Context: an optimization exercise on an open-source flow, tuned for small area. The choices shown serve that exercise and are no tape-out recipe.
Only simulation tests tie the RTL to the original design; equivalence was not proved.
Not every run is shown, and edits may drop behaviour that the tests do not exercise.

Figure 1. I/O pins on the die edge (run 1).
The bar under the picture is 100 um long. Pins as bars across the die edge, other pins in gray.
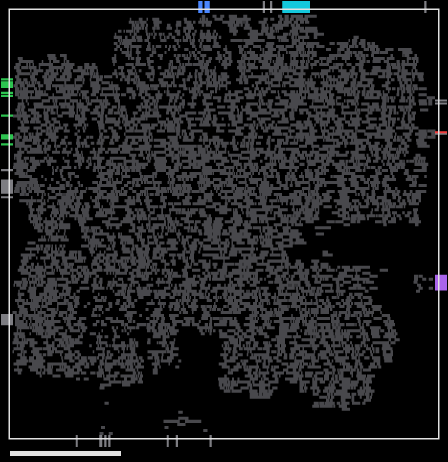
Figure 2. Signal metal coverage by tile (run 1).
The die is cut into 39 by 39 equal tiles; black is low, pale yellow is high, scaled to the fullest tile. Values are wire area over tile area, all layers added.
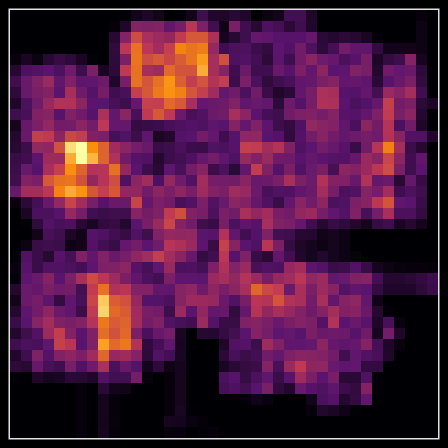
Figure 3. Signal wires on met3 (run 1).
The bar under the picture is 100 um long.
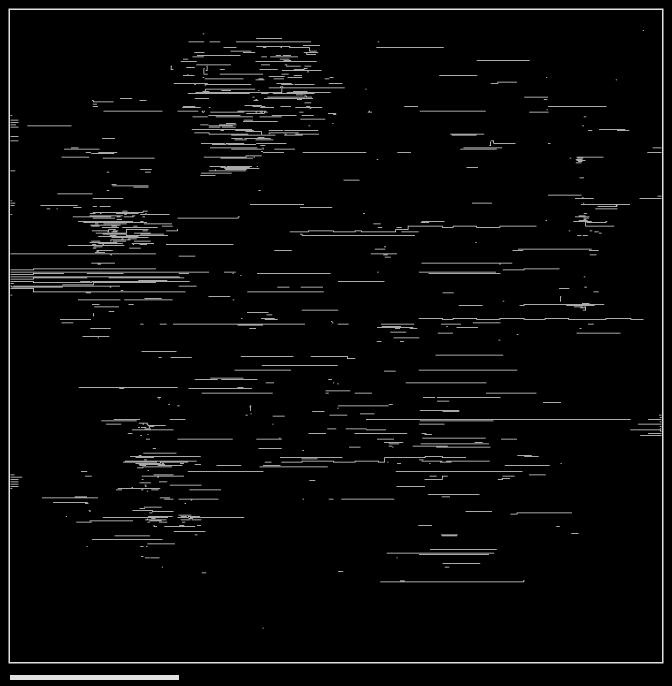
Figure 4. Clock distribution (run 1).
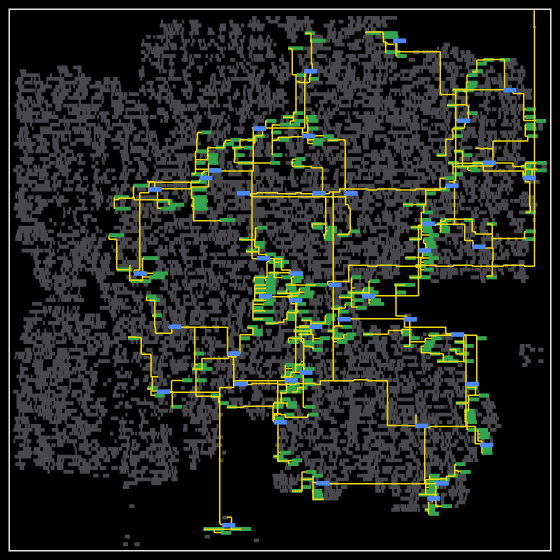
$ cat design/flow/design.v
`timescale 1ns / 1ps
module delayN
	#(parameter NDELAY = 4)
	(clk,in,out);
   input clk;
   input in;
   output out;
   reg [NDELAY-1:0] shiftreg;
   wire 	    out = shiftreg[NDELAY-1];
   always @(posedge clk)
     shiftreg <= {shiftreg[NDELAY-2:0],in};
endmodule  
`timescale 1ns / 1ps
module polar_to_cartesian
    (input [11:0] r_theta,  
     output reg signed [8:0] x_value,  
     output reg signed [8:0] y_value);
	parameter POS = 9'sb0_0000_0001;
	parameter NEG = 9'sb1_1111_1111;
   parameter ZERO = 9'sb0_0000_0000;
   wire [31:0] rsin_15deg;  
   wire [31:0] rsin_30deg;  
   wire [31:0] rsin_45deg;  
   wire [31:0] rsin_60deg;  
   wire [31:0] rsin_75deg;  
   assign rsin_15deg = (r_theta[7:0]*66) >> 8;  
   assign rsin_30deg = r_theta[7:0] >> 2;  
   assign rsin_45deg = (r_theta[7:0]*181) >> 8;             
   assign rsin_60deg = (r_theta[7:0]*222) >> 8;  
   assign rsin_75deg = (r_theta[7:0]*247) >> 8;
   always @(*) begin
      case (r_theta[11:8])
         4'h1: begin  
            x_value = POS*rsin_75deg[7:0]; 
            y_value = POS*rsin_15deg[7:0];
         end
         4'h2: begin  
            x_value = POS*rsin_60deg[7:0]; 
            y_value = POS*rsin_30deg[7:0];
         end
         4'h3: begin  
            x_value = POS*rsin_45deg[7:0]; 
            y_value = POS*rsin_45deg[7:0];
         end
         4'h4: begin  
            x_value = POS*rsin_30deg[7:0]; 
            y_value = POS*rsin_60deg[7:0];
         end
         4'h5: begin  
            x_value = POS*rsin_15deg[7:0]; 
            y_value = POS*rsin_75deg[7:0];
         end
         4'h6: begin  
            x_value = POS*ZERO; 
            y_value = POS*r_theta[7:0];
         end
         4'h7: begin  
            x_value = NEG*rsin_15deg[7:0]; 
            y_value = POS*rsin_75deg[7:0];
         end
         4'h8: begin  
            x_value = NEG*rsin_30deg[7:0]; 
            y_value = POS*rsin_60deg[7:0];
         end
         4'h9: begin  
            x_value = NEG*rsin_45deg[7:0]; 
            y_value = POS*rsin_45deg[7:0];
         end
         4'hA: begin  
            x_value = NEG*rsin_60deg[7:0]; 
            y_value = POS*rsin_30deg[7:0];
         end
         4'hB: begin  
            x_value = NEG*rsin_75deg[7:0]; 
            y_value = POS*rsin_15deg[7:0];
         end
         4'hC: begin  
            x_value = NEG*r_theta[7:0]; 
            y_value = ZERO;
         end
         default: begin  
            x_value = POS*r_theta[7:0]; 
            y_value = ZERO;
         end
      endcase
   end
endmodule
`timescale 1ns / 1ps
module alpha_blend 
   #(parameter ALPHA_M = 2,ALPHA_N = 4,ALPHA_N_LOG_2 = 2)
   (input [23:0] pixel_1,
    input [23:0] pixel_2,
    output [23:0] overlap_pixel);
   wire [7:0] alpha_blend_R;
   wire [7:0] alpha_blend_G;
   wire [7:0] alpha_blend_B;
   wire [23:0] alpha_blend_pixel;
	assign alpha_blend_R = ((pixel_1[23:16]*ALPHA_M)>>ALPHA_N_LOG_2) + 
	                           ((pixel_2[23:16]*(ALPHA_N-ALPHA_M))>>ALPHA_N_LOG_2);
	assign alpha_blend_G = ((pixel_1[15:8]*ALPHA_M)>>ALPHA_N_LOG_2) + 
	                           ((pixel_2[15:8]*(ALPHA_N-ALPHA_M))>>ALPHA_N_LOG_2);
	assign alpha_blend_B = ((pixel_1[7:0]*ALPHA_M)>>ALPHA_N_LOG_2) +
	                           ((pixel_2[7:0]*(ALPHA_N-ALPHA_M))>>ALPHA_N_LOG_2);
   assign alpha_blend_pixel = {alpha_blend_R, alpha_blend_G, alpha_blend_B};
	assign overlap_pixel = ((pixel_1 & pixel_2) > 0) ? alpha_blend_pixel : (pixel_1 | pixel_2);
endmodule
`timescale 1ns / 1ps
module blob
	#(parameter WIDTH = 64,HEIGHT = 64,COLOR = 24'hFF_FF_FF,BLANK_COLOR=24'h00_00_00)
    (input signed [11:0] center_x,
     input signed [11:0] x_value,
     input signed [11:0] center_y,
     input signed [11:0] y_value,
     output reg [23:0] pixel);
	 parameter WIDTH_D2 = WIDTH/2;
	 parameter HEIGHT_D2 = HEIGHT/2;
	 wire in_square;
	 assign in_square = 	(x_value >= (center_x-WIDTH_D2) && x_value < (center_x+WIDTH_D2)) && 
								(y_value >= (center_y-HEIGHT_D2) && y_value < (center_y+HEIGHT_D2)); 
	 always @(*) begin
		if (in_square) begin
			pixel = COLOR;
		end
		else begin
			pixel = BLANK_COLOR;
		end
	 end
endmodule
`timescale 1ns / 1ps
module oriented_blob
	#(parameter WIDTH = 64,HEIGHT = 64,COLOR = 24'hFF_FF_FF,
	  BLANK_COLOR=24'h00_00_00,INDICATOR_COLOR = 24'h00_FF_00)
    (input signed [11:0] center_x,
     input signed [11:0] x_value,
     input signed [11:0] center_y,
     input signed [11:0] y_value,
	  input [4:0] orientation,
     input clock,
     output reg [23:0] pixel);
	 parameter WIDTH_D2 = WIDTH/2;
	 parameter HEIGHT_D2 = HEIGHT/2;
	 parameter D180 = 12;
    parameter D360 = 24;
    reg in_square;
    reg signed [11:0] delta_x;
	 reg signed [11:0] delta_y;
	 reg signed [11:0] abs_delta_x;
	 reg signed [11:0] abs_delta_y;
    reg [31:0] orientation_quadrant;  
    reg [4:0] orientation2;
    reg test_on_00;
    reg test_on_45;
    reg test_on_90;
    reg signed [31:0] test_on_15;  
	 reg signed [31:0] test_on_30;  
	 reg signed [31:0] test_on_60;  
	 reg signed [31:0] test_on_75;  
    reg [1:0] orientation_quadrant2;
    reg signed [11:0] delta_x2;
    reg signed [11:0] delta_y2;
    reg in_square2;
    reg [4:0] orientation3;
	 parameter ROUNDING_FACTOR = 2;
	 parameter ROUNDING_FACTOR_2 = 2 * ROUNDING_FACTOR;
    reg on_00;
	 reg on_15;
	 reg on_30;
	 reg on_45;
	 reg on_60;
	 reg on_75;
	 reg on_90;
    reg right_quadrant;
    reg [2:0] orientation_angle;
	 reg in_square3;
    always @(posedge clock) begin
      in_square <= (x_value >= (center_x-WIDTH_D2) && x_value < (center_x+WIDTH_D2)) && 
                   (y_value >= (center_y-HEIGHT_D2) && y_value < (center_y+HEIGHT_D2)); 
      delta_x <= x_value - center_x;
      delta_y <= y_value - center_y;
      abs_delta_x <= (center_x > x_value) ? (center_x - x_value) : (x_value - center_x);
      abs_delta_y <= (center_y > y_value) ? (center_y - y_value) : (y_value - center_y);
      orientation_quadrant <= (orientation * 170) >> 10; 
      orientation2 <= orientation;
      test_on_00 <= (!(abs_delta_x == 0)) && (abs_delta_y == 0);  
      test_on_90 <= (abs_delta_x == 0) && (!(abs_delta_y == 0));  
      test_on_45 <= abs_delta_x == abs_delta_y;  
      test_on_15 <= ((abs_delta_x*17) >>> 6) - abs_delta_y;   
      test_on_30 <= ((abs_delta_x*37) >>> 6) - abs_delta_y;  
      test_on_60 <= ((abs_delta_x*111) >>> 6) - abs_delta_y;  
      test_on_75 <= ((abs_delta_x*240) >>> 6) - abs_delta_y;  
      orientation_quadrant2 <= orientation_quadrant[1:0];
      in_square2 <= in_square;
      orientation3 <= orientation2;
      delta_x2 <= delta_x;
      delta_y2 <= delta_y;
      on_00 <= test_on_00;
      on_90 <= test_on_90;
      on_45 <= test_on_45;
      on_15 <= (test_on_15 - ROUNDING_FACTOR <= 0) && 
					(test_on_15 + ROUNDING_FACTOR >= 0);
      on_30 <= (test_on_30 - ROUNDING_FACTOR <= 0) && 
					(test_on_30 + ROUNDING_FACTOR >= 0);
      on_60 <= (test_on_60 - ROUNDING_FACTOR <= 0) && 
					(test_on_60 + ROUNDING_FACTOR >= 0);
      on_75 <= (test_on_75 - ROUNDING_FACTOR_2 <= 0) && 
					(test_on_75 + ROUNDING_FACTOR_2 >= 0);
      case (orientation_quadrant2)         
         1: begin
            right_quadrant <= (delta_x2 <= 0) && (delta_y2 >=0) && in_square2;
            orientation_angle <= D180 - orientation3;  
         end
         2: begin
            right_quadrant <= (delta_x2 <= 0) && (delta_y2 <=0) && in_square2;
            orientation_angle <= orientation3 - D180;  
         end
         3: begin
            right_quadrant <= (delta_x2 >= 0) && (delta_y2 <=0) && in_square2;
            orientation_angle <= D360 - orientation3;  
         end
         default: begin
            right_quadrant <= (delta_x2 >= 0) && (delta_y2 >=0) && in_square2;
            orientation_angle <= orientation3;
         end
      endcase
		in_square3 <= in_square2;
      if (right_quadrant) begin
         case (orientation_angle)
            1: begin
               pixel <= on_15 ? INDICATOR_COLOR : COLOR;
            end
            2: begin
               pixel <= on_30 ? INDICATOR_COLOR : COLOR;
            end
            3: begin
               pixel <= on_45 ? INDICATOR_COLOR : COLOR;
            end
            4: begin
               pixel <= on_60 ? INDICATOR_COLOR : COLOR;
            end
            5: begin
               pixel <= on_75 ? INDICATOR_COLOR : COLOR;
            end
            6: begin
               pixel <= on_90 ? INDICATOR_COLOR : COLOR;
            end
            default: begin
               pixel <= on_00 ? INDICATOR_COLOR : COLOR;
            end
         endcase
      end
      else begin
			if (in_square3) begin
				pixel <= COLOR;
			end
			else begin
				pixel <= BLANK_COLOR;
			end
      end
    end
endmodule
`timescale 1ns / 1ps
module grid
	#(parameter BLANK_COLOR = 24'h00_00_00, GRID_COLOR = 24'hFF_00_00, 
					 LEFT_BORDER = -128, RIGHT_BORDER = 128,
					 TOP_BORDER = 640, BOTTOM_BORDER = 128, LINE_WIDTH = 1)
    (input signed [11:0] x_value,
     input signed [11:0] y_value,
     input clock,
     output reg [23:0] pixel);
   reg on_border;
	reg out_of_border;
	parameter BORDER_WIDTH = 3;  
	reg signed [11:0] y_value_e;
   reg signed [11:0] x_value_e;
	reg signed [31:0] test_15deg;  
	reg signed [31:0] test_45deg;  
	reg signed [31:0] test_75deg;  
	reg [31:0] r_e;  
	reg signed [11:0] y_value_e2;
	reg on_border2;
	reg out_of_border2;
	reg on_arc;
	parameter R_7 = 224*224;
	parameter R_6 = 192*192;
	parameter R_5 = 160*160;
	parameter R_4 = 128*128;
	parameter R_3 = 96*96;
	parameter R_2 = 64*64;
	parameter R_1 = 32*32;
	reg on_15_pos;
	reg on_15_neg;
	reg on_45_pos;
	reg on_45_neg;
	reg on_75_pos;
	reg on_75_neg;
	parameter ROUNDING_FACTOR = 64;
	parameter ROUNDING_FACTOR_2 = 2*ROUNDING_FACTOR;
	parameter ROUNDING_FACTOR_4 = 4*ROUNDING_FACTOR;
	parameter RADIAL_ROUNDING_FACTOR = 3;
	reg on_border3;
	reg out_of_border3;
   always @(posedge clock) begin
      y_value_e <= y_value - BOTTOM_BORDER;
      x_value_e <= x_value;
      on_border <=(x_value - RIGHT_BORDER >= 0) | (x_value - LEFT_BORDER <= 0) |
                  (y_value - TOP_BORDER >= 0) | (y_value - BOTTOM_BORDER <= 0);
      out_of_border <=  (x_value > RIGHT_BORDER + BORDER_WIDTH) 	| (x_value < LEFT_BORDER - BORDER_WIDTH) |
                        (y_value > TOP_BORDER + BORDER_WIDTH) 	| (y_value < BOTTOM_BORDER - BORDER_WIDTH);
      test_15deg <= (x_value_e*17) >>> 6;   
      test_45deg <= x_value_e;              
      test_75deg <= (x_value_e*240) >>> 6;  
      r_e <= x_value_e*x_value_e + y_value_e*y_value_e;
      y_value_e2 <= y_value_e;
      on_border2 <= on_border;
      out_of_border2 <= out_of_border;
      on_15_pos <= 	((test_15deg - y_value_e2) - LINE_WIDTH <= 0) && 
                     ((test_15deg - y_value_e2) + LINE_WIDTH >= 0);
      on_15_neg <= 	((test_15deg + y_value_e2) - LINE_WIDTH <= 0) && 
                     ((test_15deg + y_value_e2) + LINE_WIDTH >= 0);
      on_45_pos <= 	((test_45deg - y_value_e2) - LINE_WIDTH <= 0) && 
                     ((test_45deg - y_value_e2) + LINE_WIDTH >= 0);
      on_45_neg <= 	((test_45deg + y_value_e2) - LINE_WIDTH <= 0) && 
                     ((test_45deg + y_value_e2) + LINE_WIDTH >= 0);
      on_75_pos <= 	((test_75deg - y_value_e2) - (LINE_WIDTH*RADIAL_ROUNDING_FACTOR) <= 0) && 
                     ((test_75deg - y_value_e2) + (LINE_WIDTH*RADIAL_ROUNDING_FACTOR) >= 0);
      on_75_neg <= 	((test_75deg + y_value_e2) - (LINE_WIDTH*RADIAL_ROUNDING_FACTOR) <= 0) && 
                     ((test_75deg + y_value_e2) + (LINE_WIDTH*RADIAL_ROUNDING_FACTOR) >= 0);
      on_arc <= ((r_e - R_1 - (LINE_WIDTH*ROUNDING_FACTOR) <= 0) && (r_e - R_1 + (LINE_WIDTH*ROUNDING_FACTOR) >= 0)) |
                ((r_e - R_2 - (LINE_WIDTH*ROUNDING_FACTOR_2) <= 0) && (r_e - R_2 + (LINE_WIDTH*ROUNDING_FACTOR_2) >= 0)) |
                ((r_e - R_3 - (LINE_WIDTH*ROUNDING_FACTOR_2) <= 0) && (r_e - R_3 + (LINE_WIDTH*ROUNDING_FACTOR_2) >= 0)) |
                ((r_e - R_4 - (LINE_WIDTH*ROUNDING_FACTOR_2) <= 0) && (r_e - R_4 + (LINE_WIDTH*ROUNDING_FACTOR_2) >= 0)) |
                ((r_e - R_5 - (LINE_WIDTH*ROUNDING_FACTOR_4) <= 0) && (r_e - R_5 + (LINE_WIDTH*ROUNDING_FACTOR_4) >= 0)) |
                ((r_e - R_6 - (LINE_WIDTH*ROUNDING_FACTOR_4) <= 0) && (r_e - R_6 + (LINE_WIDTH*ROUNDING_FACTOR_4) >= 0)) |
                ((r_e - R_7 - (LINE_WIDTH*ROUNDING_FACTOR_4) <= 0) && (r_e - R_7 + (LINE_WIDTH*ROUNDING_FACTOR_4) >= 0));
      on_border3 <= on_border2;
      out_of_border3 <= out_of_border2;               
      if ((!out_of_border3) && (on_border3 | on_arc | on_15_pos | on_15_neg | 
                                 on_45_pos | on_45_neg | on_75_pos | on_75_neg)) begin
         pixel <= GRID_COLOR;
      end
      else begin
         pixel <= BLANK_COLOR;
      end
   end
endmodule
`timescale 1ns / 1ps
module vga_writer (
   input vclock,						 
   input reset,						 
   input [11:0] location,		 
   input [4:0] orientation,		 
   input [11:0] target_location, 
   input new_data,					 
   input orientation_ready,   	 
   input [10:0] hcount,			 
   input [9:0]  vcount, 			 
   input hsync,						 
   input vsync,						 
   input blank,						 
   output phsync,					 
   output pvsync,					 
   output pblank,					 
   output reg [23:0] pixel		 
   );
	parameter PIPELINE_LENGTH = 5;
	delayN #(.NDELAY(PIPELINE_LENGTH)) hdelay (.clk(vclock),.in(hsync),.out(phsync));
	delayN #(.NDELAY(PIPELINE_LENGTH)) vdelay (.clk(vclock),.in(vsync),.out(pvsync));
	delayN #(.NDELAY(PIPELINE_LENGTH)) bdelay (.clk(vclock),.in(blank),.out(pblank));
   parameter TOTAL_WIDTH = 1024;
	parameter TOTAL_HEIGHT = 768;
   wire signed [11:0] x_value;
   wire signed [11:0] y_value;
   assign x_value = hcount - TOTAL_WIDTH/2;
   assign y_value = TOTAL_HEIGHT - vcount;
   parameter BLANK_COLOR = 24'h00_00_00;
   parameter GRID_COLOR = 24'hFF_FF_FF;
   parameter TARGET_WIDTH = 16;
	parameter TARGET_HEIGHT = 16;
	parameter TARGET_COLOR = 24'h00_FF_00;
	parameter ROVER_HEIGHT = 16;
	parameter ROVER_WIDTH = 16;
	parameter ROVER_COLOR = 24'hFF_00_00;
	parameter ROVER_ORIENTED_COLOR = 24'h00_00_FF;
	parameter GRID_LINE_WIDTH = 1;
	parameter GRID_HEIGHT = 256;
	parameter GRID_WIDTH = 512;
	parameter GRID_RIGHT_BORDER = (TOTAL_WIDTH-GRID_WIDTH)/2;
	parameter GRID_LEFT_BORDER = -1*GRID_RIGHT_BORDER;
	parameter GRID_BOTTOM_BORDER = (TOTAL_HEIGHT-GRID_HEIGHT)/2;
	parameter GRID_TOP_BORDER = TOTAL_HEIGHT - GRID_BOTTOM_BORDER;
   reg signed [11:0] target_x;
   reg signed [11:0] target_y;
   wire signed [8:0] temp_target_x;
   wire signed [8:0] temp_target_y;
   wire signed [11:0] sized_temp_target_x;
	wire signed [11:0] sized_temp_target_y;
   reg signed [11:0] rover_x;
   reg signed [11:0] rover_y;
   wire signed [8:0] temp_rover_x;
   wire signed [8:0] temp_rover_y;
	wire signed [11:0] sized_temp_rover_x;
	wire signed [11:0] sized_temp_rover_y;
   polar_to_cartesian ptcr (.r_theta(location),.x_value(temp_rover_x),.y_value(temp_rover_y));
   assign sized_temp_rover_x = {temp_rover_x[8],temp_rover_x[8],temp_rover_x[8],temp_rover_x};
	assign sized_temp_rover_y = {temp_rover_y[8],temp_rover_y[8],temp_rover_y[8],temp_rover_y};
   polar_to_cartesian ptct (.r_theta(target_location),.x_value(temp_target_x),.y_value(temp_target_y));
   assign sized_temp_target_x = {temp_target_x[8],temp_target_x[8],temp_target_x[8],temp_target_x};
	assign sized_temp_target_y = {temp_target_y[8],temp_target_y[8],temp_target_y[8],temp_target_y};
	reg signed [11:0] max_x;
	reg signed [11:0] max_y;
	wire [2:0] scale_factor;
	assign scale_factor = 10;
   wire [23:0] grid_pixel;
   grid 	#(.GRID_COLOR(GRID_COLOR),.BLANK_COLOR(BLANK_COLOR), 
			  .BOTTOM_BORDER(GRID_BOTTOM_BORDER),.TOP_BORDER(GRID_TOP_BORDER),
			  .LEFT_BORDER(GRID_LEFT_BORDER),.RIGHT_BORDER(GRID_RIGHT_BORDER),
			  .LINE_WIDTH(GRID_LINE_WIDTH))
		grid(.x_value(x_value),.y_value(y_value),.pixel(grid_pixel),.clock(vclock));
   wire [23:0] target_pixel;
	blob #(.WIDTH(TARGET_WIDTH),.HEIGHT(TARGET_HEIGHT),.COLOR(TARGET_COLOR),.BLANK_COLOR(BLANK_COLOR))
		  target(.center_x(target_x),.center_y(target_y),.x_value(x_value),.y_value(y_value),.pixel(target_pixel));
   wire [23:0] rover_pixel_noO;
   blob #(.WIDTH(ROVER_WIDTH),.HEIGHT(ROVER_HEIGHT),.COLOR(ROVER_COLOR),.BLANK_COLOR(BLANK_COLOR))
		  rover_noO(.center_x(rover_x),.center_y(rover_y),.x_value(x_value),.y_value(y_value),.pixel(rover_pixel_noO));
   wire [23:0] rover_pixel_yesO;
   oriented_blob #(.WIDTH(ROVER_WIDTH),.HEIGHT(ROVER_HEIGHT),.COLOR(ROVER_ORIENTED_COLOR),
						 .BLANK_COLOR(BLANK_COLOR),.INDICATOR_COLOR(ROVER_COLOR))
		  rover_yesO(.center_x(rover_x),.center_y(rover_y),.x_value(x_value),.y_value(y_value),.pixel(rover_pixel_yesO),
						 .orientation(orientation),.clock(vclock));
   reg [23:0] target_pixel2;
   reg [23:0] target_pixel3;
   reg [23:0] target_pixel4;
   reg [23:0] target_pixel5;
   reg [23:0] rover_pixel_noO2;
   reg [23:0] rover_pixel_noO3;
   reg [23:0] rover_pixel_noO4;
   reg [23:0] rover_pixel;
   reg [23:0] grid_pixel2;
   parameter ALPHA_M = 2;
   parameter ALPHA_N = 4;
   parameter ALPHA_N_LOG_2 = 2;
   wire [23:0] overlap_pixel;
   alpha_blend #(.ALPHA_M(ALPHA_M),.ALPHA_N(ALPHA_N),.ALPHA_N_LOG_2(ALPHA_N_LOG_2))
              ab(.pixel_1(rover_pixel),.pixel_2(target_pixel5),.overlap_pixel(overlap_pixel));
   always @(posedge vclock) begin
		if (reset) begin
            rover_x <= 0; 
            rover_y <= GRID_BOTTOM_BORDER/2;
      end
		else begin
			if (!vsync) begin
				if (new_data | orientation_ready) begin
					rover_x <= sized_temp_rover_x * scale_factor;
					rover_y <= (sized_temp_rover_y * scale_factor) + GRID_BOTTOM_BORDER;		
				end
            target_x <= sized_temp_target_x * scale_factor;
				target_y <= (sized_temp_target_y * scale_factor) + GRID_BOTTOM_BORDER;
			end
			else begin
				rover_pixel_noO2 <= rover_pixel_noO;
				target_pixel2 <= target_pixel;
				rover_pixel_noO3 <= rover_pixel_noO2;
				target_pixel3 <= target_pixel2;
            rover_pixel_noO4 <= rover_pixel_noO3;
            target_pixel4 <= target_pixel3;
				rover_pixel <= orientation_ready ? rover_pixel_yesO : rover_pixel_noO4;
				target_pixel5 <= target_pixel4;
            grid_pixel2 <= grid_pixel;
				pixel <= |overlap_pixel ? overlap_pixel : grid_pixel2;
			end
		end
   end
endmodule
$ cat design/flow/run.sh
#!/bin/bash
# synth_recipe.tcl (not shown) runs the flow's synth.tcl, then flattens the netlist and writes it again
# the make line also repeats each setting of config.mk as NAME=value (left out here)
make -C /OpenROAD-flow-scripts/flow DESIGN_CONFIG=/design/flow/config.mk WORK_HOME=/design/flow/orfs CLKGATE_MAP_FILE= SYNTH_SCRIPT=/design/flow/synth_recipe.tcl finish
$ cat design/flow/config.mk
export PLATFORM = sky130hd
export DESIGN_NAME = vga_writer
export DESIGN_NICKNAME = vga_writer
export VERILOG_FILES = /design/flow/design.v
export SDC_FILE = /design/flow/constraint.sdc
export NUM_CORES = 4
export LEC_CHECK = 0
export CAP_MARGIN = 20
export CORE_MARGIN = 2
export CORE_UTILIZATION = 40
export SLEW_MARGIN = 20
$ cat design/flow/constraint.sdc
create_clock -name core_clock -period 12.0 [get_ports {vclock}]
set_input_delay 2.4000 -clock core_clock [delete_from_list [all_inputs] [get_ports {vclock}]]
set_output_delay 2.4000 -clock core_clock [all_outputs]
set_load 0.01 [all_outputs]
==> summary.md, run 1 <==
| Metric | Value |
|---|---|
| Critical path startpoint category | input port |
| Clock sinks | 338 |
| F_max | 0.0934 GHz |
| Yosys warns | 7 |
| Syn Inst Count | 6,663 |
| Worst Setup SP | target_location[4] |
| Clock Skew | 0.0288 ns |
| Post-layout min period | 10.70 ns |
| Max Root-Sink Buffers | 3 |
| Row cnt | 139 |
| Seq/Total Area, Yosys | 12.2% |
| Post-layout net count | 8,408 |
| Met2 Wirelength | 74.1 mm |
| Commonest non-fill, non-tap cell in the layout | inv_1 |
| Max-slew violation count | 0 |
| Mean Syn Cell Area | 8.72 um^2 |
| Critical Setup Path Class | input port to flop |
| Number of buffers outside the clock class in the layout | 156 |
| Crit path capture | target_x[8] |
| Reg2reg path depth | 30 |
| Grt total ovfl | 0 |
| Prevailing post-synth register cell | dfxtp_1 |
| Final setup violation count | 0 |
| WHS | 0.323 ns |
| Largest Register | grid.r_e |
| XOR/XNOR share of the synthesized area | 8.95% |
| Unrepaired setup endpoints after global routing | false |
| PnR worst setup slack | 1.30 ns |
| Post-Synthesis Cell Area | 58,100 um^2 |
| Clk slew on worst S/H paths | 0.06 ns |
| Critical Path RT | 12.35 ns |
| Largest family of logic cells by synthesized area | adder cells |
| Synth Area in Compound Gates | 12.6% |
| Number of top-level pins | 84 |
| CP Capture Type | flop |
| Most frequent cells in the layout | 1,264 x inv_1, 1,026 x ha_1, 606 x fa_1, 428 x xnor2_1, 390 x nor2_1 |
| Worst Path Arrival | 11.06 ns |
| Status | timing/DRC/antenna clean |
| DPL Wire Length | 134 mm |
| Hold Fails Final Rpt | 0 |
| Relative slew slack | 15.2% |
| Number of synthesized register bits | 338 |
| Layout fillers | 14.1k |
| Fraction of synthesized area in multiplexers | 0.399% |
| Antenna violations before repair | 14 |
| Maximum level of the CTS H-tree | 2 |
| RR Startpoint | rover_yesO.delta_x[0] |
| Max Cap Violations | 0 |
Back to the opening pictures, Figure 1:
- target_location: green (pins 12; direction input; edge left)
- pblank: red (pins 1; direction output; edge right)
- orientation: blue (pins 5; direction input; edge top)
- pixel: cyan (pins 24; direction output; edge top)
- vcount: purple (pins 10; direction input; edge right)
- all pins by edge: 32 top, 30 left, 14 right, 8 bottom

Back to the opening pictures, Figure 2:
- emptiest ninth of the die: bottom right
- tiles over half the peak: 7.6%
- nearly empty tiles: 22%
- mean over tiles: 0.18

Back to the opening pictures, Figure 3:
- share of all routed wire: 5.6%
- longest straight run: 156 um
- wire length on this layer: 9,080 um
- main direction: horizontal
- nets with wire on the layer: 471

Back to the opening pictures, Figure 4:
- flip-flops: green (count 338)
- clock wires: yellow (length 5,970 um)
- clock drivers: blue (count 43)
- routed clock nets: 44

Figure 5. Routing view (run 1).
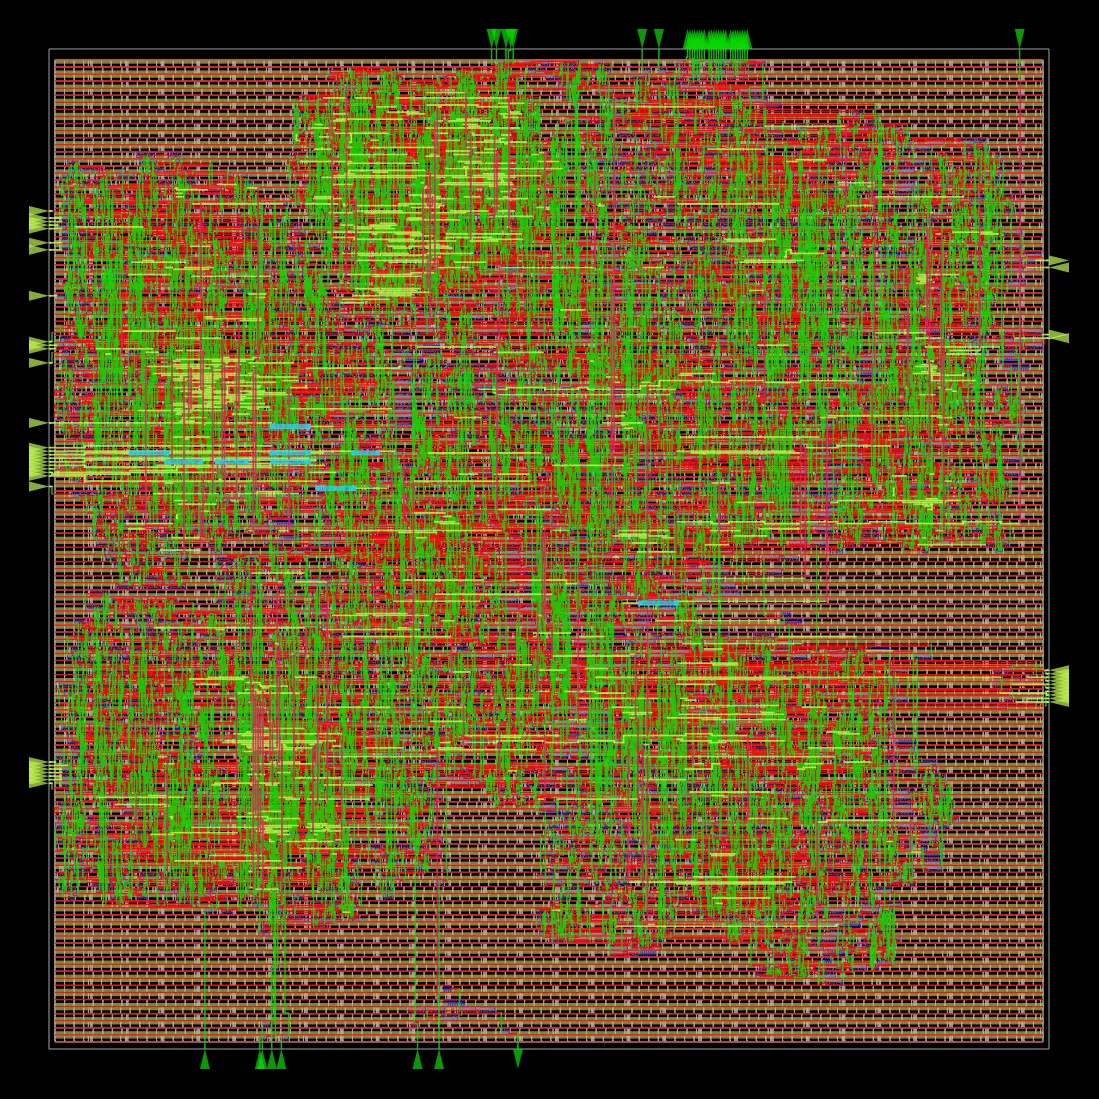

## Run 2: files that changed since run 1, shown whole
==> design/flow/design.v <==
`timescale 1ns / 1ps
module delayN
	#(parameter NDELAY = 4)
	(clk,in,out);
   input clk;
   input in;
   output out;
   reg [NDELAY-1:0] shiftreg;
   wire 	    out = shiftreg[NDELAY-1];
   always @(posedge clk)
     shiftreg <= {shiftreg[NDELAY-2:0],in};
endmodule  
`timescale 1ns / 1ps
module vga_writer (
   input vclock,
   input reset,
   input [11:0] location,
   input [4:0] orientation,
   input [11:0] target_location,
   input new_data,
   input orientation_ready,
   input [10:0] hcount,
   input [9:0]  vcount,
   input hsync,
   input vsync,
   input blank,
   output phsync,
   output pvsync,
   output pblank,
   output [23:0] pixel
   );
   delayN #(.NDELAY(5)) hdelay (.clk(vclock),.in(hsync),.out(phsync));
   delayN #(.NDELAY(5)) vdelay (.clk(vclock),.in(vsync),.out(pvsync));
   delayN #(.NDELAY(5)) bdelay (.clk(vclock),.in(blank),.out(pblank));
   function [15:0] add16;
      input [15:0] a;
      input [15:0] b;
      input cin;
      integer i;
      reg c;
      begin
         c = cin;
         for (i = 0; i < 16; i = i + 1) begin
            add16[i] = a[i] ^ b[i] ^ c;
            c = (a[i] & b[i]) | (a[i] & c) | (b[i] & c);
         end
      end
   endfunction
   function ltu16;
      input [15:0] a;
      input [15:0] b;
      integer i;
      reg c;
      begin
         c = 1'b0;
         for (i = 0; i < 16; i = i + 1)
            c = (~a[i] & b[i]) | (~(a[i] ^ b[i]) & c);
         ltu16 = c;
      end
   endfunction
   reg [11:0] tloc;
   reg [11:0] rloc;
   reg        rrst;    
   always @(posedge vclock) begin
      if (reset) rrst <= 1'b1;
      else if (!vsync && (new_data | orientation_ready)) begin
         rrst <= 1'b0;
         rloc <= location;
      end
      if (!reset && !vsync) tloc <= target_location;
   end
   function [16:0] p2c;      
      input [11:0] loc;
      reg [7:0] r;
      reg [15:0] p66, p181, p222, p247;
      reg [7:0] s15, s30, s45, s60, s75, xm, y;
      reg xn;
      begin
         r = loc[7:0];
         p66  = add16({2'b0, r, 6'b0}, {7'b0, r, 1'b0}, 1'b0);
         p181 = add16(add16({1'b0, r, 7'b0}, {3'b0, r, 5'b0}, 1'b0),
                      add16(add16({4'b0, r, 4'b0}, {6'b0, r, 2'b0}, 1'b0), {8'b0, r}, 1'b0), 1'b0);
         p222 = add16(add16({r, 8'b0}, ~{3'b0, r, 5'b0}, 1'b1), ~{7'b0, r, 1'b0}, 1'b1);
         p247 = add16(add16({r, 8'b0}, ~{5'b0, r, 3'b0}, 1'b1), ~{8'b0, r}, 1'b1);
         s15 = p66[15:8]; s30 = {2'b0, r[7:2]}; s45 = p181[15:8]; s60 = p222[15:8]; s75 = p247[15:8];
         xn = 1'b0;
         case (loc[11:8])
            4'd1:  begin xm = s75; y = s15; end
            4'd2:  begin xm = s60; y = s30; end
            4'd3:  begin xm = s45; y = s45; end
            4'd4:  begin xm = s30; y = s60; end
            4'd5:  begin xm = s15; y = s75; end
            4'd6:  begin xm = 8'd0; y = r; end
            4'd7:  begin xm = s15; y = s75; xn = 1'b1; end
            4'd8:  begin xm = s30; y = s60; xn = 1'b1; end
            4'd9:  begin xm = s45; y = s45; xn = 1'b1; end
            4'd10: begin xm = s60; y = s30; xn = 1'b1; end
            4'd11: begin xm = s75; y = s15; xn = 1'b1; end
            4'd12: begin xm = r; y = 8'd0; xn = 1'b1; end
            default: begin xm = r; y = 8'd0; end
         endcase
         p2c = {xn, xm, y};
      end
   endfunction
   wire [16:0] tc = p2c(tloc);
   wire [16:0] rc = p2c(rloc);
   wire [15:0] tdxh = add16(add16({6'b0, hcount[10:1]}, {8'b0, tc[15:8]} ^ {16{~tc[16]}}, ~tc[16]), 16'hFF04, 1'b0);
   wire [15:0] tdyh = add16(add16({7'b0, vcount[9:1]}, {8'b0, tc[7:0]}, vcount[0]), 16'hFF03, 1'b0);
   wire tsq = (tdxh[15:3] == 13'd0) && (tdyh[15:3] == 13'd0);
   wire [15:0] rxs  = rrst ? 16'hFFFF : ({8'b0, rc[15:8]} ^ {16{~rc[16]}});    
   wire        rxc  = rrst ? 1'b1 : ~rc[16];
   wire [15:0] rdxh = add16(add16({6'b0, hcount[10:1]}, rxs, rxc), 16'hFF04, 1'b0);
   wire [15:0] rys  = rrst ? 16'hFFC0 : {8'b0, rc[7:0]};
   wire [15:0] rdyh = add16(add16({7'b0, vcount[9:1]}, rys, vcount[0]), 16'hFF03, 1'b0);
   wire rsq = (rdxh[15:3] == 13'd0) && (rdyh[15:3] == 13'd0);
   wire [3:0] dx = {~rdxh[2], rdxh[1:0], hcount[0]};
   wire [3:0] dy = {rdyh[2], ~rdyh[1:0], vcount[0]};
   function [3:0] ab;
      input [3:0] v;
      case (v)
         4'd0: ab = 4'd0;
         4'd1: ab = 4'd1;
         4'd2: ab = 4'd2;
         4'd3: ab = 4'd3;
         4'd4: ab = 4'd4;
         4'd5: ab = 4'd5;
         4'd6: ab = 4'd6;
         4'd7: ab = 4'd7;
         4'd8: ab = 4'd8;
         4'd9: ab = 4'd7;
         4'd10: ab = 4'd6;
         4'd11: ab = 4'd5;
         4'd12: ab = 4'd4;
         4'd13: ab = 4'd3;
         4'd14: ab = 4'd2;
         4'd15: ab = 4'd1;
      endcase
   endfunction
   wire [3:0] adx = ab(dx);
   wire [3:0] ady = ab(dy);
   reg  [4:0] qa;
   always @(*) begin
      case (orientation)
         5'd0: qa = 5'd0;
         5'd1: qa = 5'd1;
         5'd2: qa = 5'd2;
         5'd3: qa = 5'd3;
         5'd4: qa = 5'd4;
         5'd5: qa = 5'd5;
         5'd6: qa = 5'd6;
         5'd7: qa = 5'd13;
         5'd8: qa = 5'd12;
         5'd9: qa = 5'd11;
         5'd10: qa = 5'd10;
         5'd11: qa = 5'd9;
         5'd12: qa = 5'd8;
         5'd13: qa = 5'd17;
         5'd14: qa = 5'd18;
         5'd15: qa = 5'd19;
         5'd16: qa = 5'd20;
         5'd17: qa = 5'd21;
         5'd18: qa = 5'd22;
         5'd19: qa = 5'd29;
         5'd20: qa = 5'd28;
         5'd21: qa = 5'd27;
         5'd22: qa = 5'd26;
         5'd23: qa = 5'd25;
         5'd24: qa = 5'd24;
         5'd25: qa = 5'd1;
         5'd26: qa = 5'd2;
         5'd27: qa = 5'd3;
         5'd28: qa = 5'd4;
         5'd29: qa = 5'd5;
         5'd30: qa = 5'd6;
         5'd31: qa = 5'd13;
      endcase
   end
   wire [1:0] quad = qa[4:3];
   wire [2:0] ang  = qa[2:0];
   reg on_line;
   always @(*) begin
      on_line = 1'b0;
      case ({ang, adx, ady})
         {3'd0, 4'd1, 4'd0}: on_line = 1'b1;
         {3'd0, 4'd2, 4'd0}: on_line = 1'b1;
         {3'd0, 4'd3, 4'd0}: on_line = 1'b1;
         {3'd0, 4'd4, 4'd0}: on_line = 1'b1;
         {3'd0, 4'd5, 4'd0}: on_line = 1'b1;
         {3'd0, 4'd6, 4'd0}: on_line = 1'b1;
         {3'd0, 4'd7, 4'd0}: on_line = 1'b1;
         {3'd0, 4'd8, 4'd0}: on_line = 1'b1;
         {3'd1, 4'd0, 4'd0}: on_line = 1'b1;
         {3'd1, 4'd0, 4'd1}: on_line = 1'b1;
         {3'd1, 4'd0, 4'd2}: on_line = 1'b1;
         {3'd1, 4'd1, 4'd0}: on_line = 1'b1;
         {3'd1, 4'd1, 4'd1}: on_line = 1'b1;
         {3'd1, 4'd1, 4'd2}: on_line = 1'b1;
         {3'd1, 4'd2, 4'd0}: on_line = 1'b1;
         {3'd1, 4'd2, 4'd1}: on_line = 1'b1;
         {3'd1, 4'd2, 4'd2}: on_line = 1'b1;
         {3'd1, 4'd3, 4'd0}: on_line = 1'b1;
         {3'd1, 4'd3, 4'd1}: on_line = 1'b1;
         {3'd1, 4'd3, 4'd2}: on_line = 1'b1;
         {3'd1, 4'd4, 4'd0}: on_line = 1'b1;
         {3'd1, 4'd4, 4'd1}: on_line = 1'b1;
         {3'd1, 4'd4, 4'd2}: on_line = 1'b1;
         {3'd1, 4'd4, 4'd3}: on_line = 1'b1;
         {3'd1, 4'd5, 4'd0}: on_line = 1'b1;
         {3'd1, 4'd5, 4'd1}: on_line = 1'b1;
         {3'd1, 4'd5, 4'd2}: on_line = 1'b1;
         {3'd1, 4'd5, 4'd3}: on_line = 1'b1;
         {3'd1, 4'd6, 4'd0}: on_line = 1'b1;
         {3'd1, 4'd6, 4'd1}: on_line = 1'b1;
         {3'd1, 4'd6, 4'd2}: on_line = 1'b1;
         {3'd1, 4'd6, 4'd3}: on_line = 1'b1;
         {3'd1, 4'd7, 4'd0}: on_line = 1'b1;
         {3'd1, 4'd7, 4'd1}: on_line = 1'b1;
         {3'd1, 4'd7, 4'd2}: on_line = 1'b1;
         {3'd1, 4'd7, 4'd3}: on_line = 1'b1;
         {3'd1, 4'd8, 4'd0}: on_line = 1'b1;
         {3'd1, 4'd8, 4'd1}: on_line = 1'b1;
         {3'd1, 4'd8, 4'd2}: on_line = 1'b1;
         {3'd1, 4'd8, 4'd3}: on_line = 1'b1;
         {3'd1, 4'd8, 4'd4}: on_line = 1'b1;
         {3'd2, 4'd0, 4'd0}: on_line = 1'b1;
         {3'd2, 4'd0, 4'd1}: on_line = 1'b1;
         {3'd2, 4'd0, 4'd2}: on_line = 1'b1;
         {3'd2, 4'd1, 4'd0}: on_line = 1'b1;
         {3'd2, 4'd1, 4'd1}: on_line = 1'b1;
         {3'd2, 4'd1, 4'd2}: on_line = 1'b1;
         {3'd2, 4'd2, 4'd0}: on_line = 1'b1;
         {3'd2, 4'd2, 4'd1}: on_line = 1'b1;
         {3'd2, 4'd2, 4'd2}: on_line = 1'b1;
         {3'd2, 4'd2, 4'd3}: on_line = 1'b1;
         {3'd2, 4'd3, 4'd0}: on_line = 1'b1;
         {3'd2, 4'd3, 4'd1}: on_line = 1'b1;
         {3'd2, 4'd3, 4'd2}: on_line = 1'b1;
         {3'd2, 4'd3, 4'd3}: on_line = 1'b1;
         {3'd2, 4'd4, 4'd0}: on_line = 1'b1;
         {3'd2, 4'd4, 4'd1}: on_line = 1'b1;
         {3'd2, 4'd4, 4'd2}: on_line = 1'b1;
         {3'd2, 4'd4, 4'd3}: on_line = 1'b1;
         {3'd2, 4'd4, 4'd4}: on_line = 1'b1;
         {3'd2, 4'd5, 4'd0}: on_line = 1'b1;
         {3'd2, 4'd5, 4'd1}: on_line = 1'b1;
         {3'd2, 4'd5, 4'd2}: on_line = 1'b1;
         {3'd2, 4'd5, 4'd3}: on_line = 1'b1;
         {3'd2, 4'd5, 4'd4}: on_line = 1'b1;
         {3'd2, 4'd6, 4'd1}: on_line = 1'b1;
         {3'd2, 4'd6, 4'd2}: on_line = 1'b1;
         {3'd2, 4'd6, 4'd3}: on_line = 1'b1;
         {3'd2, 4'd6, 4'd4}: on_line = 1'b1;
         {3'd2, 4'd6, 4'd5}: on_line = 1'b1;
         {3'd2, 4'd7, 4'd2}: on_line = 1'b1;
         {3'd2, 4'd7, 4'd3}: on_line = 1'b1;
         {3'd2, 4'd7, 4'd4}: on_line = 1'b1;
         {3'd2, 4'd7, 4'd5}: on_line = 1'b1;
         {3'd2, 4'd7, 4'd6}: on_line = 1'b1;
         {3'd2, 4'd8, 4'd2}: on_line = 1'b1;
         {3'd2, 4'd8, 4'd3}: on_line = 1'b1;
         {3'd2, 4'd8, 4'd4}: on_line = 1'b1;
         {3'd2, 4'd8, 4'd5}: on_line = 1'b1;
         {3'd2, 4'd8, 4'd6}: on_line = 1'b1;
         {3'd3, 4'd0, 4'd0}: on_line = 1'b1;
         {3'd3, 4'd1, 4'd1}: on_line = 1'b1;
         {3'd3, 4'd2, 4'd2}: on_line = 1'b1;
         {3'd3, 4'd3, 4'd3}: on_line = 1'b1;
         {3'd3, 4'd4, 4'd4}: on_line = 1'b1;
         {3'd3, 4'd5, 4'd5}: on_line = 1'b1;
         {3'd3, 4'd6, 4'd6}: on_line = 1'b1;
         {3'd3, 4'd7, 4'd7}: on_line = 1'b1;
         {3'd3, 4'd8, 4'd8}: on_line = 1'b1;
         {3'd4, 4'd0, 4'd0}: on_line = 1'b1;
         {3'd4, 4'd0, 4'd1}: on_line = 1'b1;
         {3'd4, 4'd0, 4'd2}: on_line = 1'b1;
         {3'd4, 4'd1, 4'd0}: on_line = 1'b1;
         {3'd4, 4'd1, 4'd1}: on_line = 1'b1;
         {3'd4, 4'd1, 4'd2}: on_line = 1'b1;
         {3'd4, 4'd1, 4'd3}: on_line = 1'b1;
         {3'd4, 4'd2, 4'd1}: on_line = 1'b1;
         {3'd4, 4'd2, 4'd2}: on_line = 1'b1;
         {3'd4, 4'd2, 4'd3}: on_line = 1'b1;
         {3'd4, 4'd2, 4'd4}: on_line = 1'b1;
         {3'd4, 4'd2, 4'd5}: on_line = 1'b1;
         {3'd4, 4'd3, 4'd3}: on_line = 1'b1;
         {3'd4, 4'd3, 4'd4}: on_line = 1'b1;
         {3'd4, 4'd3, 4'd5}: on_line = 1'b1;
         {3'd4, 4'd3, 4'd6}: on_line = 1'b1;
         {3'd4, 4'd3, 4'd7}: on_line = 1'b1;
         {3'd4, 4'd4, 4'd4}: on_line = 1'b1;
         {3'd4, 4'd4, 4'd5}: on_line = 1'b1;
         {3'd4, 4'd4, 4'd6}: on_line = 1'b1;
         {3'd4, 4'd4, 4'd7}: on_line = 1'b1;
         {3'd4, 4'd4, 4'd8}: on_line = 1'b1;
         {3'd4, 4'd5, 4'd6}: on_line = 1'b1;
         {3'd4, 4'd5, 4'd7}: on_line = 1'b1;
         {3'd4, 4'd5, 4'd8}: on_line = 1'b1;
         {3'd4, 4'd6, 4'd8}: on_line = 1'b1;
         {3'd5, 4'd0, 4'd0}: on_line = 1'b1;
         {3'd5, 4'd0, 4'd1}: on_line = 1'b1;
         {3'd5, 4'd0, 4'd2}: on_line = 1'b1;
         {3'd5, 4'd0, 4'd3}: on_line = 1'b1;
         {3'd5, 4'd0, 4'd4}: on_line = 1'b1;
         {3'd5, 4'd1, 4'd0}: on_line = 1'b1;
         {3'd5, 4'd1, 4'd1}: on_line = 1'b1;
         {3'd5, 4'd1, 4'd2}: on_line = 1'b1;
         {3'd5, 4'd1, 4'd3}: on_line = 1'b1;
         {3'd5, 4'd1, 4'd4}: on_line = 1'b1;
         {3'd5, 4'd1, 4'd5}: on_line = 1'b1;
         {3'd5, 4'd1, 4'd6}: on_line = 1'b1;
         {3'd5, 4'd1, 4'd7}: on_line = 1'b1;
         {3'd5, 4'd2, 4'd3}: on_line = 1'b1;
         {3'd5, 4'd2, 4'd4}: on_line = 1'b1;
         {3'd5, 4'd2, 4'd5}: on_line = 1'b1;
         {3'd5, 4'd2, 4'd6}: on_line = 1'b1;
         {3'd5, 4'd2, 4'd7}: on_line = 1'b1;
         {3'd5, 4'd2, 4'd8}: on_line = 1'b1;
         {3'd5, 4'd3, 4'd7}: on_line = 1'b1;
         {3'd5, 4'd3, 4'd8}: on_line = 1'b1;
         {3'd6, 4'd0, 4'd1}: on_line = 1'b1;
         {3'd6, 4'd0, 4'd2}: on_line = 1'b1;
         {3'd6, 4'd0, 4'd3}: on_line = 1'b1;
         {3'd6, 4'd0, 4'd4}: on_line = 1'b1;
         {3'd6, 4'd0, 4'd5}: on_line = 1'b1;
         {3'd6, 4'd0, 4'd6}: on_line = 1'b1;
         {3'd6, 4'd0, 4'd7}: on_line = 1'b1;
         {3'd6, 4'd0, 4'd8}: on_line = 1'b1;
         {3'd7, 4'd1, 4'd0}: on_line = 1'b1;
         {3'd7, 4'd2, 4'd0}: on_line = 1'b1;
         {3'd7, 4'd3, 4'd0}: on_line = 1'b1;
         {3'd7, 4'd4, 4'd0}: on_line = 1'b1;
         {3'd7, 4'd5, 4'd0}: on_line = 1'b1;
         {3'd7, 4'd6, 4'd0}: on_line = 1'b1;
         {3'd7, 4'd7, 4'd0}: on_line = 1'b1;
         {3'd7, 4'd8, 4'd0}: on_line = 1'b1;
         default: on_line = 1'b0;
      endcase
   end
   wire dx0 = (dx == 4'd0);
   wire dy0 = (dy == 4'd0);
   wire xle = dx[3] | dx0;
   wire xge = ~dx[3];
   wire yle = dy[3] | dy0;
   wire yge = ~dy[3];
   reg right_q;
   always @(*) begin
      case (quad)
         2'd1: right_q = xle & yge;
         2'd2: right_q = xle & yle;
         2'd3: right_q = xge & yle;
         default: right_q = xge & yge;
      endcase
   end
   wire [1:0] ob = !rsq ? 2'b00 : ((right_q & on_line) ? 2'b10 : 2'b01);
   wire oob = ltu16(16'd771, {5'b0, hcount}) | ltu16({5'b0, hcount}, 16'd253) |
              ltu16({6'b0, vcount}, 16'd253) | ltu16(16'd515, {6'b0, vcount});
   wire brd = ~ltu16({5'b0, hcount}, 16'd768) | ltu16({5'b0, hcount}, 16'd257) |
              ltu16({6'b0, vcount}, 16'd257) | ~ltu16({6'b0, vcount}, 16'd512);
   wire       neg = ~hcount[9];
   wire [7:0] u   = hcount[7:0] ^ {8{neg}};       
   wire [7:0] yc  = ~vcount[7:0];                 
   wire [15:0] e15 = add16(add16({4'b0, u, 4'b0}, {8'b0, u}, 1'b0),
                           {2'b11, ~yc, 6'b111111}, 1'b1);
   wire [15:0] e15b = add16(e15, neg ? 16'd80 : 16'd0, 1'b0);
   wire l15 = (e15b[15:8] == 8'd0) && ~(e15b[7] & e15b[6]);
   wire [15:0] e45 = add16({8'b0, u}, {8'hFF, ~yc}, 1'b1);
   wire l45 = (e45 == 16'd0) | (e45 == 16'd1) | (neg ? (e45 == 16'hFFFF) : (e45 == 16'd2));
   wire [15:0] e75 = add16(add16({4'b0, u, 4'b0}, ~{8'b0, u}, 1'b1),
                           {6'b111111, ~yc, 2'b11}, 1'b1);
   wire [15:0] e75b = add16(e75, neg ? 16'd26 : 16'd8, 1'b0);    
   wire l75 = (e75b[15:5] == 11'd0) && ~(e75b[4] & e75b[3] & e75b[2]);
   function arcp;
      input [7:0] uu;
      input n;
      input [7:0] yy;
      input [7:0] m;
      input [7:0] ye;
      arcp = (uu == (n ? m - 8'd1 : m)) && (yy == ye - 8'd1);
   endfunction
   wire arc = arcp(u, neg, yc, 8'd224, 8'd16) | arcp(u, neg, yc, 8'd192, 8'd16) |
              arcp(u, neg, yc, 8'd160, 8'd16) | arcp(u, neg, yc, 8'd144, 8'd128) |
              arcp(u, neg, yc, 8'd128, 8'd144) | arcp(u, neg, yc, 8'd88, 8'd40) |
              arcp(u, neg, yc, 8'd40, 8'd88) | arcp(u, neg, yc, 8'd16, 8'd160) |
              arcp(u, neg, yc, 8'd16, 8'd192) | arcp(u, neg, yc, 8'd16, 8'd224);
   wire gb = ~oob & (brd | l15 | l45 | l75 | arc);
   reg [3:0] gp;
   reg [1:0] op1, op2, op3, op4;
   always @(posedge vclock) begin
      gp  <= {gp[2:0], gb};
      op1 <= ob;
      op2 <= op1;
      op3 <= op2;
      op4 <= op3;
   end
   reg [2:0] tp;       
   reg [2:0] rp;       
   reg [2:0] col;      
   reg [2:0] pix;
   wire rR = orientation_ready ? op4[1] : rp[2];
   wire rB = orientation_ready & op4[0];
   wire g4 = gp[3];
   wire t4 = tp[2];
   always @(posedge vclock) begin
      if (!reset && vsync) begin
         tp  <= {tp[1:0], tsq};
         rp  <= {rp[1:0], rsq};
         col <= {rR | (~rB & ~t4 & g4), t4 | (~rR & ~rB & g4), rB | (~rR & ~t4 & g4)};
         pix <= col;
      end
   end
   assign pixel = {{8{pix[2]}}, {8{pix[1]}}, {8{pix[0]}}};
endmodule
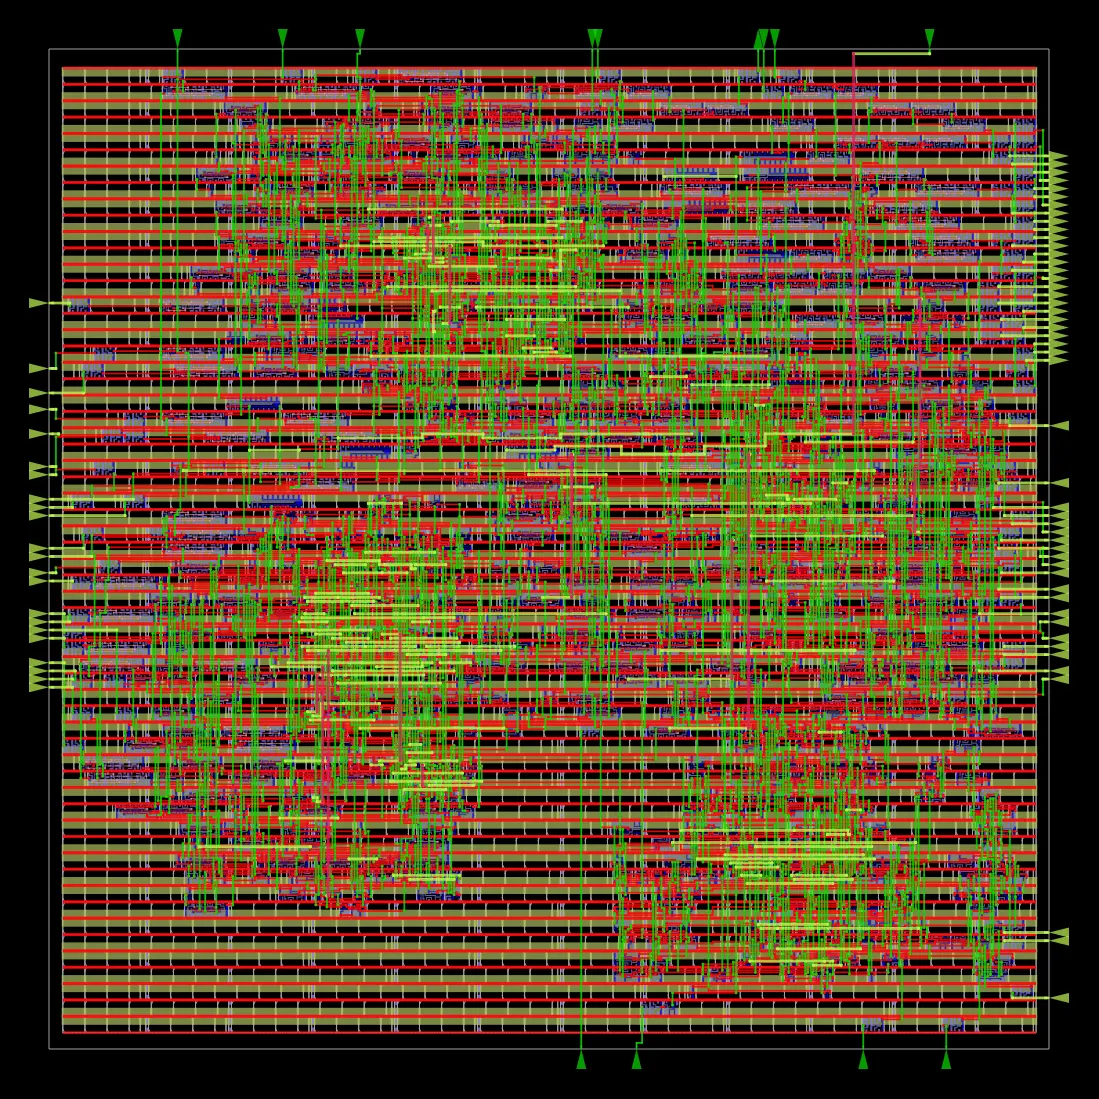
Figure 6: run 2, routing view.
routed wl met3: 2.06 mm
gr usage total: 19.9%
Met2 Wirelength: 12.3 mm

==> run 2 against run 1 <==
Net effect:
- worst setup slack better by 0.60 ns
- clock skew down 0.021 ns
- non-clock buffer count down 65
- worst hold slack better by 0.00089 ns
- routed wire length shrank 83%
- global-route usage fell by 2.1 points
- critical endpoint is now op1[1]
- highest routed layer is now met4
==> summary.md, run 2 <==
| Metric | Value |
|---|---|
| Status | timing/DRC/antenna clean |
| Worst Path Arrival | 10.37 ns (-0.69 ns) |
| Seq/Total Area, Yosys | 15.6% (+3.4 points) |
| WHS | 0.324 ns (+0.000889 ns) |
| Number of buffers outside the clock class in the layout | 91 (-42%) |
| Prevailing post-synth register cell | edfxtp_1 |
| Clock Skew | 0.00749 ns (-0.0213 ns) |
| Final setup violation count | 0 (unchanged) |
| Post-Synthesis Cell Area | 10,500 um^2 (-82%) |
| Most frequent cells in the layout | 178 x inv_1, 150 x ha_1, 121 x fa_1, 83 x clkdlybuf4s50_1, 74 x nor2_1 |
| CP Capture Type | flop |
| Layout fillers | 2,504 (-82%) |
| Clk slew on worst S/H paths | 0.06 ns (about the same) |
| Antenna violations before repair | 0 (-14) |
| Unrepaired setup endpoints after global routing | false |
| Max-slew violation count | 0 (unchanged) |
| Worst Setup SP | rloc[2] |
| Fraction of synthesized area in multiplexers | 1.02% (+0.62 points) |
| Post-layout net count | 1,509 (-82%) |
| Largest family of logic cells by synthesized area | adder cells |
| Critical path startpoint category | flop |
| Clock sinks | 64 (-81%) |
| Max Root-Sink Buffers | 2 (-1) |
| Hold Fails Final Rpt | 0 (unchanged) |
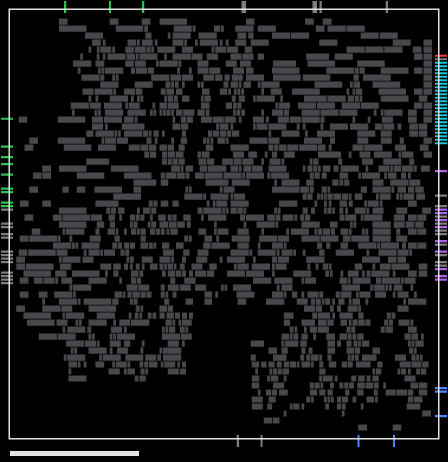
Figure 7: run 2, I/O pins on the die edge.
The bar under the picture is 50 um long. Pins as bars across the die edge, other pins in gray.
- vcount: purple (pins 10; direction input; edge right)
- pblank: red (pins 1; direction output; edge right)
- pixel: cyan (pins 24; direction output; edge right)
- orientation: blue (pins 5; direction input; edge 3 right, 2 bottom)
- target_location: green (pins 12; direction input; edge 9 left, 3 top)
- all pins by edge: 49 right, 22 left, 9 top, 4 bottom

Figure 8. Clock distribution (run 2).
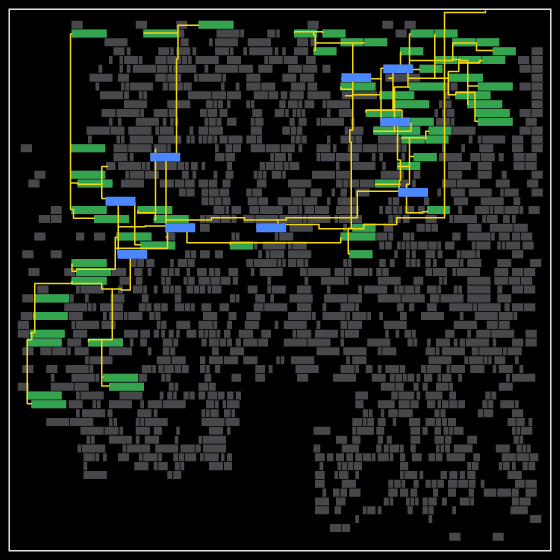

==> run 3: a larger rewrite; changed files in full <==
==> design/flow/design.v <==
`timescale 1ns / 1ps
module delayN
	#(parameter NDELAY = 4)
	(clk,in,out);
   input clk;
   input in;
   output out;
   reg [NDELAY-1:0] shiftreg;
   wire 	    out = shiftreg[NDELAY-1];
   always @(posedge clk)
     shiftreg <= {shiftreg[NDELAY-2:0],in};
endmodule  
`timescale 1ns / 1ps
module vga_writer (
   input vclock,
   input reset,
   input [11:0] location,
   input [4:0] orientation,
   input [11:0] target_location,
   input new_data,
   input orientation_ready,
   input [10:0] hcount,
   input [9:0]  vcount,
   input hsync,
   input vsync,
   input blank,
   output phsync,
   output pvsync,
   output pblank,
   output [23:0] pixel
   );
   delayN #(.NDELAY(5)) hdelay (.clk(vclock),.in(hsync),.out(phsync));
   delayN #(.NDELAY(5)) vdelay (.clk(vclock),.in(vsync),.out(pvsync));
   delayN #(.NDELAY(5)) bdelay (.clk(vclock),.in(blank),.out(pblank));
   function [15:0] add16;
      input [15:0] a;
      input [15:0] b;
      input cin;
      integer i;
      reg c;
      begin
         c = cin;
         for (i = 0; i < 16; i = i + 1) begin
            add16[i] = a[i] ^ b[i] ^ c;
            c = (a[i] & b[i]) | (a[i] & c) | (b[i] & c);
         end
      end
   endfunction
   function ltu16;
      input [15:0] a;
      input [15:0] b;
      integer i;
      reg c;
      begin
         c = 1'b0;
         for (i = 0; i < 16; i = i + 1)
            c = (~a[i] & b[i]) | (~(a[i] ^ b[i]) & c);
         ltu16 = c;
      end
   endfunction
   reg [11:0] tloc;
   reg [11:0] rloc;
   reg        rrst;    
   always @(posedge vclock) begin
      if (reset) rrst <= 1'b1;
      else if (!vsync && (new_data | orientation_ready)) begin
         rrst <= 1'b0;
         rloc <= location;
      end
      if (!reset && !vsync) tloc <= target_location;
   end
   function [17:0] p2c;      
      input [11:0] loc;
      reg [7:0] r;
      reg [1:0] c;
      reg sw, xn, c1, c2, c3, nz;
      reg [15:0] p9, p66, o1, o2, t, hi;
      reg [7:0] lo;
      begin
         r = loc[7:0];
         xn   = ((loc[11:8] == 4'd7) | (loc[11:8] == 4'd8) | (loc[11:8] == 4'd9) | (loc[11:8] == 4'd10) | (loc[11:8] == 4'd11) | (loc[11:8] == 4'd12));
         sw   = ((loc[11:8] == 4'd4) | (loc[11:8] == 4'd5) | (loc[11:8] == 4'd6) | (loc[11:8] == 4'd7) | (loc[11:8] == 4'd8));
         c[0] = ((loc[11:8] == 4'd1) | (loc[11:8] == 4'd3) | (loc[11:8] == 4'd5) | (loc[11:8] == 4'd7) | (loc[11:8] == 4'd9) | (loc[11:8] == 4'd11));
         c[1] = (loc[11:8] == 4'd2) | (loc[11:8] == 4'd3) | (loc[11:8] == 4'd4) |
                (loc[11:8] == 4'd8) | (loc[11:8] == 4'd9) | (loc[11:8] == 4'd10);
         c1 = ~c[1] & c[0];
         c2 = c[1] & ~c[0];
         c3 = c[1] & c[0];
         p9  = add16({5'b0, r, 3'b0}, {8'b0, r}, 1'b0);
         p66 = add16({2'b0, r, 6'b0}, {7'b0, r, 1'b0}, 1'b0);
         o1  = c[0] ? p9 : (c2 ? {7'b0, r, 1'b0} : 16'd0);
         o2  = c3 ? p66 : (c2 ? {3'b0, r, 5'b0} : 16'd0);
         t   = add16(o1, o2, 1'b0);
         nz  = |t[7:0];
         hi  = add16({8'b0, r}, ~{8'b0, t[15:8]}, ~nz);
         lo  = c3 ? hi[7:0] : (c2 ? {2'b0, r[7:2]} : (c1 ? p66[15:8] : 8'd0));
         p2c = {1'b0, xn, sw ? lo : hi[7:0], sw ? hi[7:0] : lo};
      end
   endfunction
   wire [17:0] tc = p2c(tloc);
   wire [17:0] rc = p2c(rloc);
   wire [15:0] tz = add16({6'b0, hcount[10:1]}, {8'b0, tc[15:8]} ^ {16{~tc[16]}}, ~tc[16]);
   wire [15:0] tw = add16({7'b0, vcount[9:1]}, {8'b0, tc[7:0]}, vcount[0]);
   wire tsq = ((tz[11:2] == 10'd63) | (tz[11:2] == 10'd64)) &
              ((tw[11:0] == 12'd253) | (tw[11:0] == 12'd254) | (tw[11:0] == 12'd255) |
               ((tw[11:3] == 9'd32) & ~(tw[2] & (tw[1] | tw[0]))));
   wire [7:0]  rxm = rc[15:8] & {8{~rrst}};
   wire [7:0]  ry  = rrst ? 8'd192 : rc[7:0];
   wire [15:0] rz = add16({6'b0, hcount[10:1]}, {8'b0, rxm} ^ {16{~rc[16] | rrst}}, ~rc[16] | rrst);
   wire [15:0] rw = add16({7'b0, vcount[9:1]}, {8'b0, ry}, vcount[0]);
   wire [11:0] rwo = rrst ? 12'd256 : 12'd0;
   wire rsq = ((rz[11:2] == 10'd63) | (rz[11:2] == 10'd64)) &
              (rrst ? ((rw[11:0] == 12'd509) | (rw[11:0] == 12'd510) | (rw[11:0] == 12'd511) |
                       ((rw[11:3] == 9'd64) & ~(rw[2] & (rw[1] | rw[0]))))
                    : ((rw[11:0] == 12'd253) | (rw[11:0] == 12'd254) | (rw[11:0] == 12'd255) |
                       ((rw[11:3] == 9'd32) & ~(rw[2] & (rw[1] | rw[0])))));
   wire [2:0] wl;    
   assign wl[0] = ((rw[2:0] == 3'd6) | (rw[2:0] == 3'd0) | (rw[2:0] == 3'd2) | (rw[2:0] == 3'd4));
   assign wl[1] = ((rw[2:0] == 3'd7) | (rw[2:0] == 3'd0) | (rw[2:0] == 3'd3) | (rw[2:0] == 3'd4));
   assign wl[2] = ((rw[2:0] == 3'd1) | (rw[2:0] == 3'd2) | (rw[2:0] == 3'd3) | (rw[2:0] == 3'd4));
   wire [3:0] dx = {rz[2], rz[1:0], hcount[0]};
   wire [3:0] dy = {wl[2], ~wl[1:0], vcount[0]};
   function [3:0] ab;    
      input [3:0] v;
      begin
         ab[0] = ((v == 4'd1) | (v == 4'd3) | (v == 4'd5) | (v == 4'd7) | (v == 4'd9) | (v == 4'd11) | (v == 4'd13) | (v == 4'd15));
         ab[1] = ((v == 4'd2) | (v == 4'd3) | (v == 4'd6) | (v == 4'd7) | (v == 4'd9) | (v == 4'd10) | (v == 4'd13) | (v == 4'd14));
         ab[2] = ((v == 4'd4) | (v == 4'd5) | (v == 4'd6) | (v == 4'd7) | (v == 4'd9) | (v == 4'd10) | (v == 4'd11) | (v == 4'd12));
         ab[3] = ((v == 4'd8));
      end
   endfunction
   wire [3:0] adx = ab(dx);
   wire [3:0] ady = ab(dy);
   wire [4:0] qa;    
   assign qa[0] = ((orientation == 5'd1) | (orientation == 5'd3) | (orientation == 5'd5) | (orientation == 5'd7) | (orientation == 5'd9) | (orientation == 5'd11) | (orientation == 5'd13) | (orientation == 5'd15) | (orientation == 5'd17) | (orientation == 5'd19) | (orientation == 5'd21) | (orientation == 5'd23) | (orientation == 5'd25) | (orientation == 5'd27) | (orientation == 5'd29) | (orientation == 5'd31));
   assign qa[1] = ((orientation == 5'd2) | (orientation == 5'd3) | (orientation == 5'd6) | (orientation == 5'd9) | (orientation == 5'd10) | (orientation == 5'd14) | (orientation == 5'd15) | (orientation == 5'd18) | (orientation == 5'd21) | (orientation == 5'd22) | (orientation == 5'd26) | (orientation == 5'd27) | (orientation == 5'd30));
   assign qa[2] = ((orientation == 5'd4) | (orientation == 5'd5) | (orientation == 5'd6) | (orientation == 5'd7) | (orientation == 5'd8) | (orientation == 5'd16) | (orientation == 5'd17) | (orientation == 5'd18) | (orientation == 5'd19) | (orientation == 5'd20) | (orientation == 5'd28) | (orientation == 5'd29) | (orientation == 5'd30) | (orientation == 5'd31));
   assign qa[3] = ((orientation == 5'd7) | (orientation == 5'd8) | (orientation == 5'd9) | (orientation == 5'd10) | (orientation == 5'd11) | (orientation == 5'd12) | (orientation == 5'd19) | (orientation == 5'd20) | (orientation == 5'd21) | (orientation == 5'd22) | (orientation == 5'd23) | (orientation == 5'd24) | (orientation == 5'd31));
   assign qa[4] = ((orientation == 5'd13) | (orientation == 5'd14) | (orientation == 5'd15) | (orientation == 5'd16) | (orientation == 5'd17) | (orientation == 5'd18) | (orientation == 5'd19) | (orientation == 5'd20) | (orientation == 5'd21) | (orientation == 5'd22) | (orientation == 5'd23) | (orientation == 5'd24));
   wire [1:0] quad = qa[4:3];
   wire [2:0] ang  = qa[2:0];
   wire on_line = ({ang, adx, ady} == 11'd16) |
                  ({ang, adx, ady} == 11'd32) |
                  ({ang, adx, ady} == 11'd48) |
                  ({ang, adx, ady} == 11'd64) |
                  ({ang, adx, ady} == 11'd80) |
                  ({ang, adx, ady} == 11'd96) |
                  ({ang, adx, ady} == 11'd112) |
                  ({ang, adx, ady} == 11'd128) |
                  ({ang, adx, ady} == 11'd256) |
                  ({ang, adx, ady} == 11'd257) |
                  ({ang, adx, ady} == 11'd258) |
                  ({ang, adx, ady} == 11'd272) |
                  ({ang, adx, ady} == 11'd273) |
                  ({ang, adx, ady} == 11'd274) |
                  ({ang, adx, ady} == 11'd288) |
                  ({ang, adx, ady} == 11'd289) |
                  ({ang, adx, ady} == 11'd290) |
                  ({ang, adx, ady} == 11'd304) |
                  ({ang, adx, ady} == 11'd305) |
                  ({ang, adx, ady} == 11'd306) |
                  ({ang, adx, ady} == 11'd320) |
                  ({ang, adx, ady} == 11'd321) |
                  ({ang, adx, ady} == 11'd322) |
                  ({ang, adx, ady} == 11'd323) |
                  ({ang, adx, ady} == 11'd336) |
                  ({ang, adx, ady} == 11'd337) |
                  ({ang, adx, ady} == 11'd338) |
                  ({ang, adx, ady} == 11'd339) |
                  ({ang, adx, ady} == 11'd352) |
                  ({ang, adx, ady} == 11'd353) |
                  ({ang, adx, ady} == 11'd354) |
                  ({ang, adx, ady} == 11'd355) |
                  ({ang, adx, ady} == 11'd368) |
                  ({ang, adx, ady} == 11'd369) |
                  ({ang, adx, ady} == 11'd370) |
                  ({ang, adx, ady} == 11'd371) |
                  ({ang, adx, ady} == 11'd384) |
                  ({ang, adx, ady} == 11'd385) |
                  ({ang, adx, ady} == 11'd386) |
                  ({ang, adx, ady} == 11'd387) |
                  ({ang, adx, ady} == 11'd388) |
                  ({ang, adx, ady} == 11'd512) |
                  ({ang, adx, ady} == 11'd513) |
                  ({ang, adx, ady} == 11'd514) |
                  ({ang, adx, ady} == 11'd528) |
                  ({ang, adx, ady} == 11'd529) |
                  ({ang, adx, ady} == 11'd530) |
                  ({ang, adx, ady} == 11'd544) |
                  ({ang, adx, ady} == 11'd545) |
                  ({ang, adx, ady} == 11'd546) |
                  ({ang, adx, ady} == 11'd547) |
                  ({ang, adx, ady} == 11'd560) |
                  ({ang, adx, ady} == 11'd561) |
                  ({ang, adx, ady} == 11'd562) |
                  ({ang, adx, ady} == 11'd563) |
                  ({ang, adx, ady} == 11'd576) |
                  ({ang, adx, ady} == 11'd577) |
                  ({ang, adx, ady} == 11'd578) |
                  ({ang, adx, ady} == 11'd579) |
                  ({ang, adx, ady} == 11'd580) |
                  ({ang, adx, ady} == 11'd592) |
                  ({ang, adx, ady} == 11'd593) |
                  ({ang, adx, ady} == 11'd594) |
                  ({ang, adx, ady} == 11'd595) |
                  ({ang, adx, ady} == 11'd596) |
                  ({ang, adx, ady} == 11'd609) |
                  ({ang, adx, ady} == 11'd610) |
                  ({ang, adx, ady} == 11'd611) |
                  ({ang, adx, ady} == 11'd612) |
                  ({ang, adx, ady} == 11'd613) |
                  ({ang, adx, ady} == 11'd626) |
                  ({ang, adx, ady} == 11'd627) |
                  ({ang, adx, ady} == 11'd628) |
                  ({ang, adx, ady} == 11'd629) |
                  ({ang, adx, ady} == 11'd630) |
                  ({ang, adx, ady} == 11'd642) |
                  ({ang, adx, ady} == 11'd643) |
                  ({ang, adx, ady} == 11'd644) |
                  ({ang, adx, ady} == 11'd645) |
                  ({ang, adx, ady} == 11'd646) |
                  ({ang, adx, ady} == 11'd768) |
                  ({ang, adx, ady} == 11'd785) |
                  ({ang, adx, ady} == 11'd802) |
                  ({ang, adx, ady} == 11'd819) |
                  ({ang, adx, ady} == 11'd836) |
                  ({ang, adx, ady} == 11'd853) |
                  ({ang, adx, ady} == 11'd870) |
                  ({ang, adx, ady} == 11'd887) |
                  ({ang, adx, ady} == 11'd904) |
                  ({ang, adx, ady} == 11'd1024) |
                  ({ang, adx, ady} == 11'd1025) |
                  ({ang, adx, ady} == 11'd1026) |
                  ({ang, adx, ady} == 11'd1040) |
                  ({ang, adx, ady} == 11'd1041) |
                  ({ang, adx, ady} == 11'd1042) |
                  ({ang, adx, ady} == 11'd1043) |
                  ({ang, adx, ady} == 11'd1057) |
                  ({ang, adx, ady} == 11'd1058) |
                  ({ang, adx, ady} == 11'd1059) |
                  ({ang, adx, ady} == 11'd1060) |
                  ({ang, adx, ady} == 11'd1061) |
                  ({ang, adx, ady} == 11'd1075) |
                  ({ang, adx, ady} == 11'd1076) |
                  ({ang, adx, ady} == 11'd1077) |
                  ({ang, adx, ady} == 11'd1078) |
                  ({ang, adx, ady} == 11'd1079) |
                  ({ang, adx, ady} == 11'd1092) |
                  ({ang, adx, ady} == 11'd1093) |
                  ({ang, adx, ady} == 11'd1094) |
                  ({ang, adx, ady} == 11'd1095) |
                  ({ang, adx, ady} == 11'd1096) |
                  ({ang, adx, ady} == 11'd1110) |
                  ({ang, adx, ady} == 11'd1111) |
                  ({ang, adx, ady} == 11'd1112) |
                  ({ang, adx, ady} == 11'd1128) |
                  ({ang, adx, ady} == 11'd1280) |
                  ({ang, adx, ady} == 11'd1281) |
                  ({ang, adx, ady} == 11'd1282) |
                  ({ang, adx, ady} == 11'd1283) |
                  ({ang, adx, ady} == 11'd1284) |
                  ({ang, adx, ady} == 11'd1296) |
                  ({ang, adx, ady} == 11'd1297) |
                  ({ang, adx, ady} == 11'd1298) |
                  ({ang, adx, ady} == 11'd1299) |
                  ({ang, adx, ady} == 11'd1300) |
                  ({ang, adx, ady} == 11'd1301) |
                  ({ang, adx, ady} == 11'd1302) |
                  ({ang, adx, ady} == 11'd1303) |
                  ({ang, adx, ady} == 11'd1315) |
                  ({ang, adx, ady} == 11'd1316) |
                  ({ang, adx, ady} == 11'd1317) |
                  ({ang, adx, ady} == 11'd1318) |
                  ({ang, adx, ady} == 11'd1319) |
                  ({ang, adx, ady} == 11'd1320) |
                  ({ang, adx, ady} == 11'd1335) |
                  ({ang, adx, ady} == 11'd1336) |
                  ({ang, adx, ady} == 11'd1537) |
                  ({ang, adx, ady} == 11'd1538) |
                  ({ang, adx, ady} == 11'd1539) |
                  ({ang, adx, ady} == 11'd1540) |
                  ({ang, adx, ady} == 11'd1541) |
                  ({ang, adx, ady} == 11'd1542) |
                  ({ang, adx, ady} == 11'd1543) |
                  ({ang, adx, ady} == 11'd1544) |
                  ({ang, adx, ady} == 11'd1808) |
                  ({ang, adx, ady} == 11'd1824) |
                  ({ang, adx, ady} == 11'd1840) |
                  ({ang, adx, ady} == 11'd1856) |
                  ({ang, adx, ady} == 11'd1872) |
                  ({ang, adx, ady} == 11'd1888) |
                  ({ang, adx, ady} == 11'd1904) |
                  ({ang, adx, ady} == 11'd1920);
   wire dx0 = (dx == 4'd0);
   wire dy0 = (dy == 4'd0);
   wire xle = dx[3] | dx0;
   wire xge = ~dx[3];
   wire yle = dy[3] | dy0;
   wire yge = ~dy[3];
   reg right_q;
   always @(*) begin
      case (quad)
         2'd1: right_q = xle & yge;
         2'd2: right_q = xle & yle;
         2'd3: right_q = xge & yle;
         default: right_q = xge & yge;
      endcase
   end
   wire [1:0] ob = !rsq ? 2'b00 : ((right_q & on_line) ? 2'b10 : 2'b01);
   wire oob = ltu16(16'd771, {5'b0, hcount}) | ltu16({5'b0, hcount}, 16'd253) |
              ltu16({6'b0, vcount}, 16'd253) | ltu16(16'd515, {6'b0, vcount});
   wire brd = ~ltu16({5'b0, hcount}, 16'd768) | ltu16({5'b0, hcount}, 16'd257) |
              ltu16({6'b0, vcount}, 16'd257) | ~ltu16({6'b0, vcount}, 16'd512);
   wire       neg = ~hcount[9];
   wire [7:0] u   = hcount[7:0] ^ {8{neg}};       
   wire [7:0] v   = vcount[7:0];                  
   wire [7:0] yc  = ~v;                           
   wire [15:0] e45 = add16({8'b0, u}, {8'b0, v}, neg);
   wire l45 = (e45 == 16'd255) | (e45 == 16'd256) | (e45 == 16'd257);
   wire [15:0] s17 = add16({4'b0, u, 4'b0}, {8'b0, u}, 1'b0);
   wire [15:0] s17n = add16(s17, {9'b0, neg, 1'b0, neg, 4'b0}, 1'b0);
   wire [15:0] e15 = add16({9'b0, s17n[12:6]}, {8'b0, v}, 1'b0);
   wire l15 = (e15 == 16'd255) | (e15 == 16'd256) | (e15 == 16'd257);
   wire ulo = ~u[7] & ~(u[6] & (u[5] | u[4] | u[3]));
   wire [15:0] t75 = add16({9'h1FF, ~u[6:0]}, {11'b0, neg, 2'b0, neg, 1'b1}, 1'b0);
   wire [15:0] s75 = add16({5'b0, u[6:0], 4'b0}, t75, 1'b0);
   wire [15:0] e75 = add16({6'b0, s75[11:2]}, {8'b0, v}, 1'b0);
   wire l75 = ulo & ~ltu16(e75, 16'd253) & ltu16(e75, 16'd260);
   function arcp;
      input [7:0] uu;
      input n;
      input [7:0] yy;
      input [7:0] m;
      input [7:0] ye;
      arcp = (uu == (n ? m - 8'd1 : m)) && (yy == ye - 8'd1);
   endfunction
   wire arc = arcp(u, neg, yc, 8'd224, 8'd16) | arcp(u, neg, yc, 8'd192, 8'd16) |
              arcp(u, neg, yc, 8'd160, 8'd16) | arcp(u, neg, yc, 8'd144, 8'd128) |
              arcp(u, neg, yc, 8'd128, 8'd144) | arcp(u, neg, yc, 8'd88, 8'd40) |
              arcp(u, neg, yc, 8'd40, 8'd88) | arcp(u, neg, yc, 8'd16, 8'd160) |
              arcp(u, neg, yc, 8'd16, 8'd192) | arcp(u, neg, yc, 8'd16, 8'd224);
   wire gb = ~oob & (brd | l15 | l45 | l75 | arc);
   reg [3:0] gp;
   reg [1:0] op1, op2, op3, op4;
   always @(posedge vclock) begin
      gp  <= {gp[2:0], gb};
      op1 <= ob;
      op2 <= op1;
      op3 <= op2;
      op4 <= op3;
   end
   reg [2:0] tp;       
   reg [2:0] rp;       
   reg [2:0] col;      
   reg [2:0] pix;
   wire rR = orientation_ready ? op4[1] : rp[2];
   wire rB = orientation_ready & op4[0];
   wire g4 = gp[3];
   wire t4 = tp[2];
   always @(posedge vclock) begin
      if (!reset && vsync) begin
         tp  <= {tp[1:0], tsq};
         rp  <= {rp[1:0], rsq};
         col <= {rR | (~rB & ~t4 & g4), t4 | (~rR & ~rB & g4), rB | (~rR & ~t4 & g4)};
         pix <= col;
      end
   end
   assign pixel = {{8{pix[2]}}, {8{pix[1]}}, {8{pix[0]}}};
endmodule
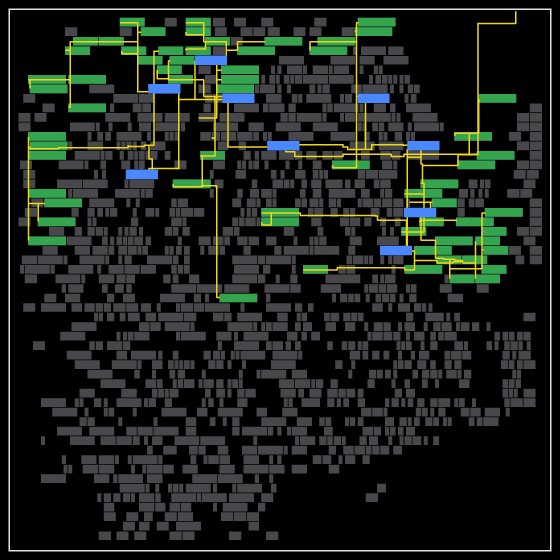
Figure 9: run 3, clock distribution.

==> run 3 against run 2 <==
Net effect:
- area after synthesis down 14%
- die area down 14%
- synthesized cell count down 9.3%
- final cell count down 11%
- non-clock buffer count up 4
- first-iteration DRC count up 8.3%
- via count down 8.5%
- clock-buffer cell count up 3
- largest cell class unchanged
==> summary.md, run 3 <==
| Metric | Value |
|---|---|
| Status | timing/DRC/antenna clean |
| Routed wl met3 | 1.13 mm (-45%) |
| Layout cells sized above 1 | 5.02% |
| RR Endpoint | op1[0] |
| Area of the core | 22,400 um^2 |
| Top-area cell type share of the netlist area | 23.7% |
| Worst Path Arrival | 11.33 ns (+0.96 ns) |
| DRC | 0 |
| Clk slew on worst S/H paths | 0.06 ns (about the same) |
| M1 wire length | 10.5 mm |
| Met2 Wirelength | 11.4 mm (-7.4%) |
| Vias/cell | 5.68 |
| Fin Setup TNS | 0 ns |
| Initial Utilization | 40.4% |
| Unrepaired setup endpoints after global routing | false |
| M2 GR Usage | 33.9% |
| Antenna violations before repair | 0 (unchanged) |
| Post-Synthesis Cell Area | 9050 um^2 (-14%) |
| WHS | 0.315 ns (-0.00896 ns) |
| Post-Synth Simple-Gate Area | 19.0% |
| Most used routing layer | met2 |
| Leading cell category by total area | multi-input combinational cells |
| CTS tree | yes |
| Synthesized-area fraction occupied by adder cells | 32.6% |
| Gr usage total | 19.9% (-0.022 points) |
| Synth Area in Compound Gates | 17.2% |
| Critical path startpoint category | flop |
| Number of buffers outside the clock class in the layout | 95 (+4.4%) |
| Seq/Total Area, Yosys | 18.1% (+2.6 points) |
| Final sequential cell count | 64 |
| CP Capture Type | flop |
| Crit path max-delay family | adder cells |
| Top post-synthesis cells by area | fa_1 24%, edfxtp_1 12%, ha_1 8.8% |
| Fraction of synthesized area in multiplexers | 0.898% (-0.12 points) |
| Layout fillers | 2,179 (-13%) |
| Max Root-Sink Buffers | 2 (unchanged) |
| Hold Fails Final Rpt | 0 (unchanged) |
| PnR worst setup slack | 0.928 ns |
| Crit path max-delay cell type | or4b_2 |
| Most frequent cells in the layout | 107 x fa_1, 99 x inv_1, 94 x nand2_1, 84 x nor2_1, 83 x clkdlybuf4s50_1 |
| Clock sinks | 64 (unchanged) |
| Clock Skew | 0.00851 ns (+0.00103 ns) |
| Number of top-level pins | 84 |
| Final setup violation count | 0 (unchanged) |
| Max-slew violation count | 0 (unchanged) |
| Prevailing post-synth register cell | edfxtp_1 |
| Net Count, Synth | 1,260 |
| Largest family of logic cells by synthesized area | adder cells |
| Worst Setup SP | rloc[11] |
| Post-layout net count | 1,299 (-14%) |
| Multi-input gates | 801 |
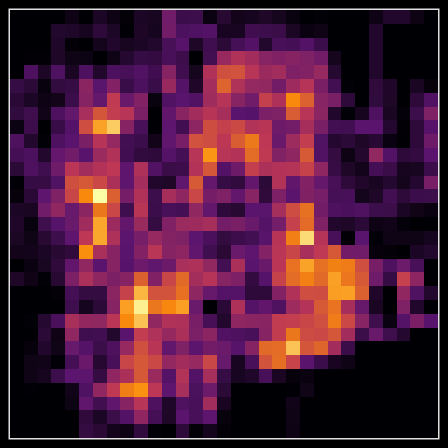
Figure 10: run 3, signal metal coverage by tile.
The die is cut into 31 by 31 equal tiles; black is low, pale yellow is high, scaled to the fullest tile. Values are wire area over tile area, all layers added.
- mean over tiles: 0.16
- fullest tile: 0.66
- tiles over half the peak: 12%
- densest ninth of the die: middle
- nearly empty tiles: 21%

Figure 11. Routing view (run 3).
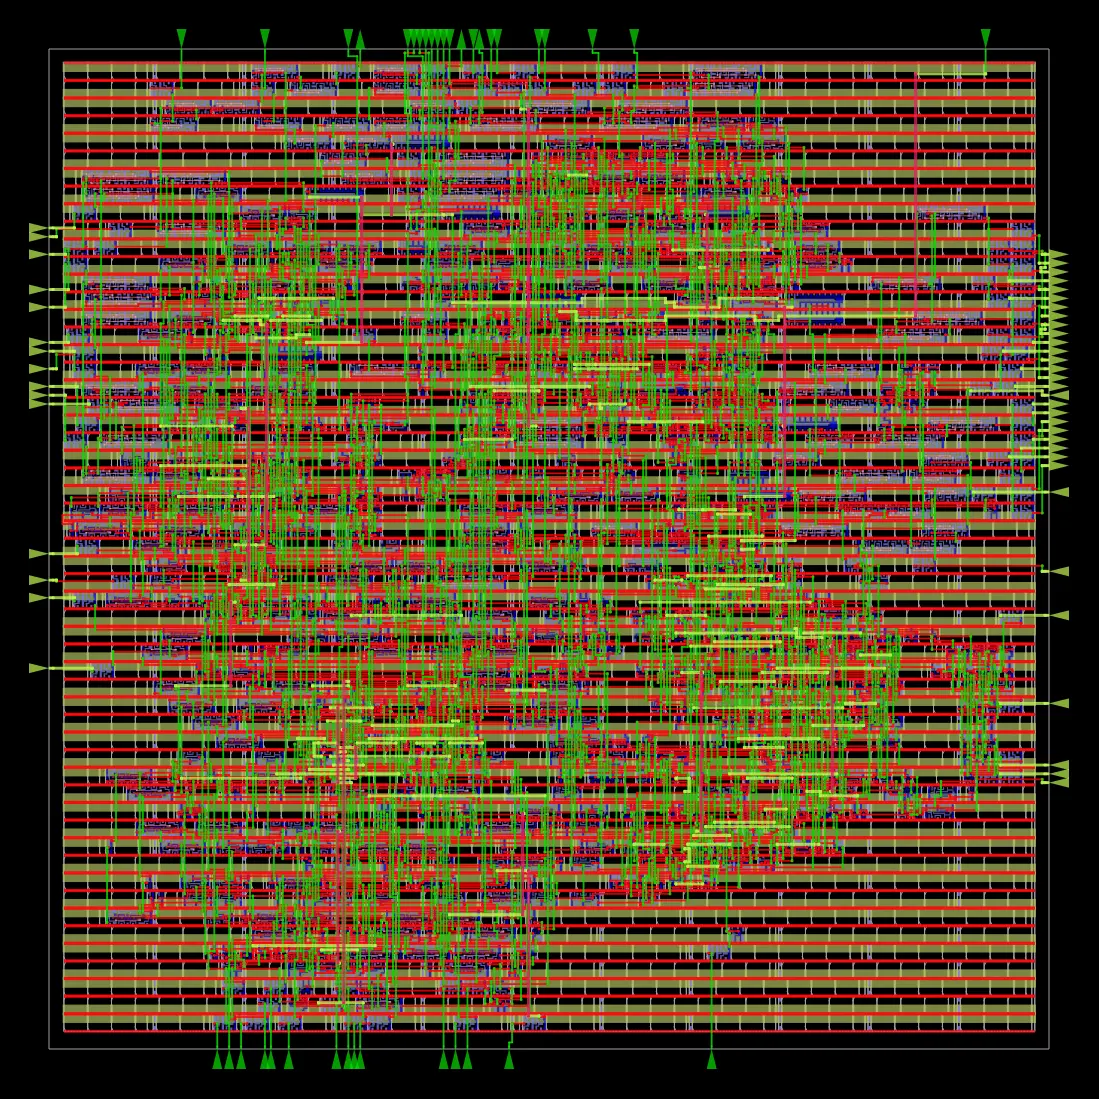

==> run 4, diff against run 3 <==
--- a/design/flow/config.mk
+++ b/design/flow/config.mk
@@ -7,5 +7,7 @@
 export LEC_CHECK = 0
+export ABC_AREA = 1
 export CAP_MARGIN = 20
 export CORE_MARGIN = 2
-export CORE_UTILIZATION = 40
+export CORE_UTILIZATION = 60
+export CTS_BUF_LIST = sky130_fd_sc_hd__clkbuf_2 sky130_fd_sc_hd__clkbuf_4
 export SLEW_MARGIN = 20
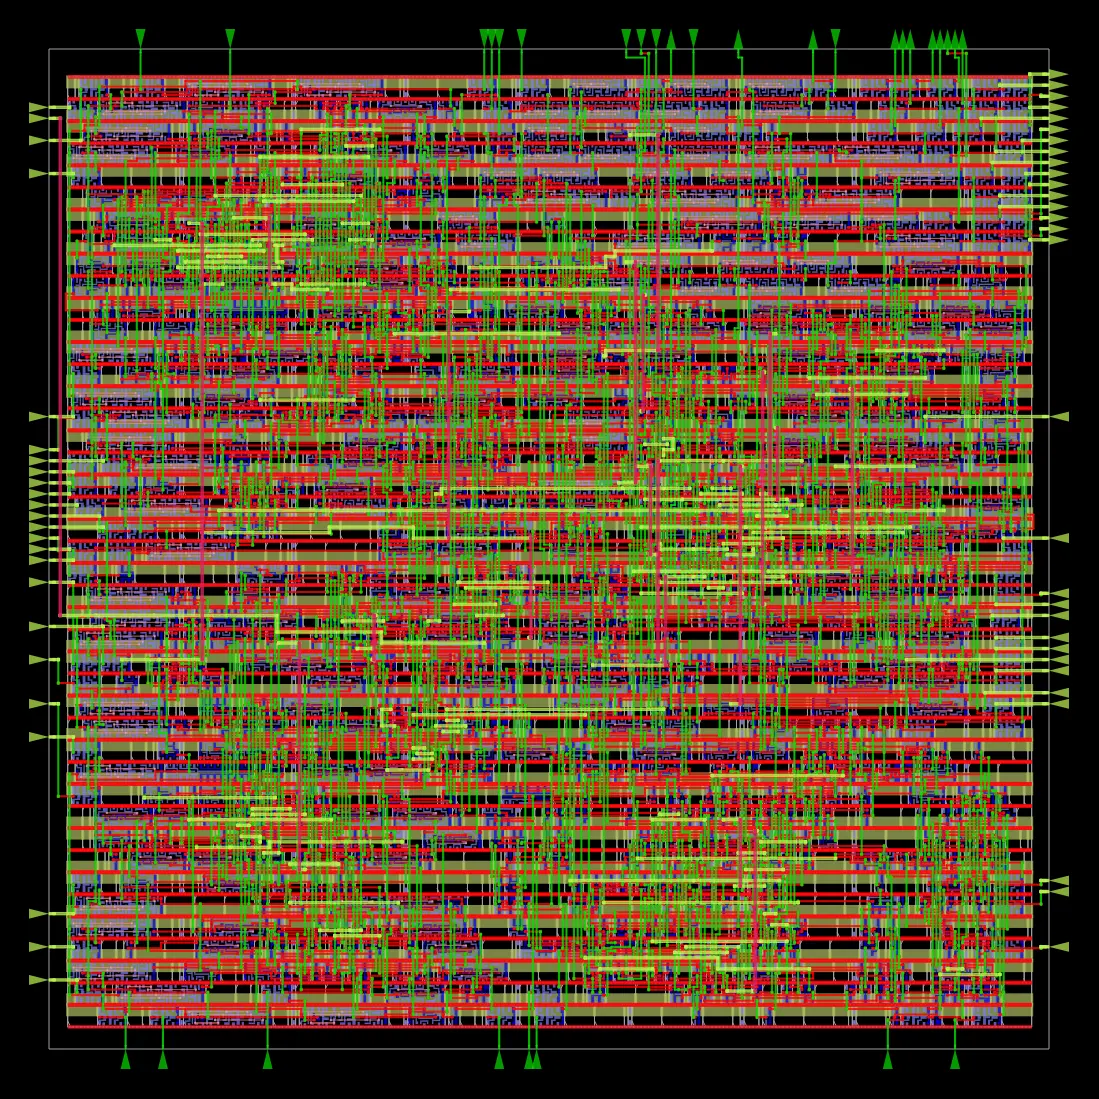
Figure 12: run 4, routing view.
Met2 Wirelength: 8.99 mm
Vias: 7,196
Routed wire per std cell: 14.9 um
Top Layer Used: met4
routed wl met3: 1.38 mm

==> run 4 against run 3 <==
Net effect:
- final cell count down 3.9%
- clock skew up 0.0093 ns
- via count down 6.9%
- fmax up 8.3%
- sequential share of layout area up 1.2 points
- area after synthesis down 6.0%
- worst hold slack better by 0.016 ns
- design area down 7.2%
- worst setup slack better by 0.85 ns
- critical path type unchanged
- critical endpoint unchanged
- largest cell class unchanged
==> summary.md, run 4 <==
| Metric | Value |
|---|---|
| Net Count, Synth | 1,284 (+1.9%) |
| WHS | 0.331 ns (+0.0163 ns) |
| Number of top-level pins | 84 (unchanged) |
| Post-layout net count | 1,348 (+3.8%) |
| DRC | 0 (unchanged) |
| Max-slew violation count | 0 (unchanged) |
| Most frequent cells in the layout | 209 x inv_1, 165 x nand2_1, 110 x nor2_1, 107 x fa_1, 83 x clkdlybuf4s50_1 |
| Area of the core | 13,900 um^2 (-38%) |
| Status | timing/DRC/antenna clean |
| Synth Area in Compound Gates | 9.32% (-7.9 points) |
| Seq/Total Area, Yosys | 19.3% (+1.2 points) |
| Largest family of logic cells by synthesized area | adder cells |
| Vias/cell | 5.50 (-3.1%) |
| Initial Utilization | 61.3% (+21 points) |
| Worst Setup SP | rloc[10] |
| Prevailing post-synth register cell | edfxtp_1 |
| Crit path max-delay cell type | nor2_1 |
| Fin Setup TNS | 0 ns (unchanged) |
| CTS tree | yes |
| Number of buffers outside the clock class in the layout | 84 (-12%) |
| Top-area cell type share of the netlist area | 25.2% (+1.5 points) |
| M2 GR Usage | 44.9% (+11 points) |
| Final setup violation count | 0 (unchanged) |
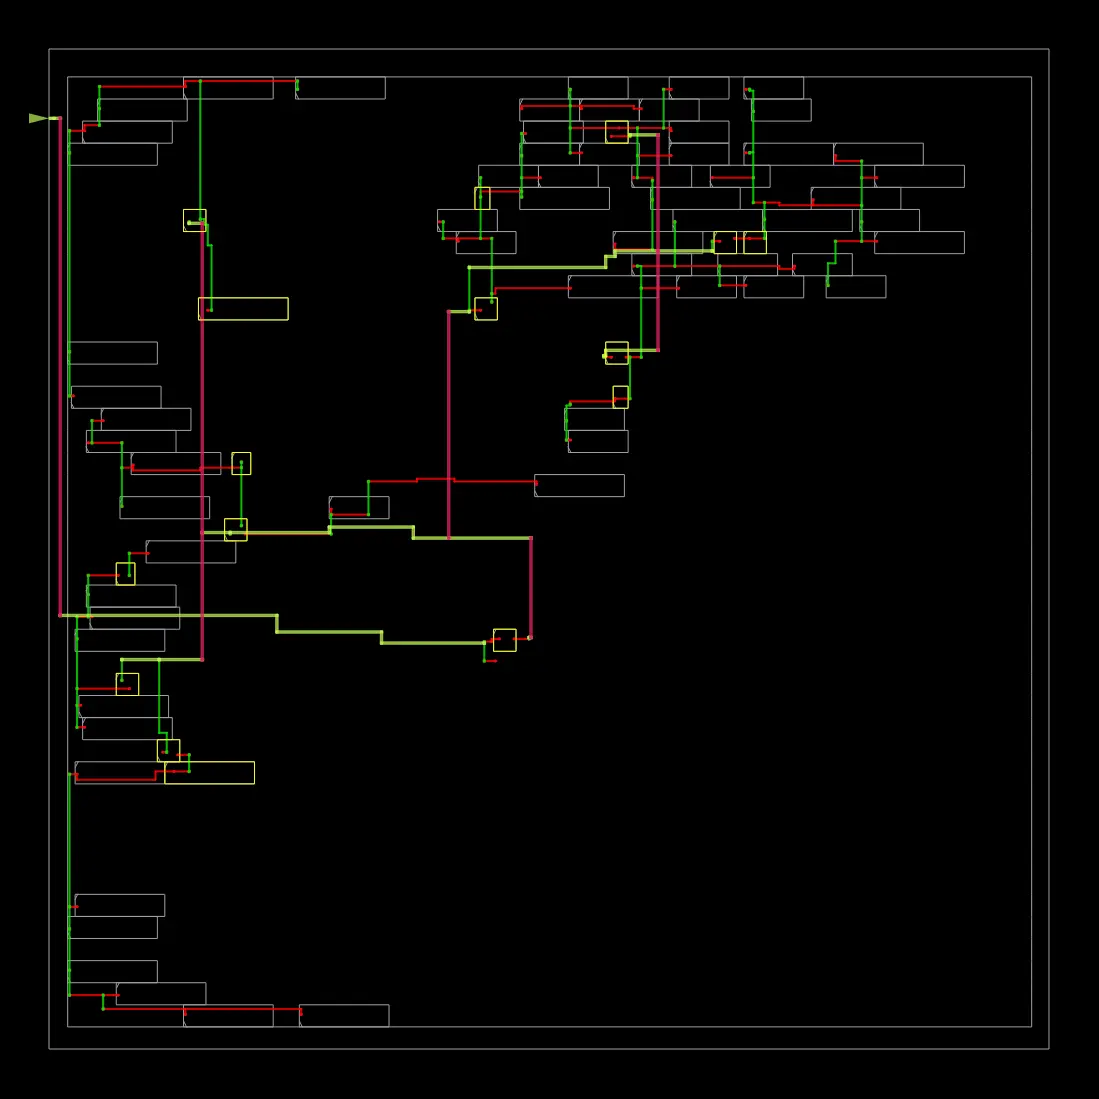
Figure 13: run 4, clock routing.
Clock Latency Late Sink: 0.45 ns
Clock Skew: 0.0178 ns
Clock Buffer Count: 10
clock sinks: 64

Figure 14. Signal wires on met3 (run 4).
The bar under the picture is 20 um long.
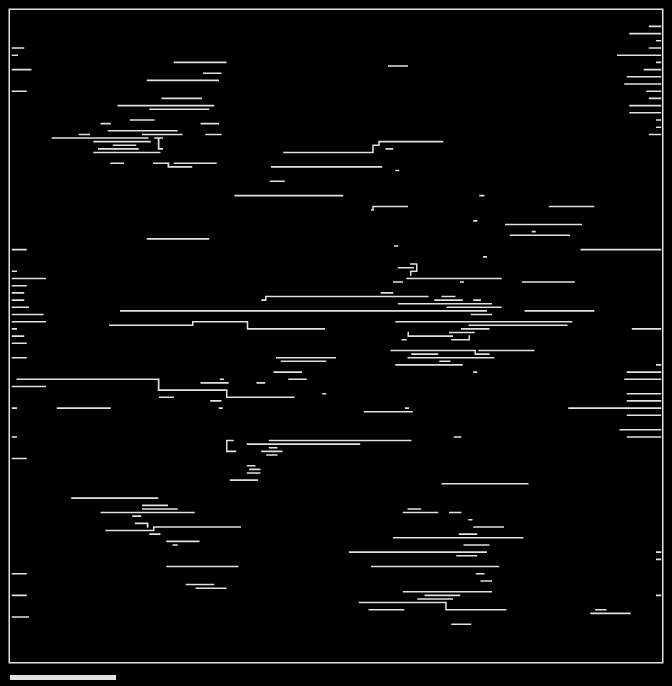

==> run 5, diff against run 4 <==
==> design/flow/flow/run.sh (new file) <==
#!/bin/bash
# Layout flow: the standard flow (standard.sh) with two changes.
# 1. Synthesis is ORFS's own synthesis script with the full-adder extraction
#    step off (ADDER_MAP_FILE empty, no Kogge-Stone adder map) and abc run with
#    an area script (flow/abc_deep.script: &deepsyn, then area mapping), so the
#    arithmetic is optimised together with the logic around it. Registers are
#    inferred, mapped and named exactly as in the standard synthesis.
# 2. Port buffers are the smallest buffer cell (buf_1) instead of the default.
# Each step's full output goes to its own log here (synth.log, layout.log);
# ORFS's per-step logs are under orfs/logs.
set -euo pipefail
W=$(pwd)
mkdir -p "$W/syn_scripts"
for f in "$FLOW_HOME"/scripts/*; do ln -sf "$f" "$W/syn_scripts/"; done
rm -f "$W/syn_scripts/abc_area.script"
cp "$W/flow/abc_deep.script" "$W/syn_scripts/abc_area.script"
SCRIPTS_DIR="$W/syn_scripts" ADDER_MAP_FILE= SYNTH_OPERATIONS_ARGS=-noshare ABC_AREA=1 \
  bash standard.sh synth > "$W/synth.log" 2>&1
BUFFER_PORTS_ARGS="-buffer_cell sky130_fd_sc_hd__buf_1" \
  bash standard.sh > "$W/layout.log" 2>&1
==> design/flow/flow/abc_deep.script (new file) <==
strash
&get -n
&deepsyn -T 120 -S 1
&put
dch -f
map -a
topo
==> design/flow/standard.sh (new file) <==
#!/bin/bash
# synth_recipe.tcl (not shown) runs the flow's synth.tcl, then flattens the netlist and writes it again
# the make line also repeats each setting of config.mk as NAME=value (left out here)
make -C /OpenROAD-flow-scripts/flow DESIGN_CONFIG=/design/flow/config.mk WORK_HOME=/design/flow/orfs CLKGATE_MAP_FILE= SYNTH_SCRIPT=/design/flow/synth_recipe.tcl "${@:-finish}"
--- a/design/flow/config.mk
+++ b/design/flow/config.mk
@@ -7,3 +7,2 @@
 export LEC_CHECK = 0
-export ABC_AREA = 1
 export CAP_MARGIN = 20
@@ -11,3 +10,3 @@
 export CORE_UTILIZATION = 60
-export CTS_BUF_LIST = sky130_fd_sc_hd__clkbuf_2 sky130_fd_sc_hd__clkbuf_4
+export CTS_BUF_LIST = sky130_fd_sc_hd__clkbuf_4 sky130_fd_sc_hd__clkbuf_8
 export SLEW_MARGIN = 20
removed: design/flow/run.sh
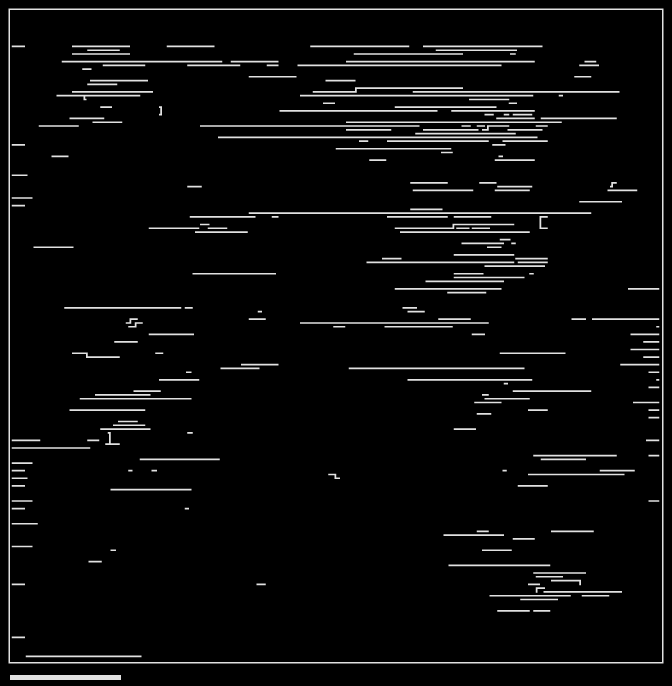
Figure 15: run 5, signal wires on met3.
The bar under the picture is 20 um long.
drt total wl: 21.3 mm
Vias: 8,702
met3 usage: 4.17%

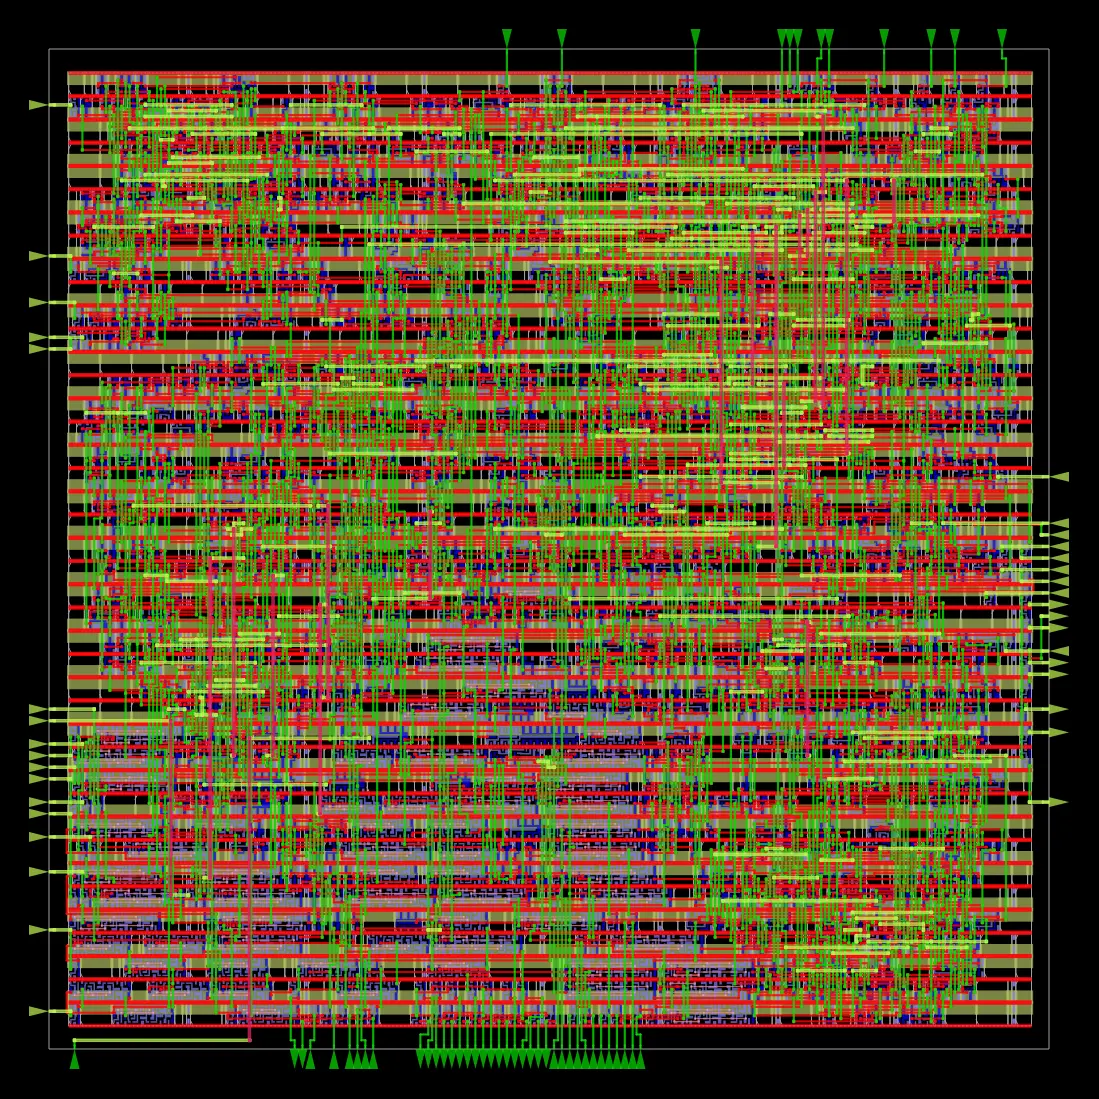
Figure 16: run 5, routing view.
routed wl met3: 1.79 mm
gr usage total: 31.3%
Routed wire per std cell: 14.1 um
Met2 Wirelength: 9.87 mm

==> run 5 against run 4 <==
Net effect:
- flip-flop and latch count did not move
- final cell count grew 15%
- first-iteration DRC count up 29%
- sequential share of layout area increased by 2.7 points
- critical path depth grew 2
- largest cell class unchanged
- non-clock buffer count stayed put
- worst setup slack better by 2.6 ns
- area after synthesis shrank 9.9%
==> summary.md, run 5 <==
| Metric | Value |
|---|---|
| Status | timing/DRC/antenna clean |
| Crit path capture | rp[0] |
| Initial Utilization | 61.0% (-0.32 points) |
| Top Layer Used | met4 |
| WHS | 0.326 ns (-0.00553 ns) |
| Number of buffers outside the clock class in the layout | 84 (unchanged) |
| Max-slew violation count | 0 (unchanged) |
| Worst Setup SP | rloc[4] |
| M2 GR Usage | 51.9% (+7.0 points) |
| Top-area cell type share of the netlist area | 14.1% (-11 points) |
| Synth Area in Compound Gates | 21.0% (+12 points) |
| Seq/Total Area, Yosys | 21.4% (+2.1 points) |
| Crit path max fanout | 8 |
| Clock sinks | 64 (unchanged) |
| DRC | 0 (unchanged) |
| Net Count, Synth | 1,314 (+2.3%) |
| Fin Setup TNS | 0 ns (unchanged) |
| Post-layout net count | 1,388 (+3.0%) |
| Largest family of logic cells by synthesized area | simple AND/OR/NAND/NOR gates |
| Clock Buffer Count | 9 (-1) |
| Prevailing post-synth register cell | edfxtp_1 |
| Vias/cell | 5.77 (+4.9%) |
| Number of top-level pins | 84 (unchanged) |
| Clock Skew | 0.0140 ns (-0.00384 ns) |
| Most frequent cells in the layout | 254 x nor2_1, 241 x nand2_1, 171 x clkinv_1, 100 x o21ai_0, 86 x xor2_1 |
| Area of the core | 12,600 um^2 (-9.5%) |
Figure 17. Clock distribution (run 5).
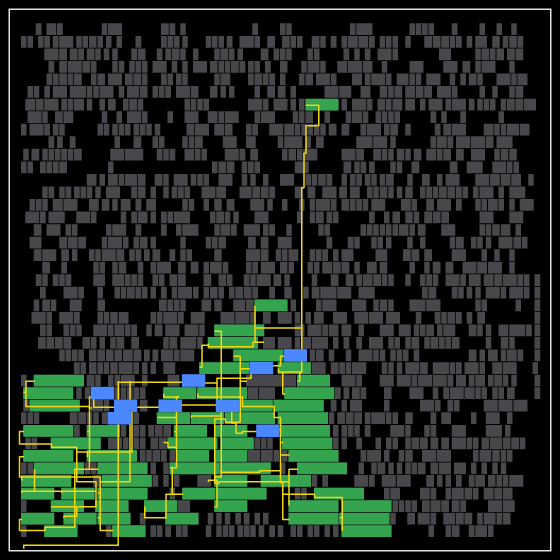

==> run 6, diff against run 5 <==
--- a/design/flow/flow/run.sh
+++ b/design/flow/flow/run.sh
@@ -4,3 +4,3 @@
 #    step off (ADDER_MAP_FILE empty, no Kogge-Stone adder map) and abc run with
-#    an area script (flow/abc_deep.script: &deepsyn, then area mapping), so the
+#    an area script (flow/abc_deep.script: &deepsyn, then amap area mapping), so the
 #    arithmetic is optimised together with the logic around it. Registers are
==> design/flow/flow/abc_deep.script (replaced) <==
strash
&get -n
&deepsyn -T 120 -S 1
&put
dch -f
amap
topo
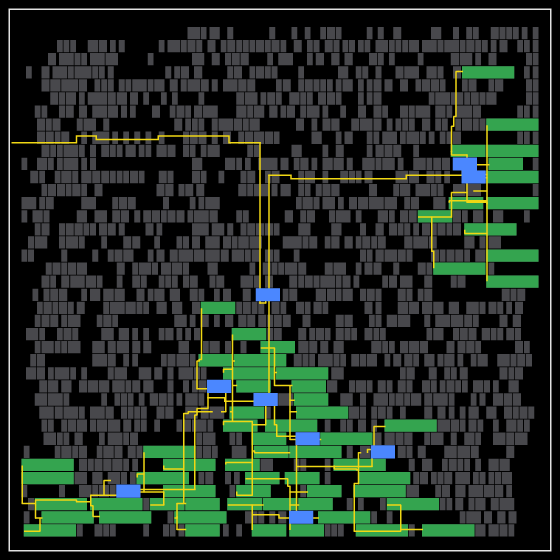
Figure 18: run 6, clock distribution.
- flip-flops: green (count 64)
- clock drivers: blue (count 9)
- clock wires: yellow (length 774 um)
- routed clock nets: 10
Clock Skew: 0.00885 ns
Clock Latency Late Sink: 0.35 ns

==> run 6 against run 5 <==
Net effect:
- critical endpoint is now op1[0]
- critical path depth up 2
- area after synthesis down 8.3%
- synthesized cell count down 9.0%
- worst hold slack better by 0.0018 ns
- design area down 8.3%
- fmax down 3.7%
==> summary.md, run 6 <==
| Metric | Value |
|---|---|
| DRC | 0 (unchanged) |
| Vias | 8,440 (-3.0%) |
| XOR/XNOR share of the synthesized area | 0.125% |
| Post-synth top cells | 231 x nor2_1, 168 x o21ai_0, 144 x nand2_1 |
| Seq/Total Area, Yosys | 23.4% (+1.9 points) |
| Met2 Wirelength | 9.16 mm (-7.3%) |
| M2 GR Usage | 52.2% (+0.30 points) |
| Clock root cell | clkbuf_8 |
| Max-slew violation count | 0 (unchanged) |
| Fin Setup TNS | 0 ns (unchanged) |
| Netlist cell types | 52 |
| Crit path max fanout | 7 (-1) |
| Synth Area in Compound Gates | 39.5% (+19 points) |
| Number of top-level pins | 84 (unchanged) |
| Global-route met1 utilization | 45.4% |
| Layout fillers | 1,078 |
| Initial Utilization | 61.5% (+0.54 points) |
| Drt total wl | 20.4 mm (-4.3%) |
| Worst-Margin Slew | 0.955 ns |
| Post-layout net count | 1,276 (-8.1%) |
| Net Count, Synth | 1,201 (-8.6%) |
| Commonest non-fill, non-tap cell in the layout | nor2_1 |
| Met3 usage | 5.83% (+1.7 points) |
| Final Non-Filler Cells | 1,367 |
| Clock sinks | 64 (unchanged) |
| CTS tree | yes |
| Largest family of logic cells by synthesized area | compound AO/OA/AOI/OAI gates |
| Crit path capture | op1[0] |
| Top Layer Used | met4 |
| # Post-CTS Setup Buffers | 0 |
| Clock Buffer Count | 10 (+1) |
| Synthesized-area fraction occupied by adder cells | 0% |
| WHS | 0.328 ns (+0.00176 ns) |
| Worst Setup SP | rloc[1] |
| Most frequent cells in the layout | 231 x nor2_1, 168 x o21ai_0, 144 x nand2_1, 115 x a21oi_1, 113 x clkinv_1 |
| Row cnt | 39 |
| Routed wl met3 | 1.88 mm (+5.0%) |
| Prevailing post-synth register cell | edfxtp_1 |
| Placed Area | 7370 um^2 |
| Yosys warns | 2 |
| Status | timing/DRC/antenna clean |
| Gr usage total | 32.4% (+1.1 points) |
| Top-area cell type share of the netlist area | 15.4% (+1.3 points) |
| Number of buffers outside the clock class in the layout | 85 (+1.2%) |
| Post-Synth Simple-Gate Area | 28.7% |
| Area of the core | 11,400 um^2 (-9.1%) |
| Vias/cell | 6.17 (+7.0%) |
| Hold path cells | 0 |
| Routed wire per std cell | 14.9 um (+5.6%) |
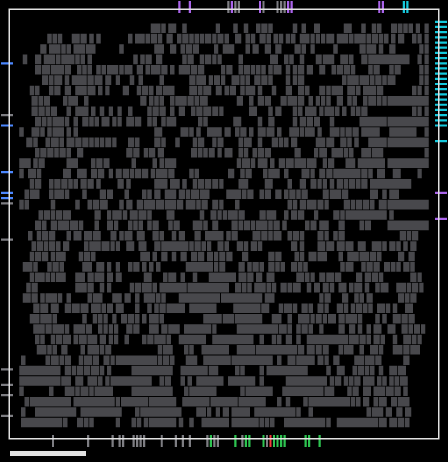
Figure 19: run 6, I/O pins on the die edge.
The bar under the picture is 20 um long. Pins as bars across the die edge, other pins in gray.
- pixel: cyan (pins 24; direction output; edge 22 right, 2 top)
- target_location: green (pins 12; direction input; edge bottom)
- vcount: purple (pins 10; direction input; edge 8 top, 2 right)
- pblank: red (pins 1; direction output; edge bottom)
- orientation: blue (pins 5; direction input; edge left)
Die Span Y: 112 um
die width: 112 um
port bufs: 83

Figure 20. Signal wires on met3 (run 6).
The bar under the picture is 20 um long.
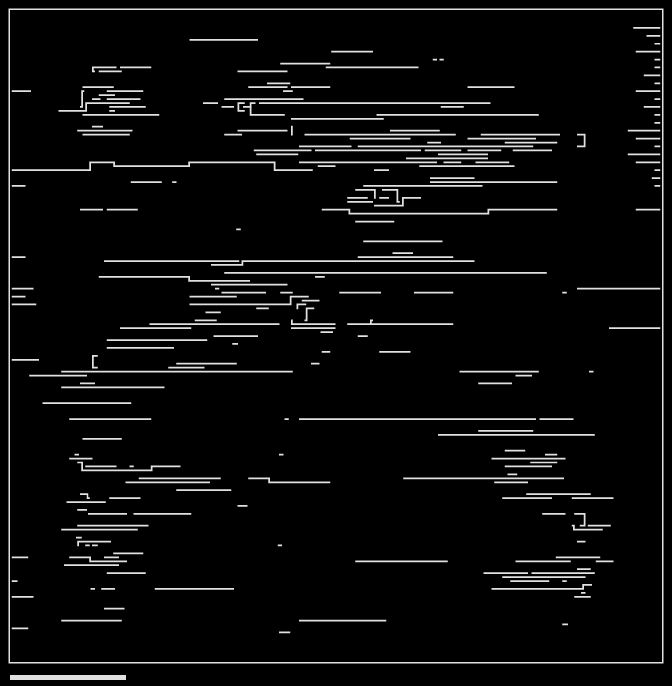

==> run 7, diff against run 6 <==
--- a/design/flow/config.mk
+++ b/design/flow/config.mk
@@ -10,3 +10,5 @@
 export CORE_UTILIZATION = 60
-export CTS_BUF_LIST = sky130_fd_sc_hd__clkbuf_4 sky130_fd_sc_hd__clkbuf_8
+export CTS_BUF_LIST = sky130_fd_sc_hd__clkbuf_8 sky130_fd_sc_hd__clkbuf_16
+export CTS_CLUSTER_DIAMETER = 100
+export CTS_CLUSTER_SIZE = 32
 export SLEW_MARGIN = 20
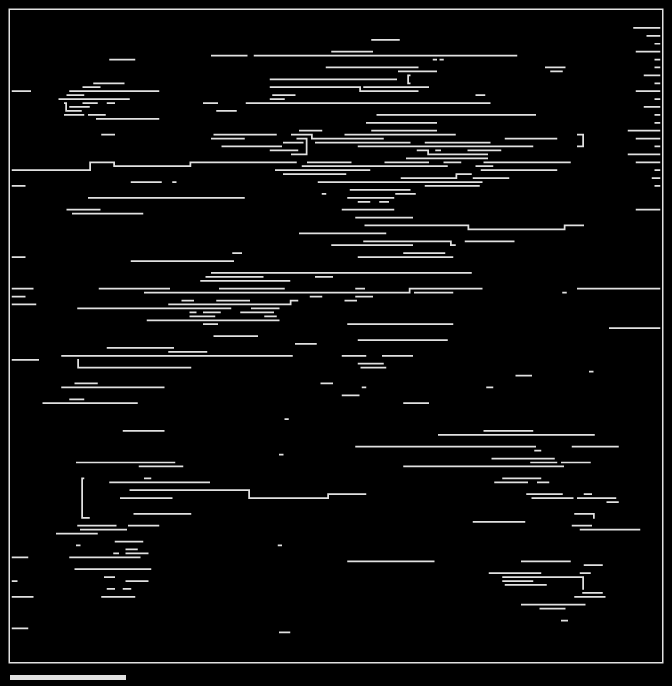
Figure 21: run 7, signal wires on met3.
The bar under the picture is 20 um long.
- nets with wire on the layer: 181
- share of all routed wire: 9.6%
- longest straight run: 45.5 um
- wire length on this layer: 1,970 um
Vias: 8,414
met3 usage: 5.51%

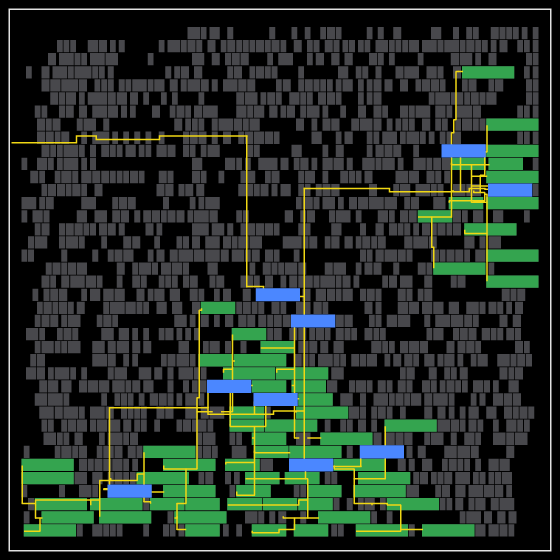
Figure 22: run 7, clock distribution.
Clock Skew: 0.00569 ns
Clock Latency Late Sink: 0.34 ns

==> run 7 against run 6 <==
Net effect:
- clock-buffer cell count decreased by 1
- flip-flop and latch count did not move
- clock skew is 0.0032 ns lower
- sequential share of layout area down 0.28 points
- register-to-register slack improved by 0.08 ns
- still clean
- critical path depth did not move
==> summary.md, run 7 <==
| Metric | Value |
|---|---|
| Row cnt | 39 (unchanged) |
| Placed Area | 7370 um^2 (unchanged) |
| Layout fillers | 1,063 (-1.4%) |
| Area of the core | 11,400 um^2 (unchanged) |
| Final Non-Filler Cells | 1,367 (unchanged) |
| Commonest non-fill, non-tap cell in the layout | nor2_1 |
| Ys async rst share | 0% |
| Netlist cell types | 52 (unchanged) |
| Clock root cell | clkbuf_16 |
| Top-area cell type share of the netlist area | 15.4% (unchanged) |
| Port bufs | 83 (unchanged) |
| Seq/Total Area, Yosys | 23.4% (unchanged) |
| M2 GR Usage | 52.4% (+0.28 points) |
| Gr usage total | 32.5% (+0.076 points) |
| XOR/XNOR share of the synthesized area | 0.125% (unchanged) |
| CTS resizes | 0 |
| DRC | 0 (unchanged) |
| Clock sinks | 64 (unchanged) |
| Largest family of logic cells by synthesized area | compound AO/OA/AOI/OAI gates |
| Fin Setup TNS | 0 ns (unchanged) |
| Net Count, Synth | 1,201 (unchanged) |
| Vias/cell | 6.16 (-0.31%) |
| CTS tree | yes |
| Prevailing post-synth register cell | edfxtp_1 |
| Crit path max fanout | 7 (unchanged) |
| Number of top-level pins | 84 (unchanged) |
| Worst Setup SP | rloc[1] |
| Die width | 112 um (unchanged) |
| # Post-CTS Setup Buffers | 0 (unchanged) |
| Crit path capture | op1[0] |
| Post-synth top cells | 231 x nor2_1, 168 x o21ai_0, 144 x nand2_1 |
| Worst-Margin Slew | 0.954 ns (-0.000524 ns) |
| Max-slew violation count | 0 (unchanged) |
| Synth Area in Compound Gates | 39.5% (unchanged) |
| Global-route met1 utilization | 45.4% (-0.049 points) |
| Crit path max-delay cell type | a21oi_1 |
| Number of buffers outside the clock class in the layout | 85 (unchanged) |
| Top Layer Used | met4 |
| Synthesized-area fraction occupied by adder cells | 0% (unchanged) |
| Met2 Wirelength | 9.24 mm (+0.95%) |
| Status | timing/DRC/antenna clean |
| TritonRoute pass-1 iters | 5 |
| Post-Synth Simple-Gate Area | 28.7% (unchanged) |
| Post-layout net count | 1,276 (unchanged) |
| Die Span Y | 112 um (unchanged) |
| Clock Buffer Count | 9 (-1) |
| Routed wl met3 | 1.97 mm (+4.9%) |

## Gallery

Clock routing.
panel A
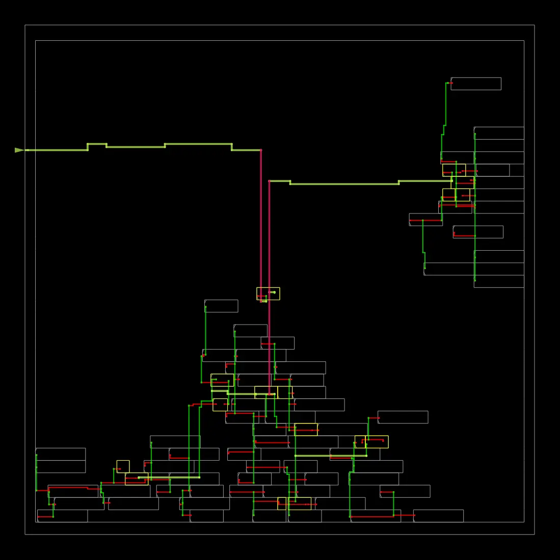
panel B
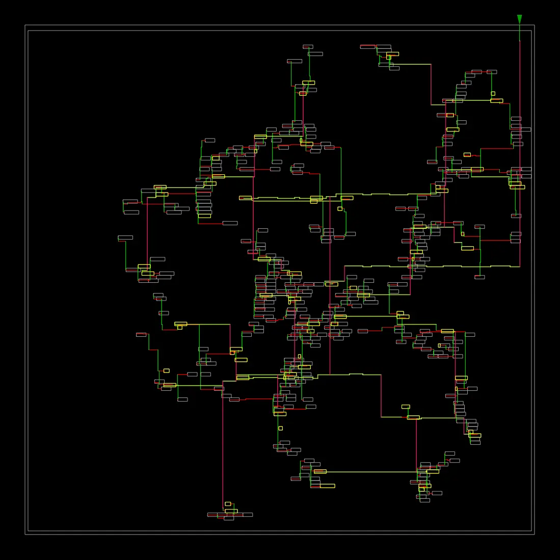
panel C
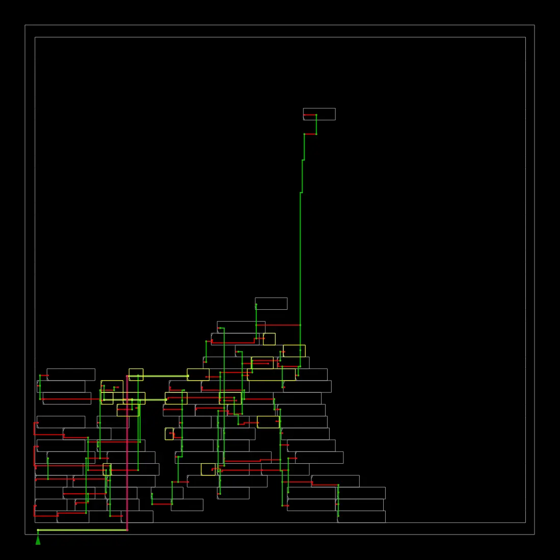
panel D
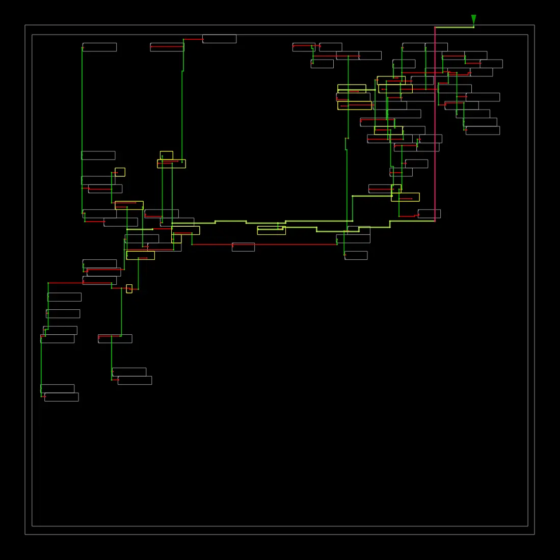
panel E
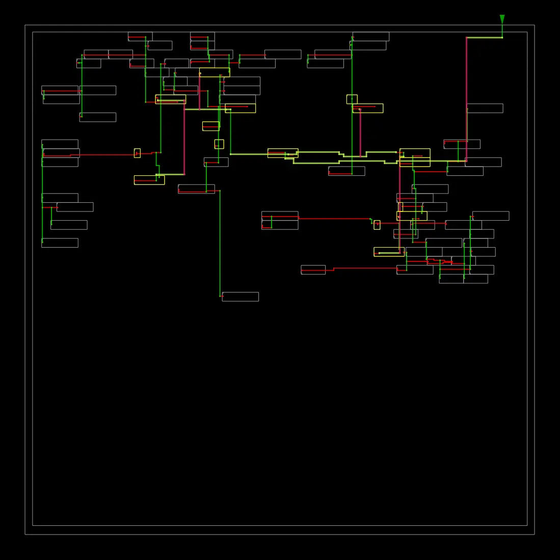
panel B: run 1
panel C: run 5
panel D: run 2
panel E: run 3
panel A: run 6
Of these, most sequential cells: panel B


==> layout pictures side by side <==
Signal metal coverage by tile.
shot_01.png
The die is cut into 23 by 23 equal tiles; black is low, pale yellow is high, scaled to the fullest tile. Values are wire area over tile area, all layers added.
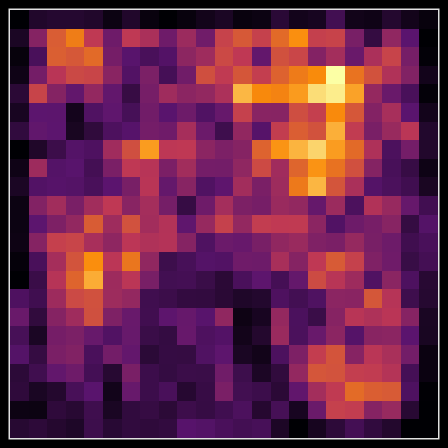
shot_02.png
The die is cut into 22 by 22 equal tiles; black is low, pale yellow is high, scaled to the fullest tile. Values are wire area over tile area, all layers added.
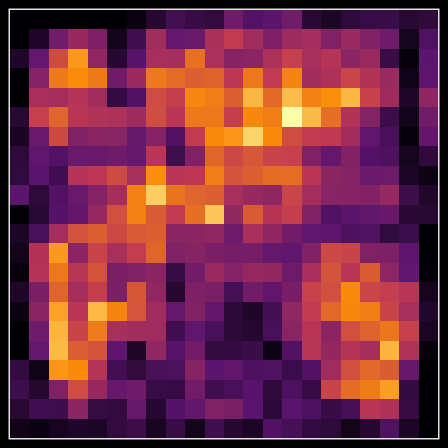
shot_03.png
The die is cut into 33 by 33 equal tiles; black is low, pale yellow is high, scaled to the fullest tile. Values are wire area over tile area, all layers added.
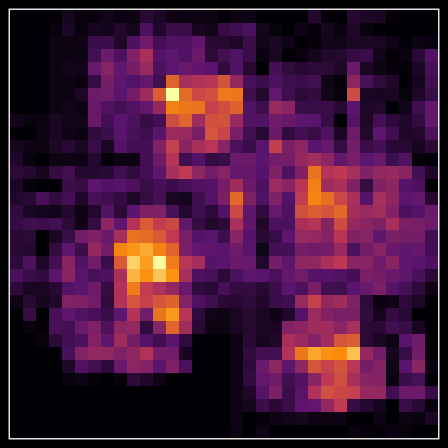
shot_04.png
The die is cut into 25 by 25 equal tiles; black is low, pale yellow is high, scaled to the fullest tile. Values are wire area over tile area, all layers added.
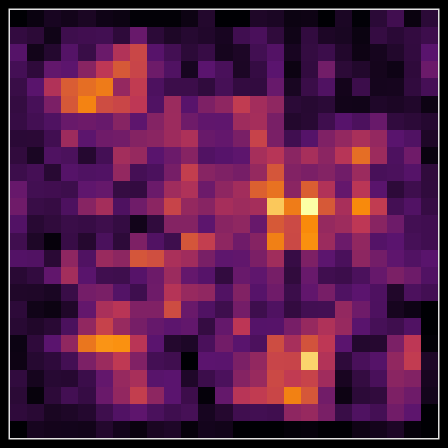
shot_02.png is run 6.
shot_04.png is run 4.
shot_01.png is run 5.
shot_03.png is run 2.

Key to shot_04.png:
- fullest tile: 0.83
- nearly empty tiles: 4.3%
- densest ninth of the die: middle
- tiles over half the peak: 9.8%

-- static timing again, ports no longer ideal --
Ports are ideal in the flow. The routed layouts listed here were re-timed in OpenROAD. Step 1, drivers: a clkbuf_16 drives vclock and a buf_2 each remaining input, both assumed. Step 2 moves the port delays by t, midway between the first and last clock arrival at a register: inputs arrive t later, outputs are due t later. That takes back most of the time a late clock gives input paths. Slacks: no drivers / after step 1 / after step 2; pairs: no drivers / after step 1.
| run | t (ns) | setup WS [ns] | clock arrival spread, ns | pins driven straight from the clock port |
|---|---|---|---|---|
| run 1 | 0.682 | 1.296 / 1.351 / 0.669 | 0.033 / 0.034 | 1 |
| run 2 | 0.376 | 1.899 / 1.899 / 1.899 | 0.007 / 0.008 | 1 |
| run 3 | 0.371 | 0.928 / 0.928 / 0.928 | 0.009 / 0.009 | 1 |
| run 4 | 0.480 | 1.780 / 1.780 / 1.780 | 0.019 / 0.018 | 1 |
| run 5 | 0.342 | 4.332 / 4.332 / 4.073 | 0.014 / 0.014 | 1 |
| run 6 | 0.379 | 4.039 / 4.039 / 3.805 | 0.010 / 0.009 | 1 |
| run 7 | 0.374 | 4.118 / 4.118 / 3.762 | 0.006 / 0.006 | 1 |
After both steps setup and hold are still met in every run listed. For run 1, which loses most, drivers alone change the setup slack by +0.055 ns; drivers and shift together by -0.627 ns.
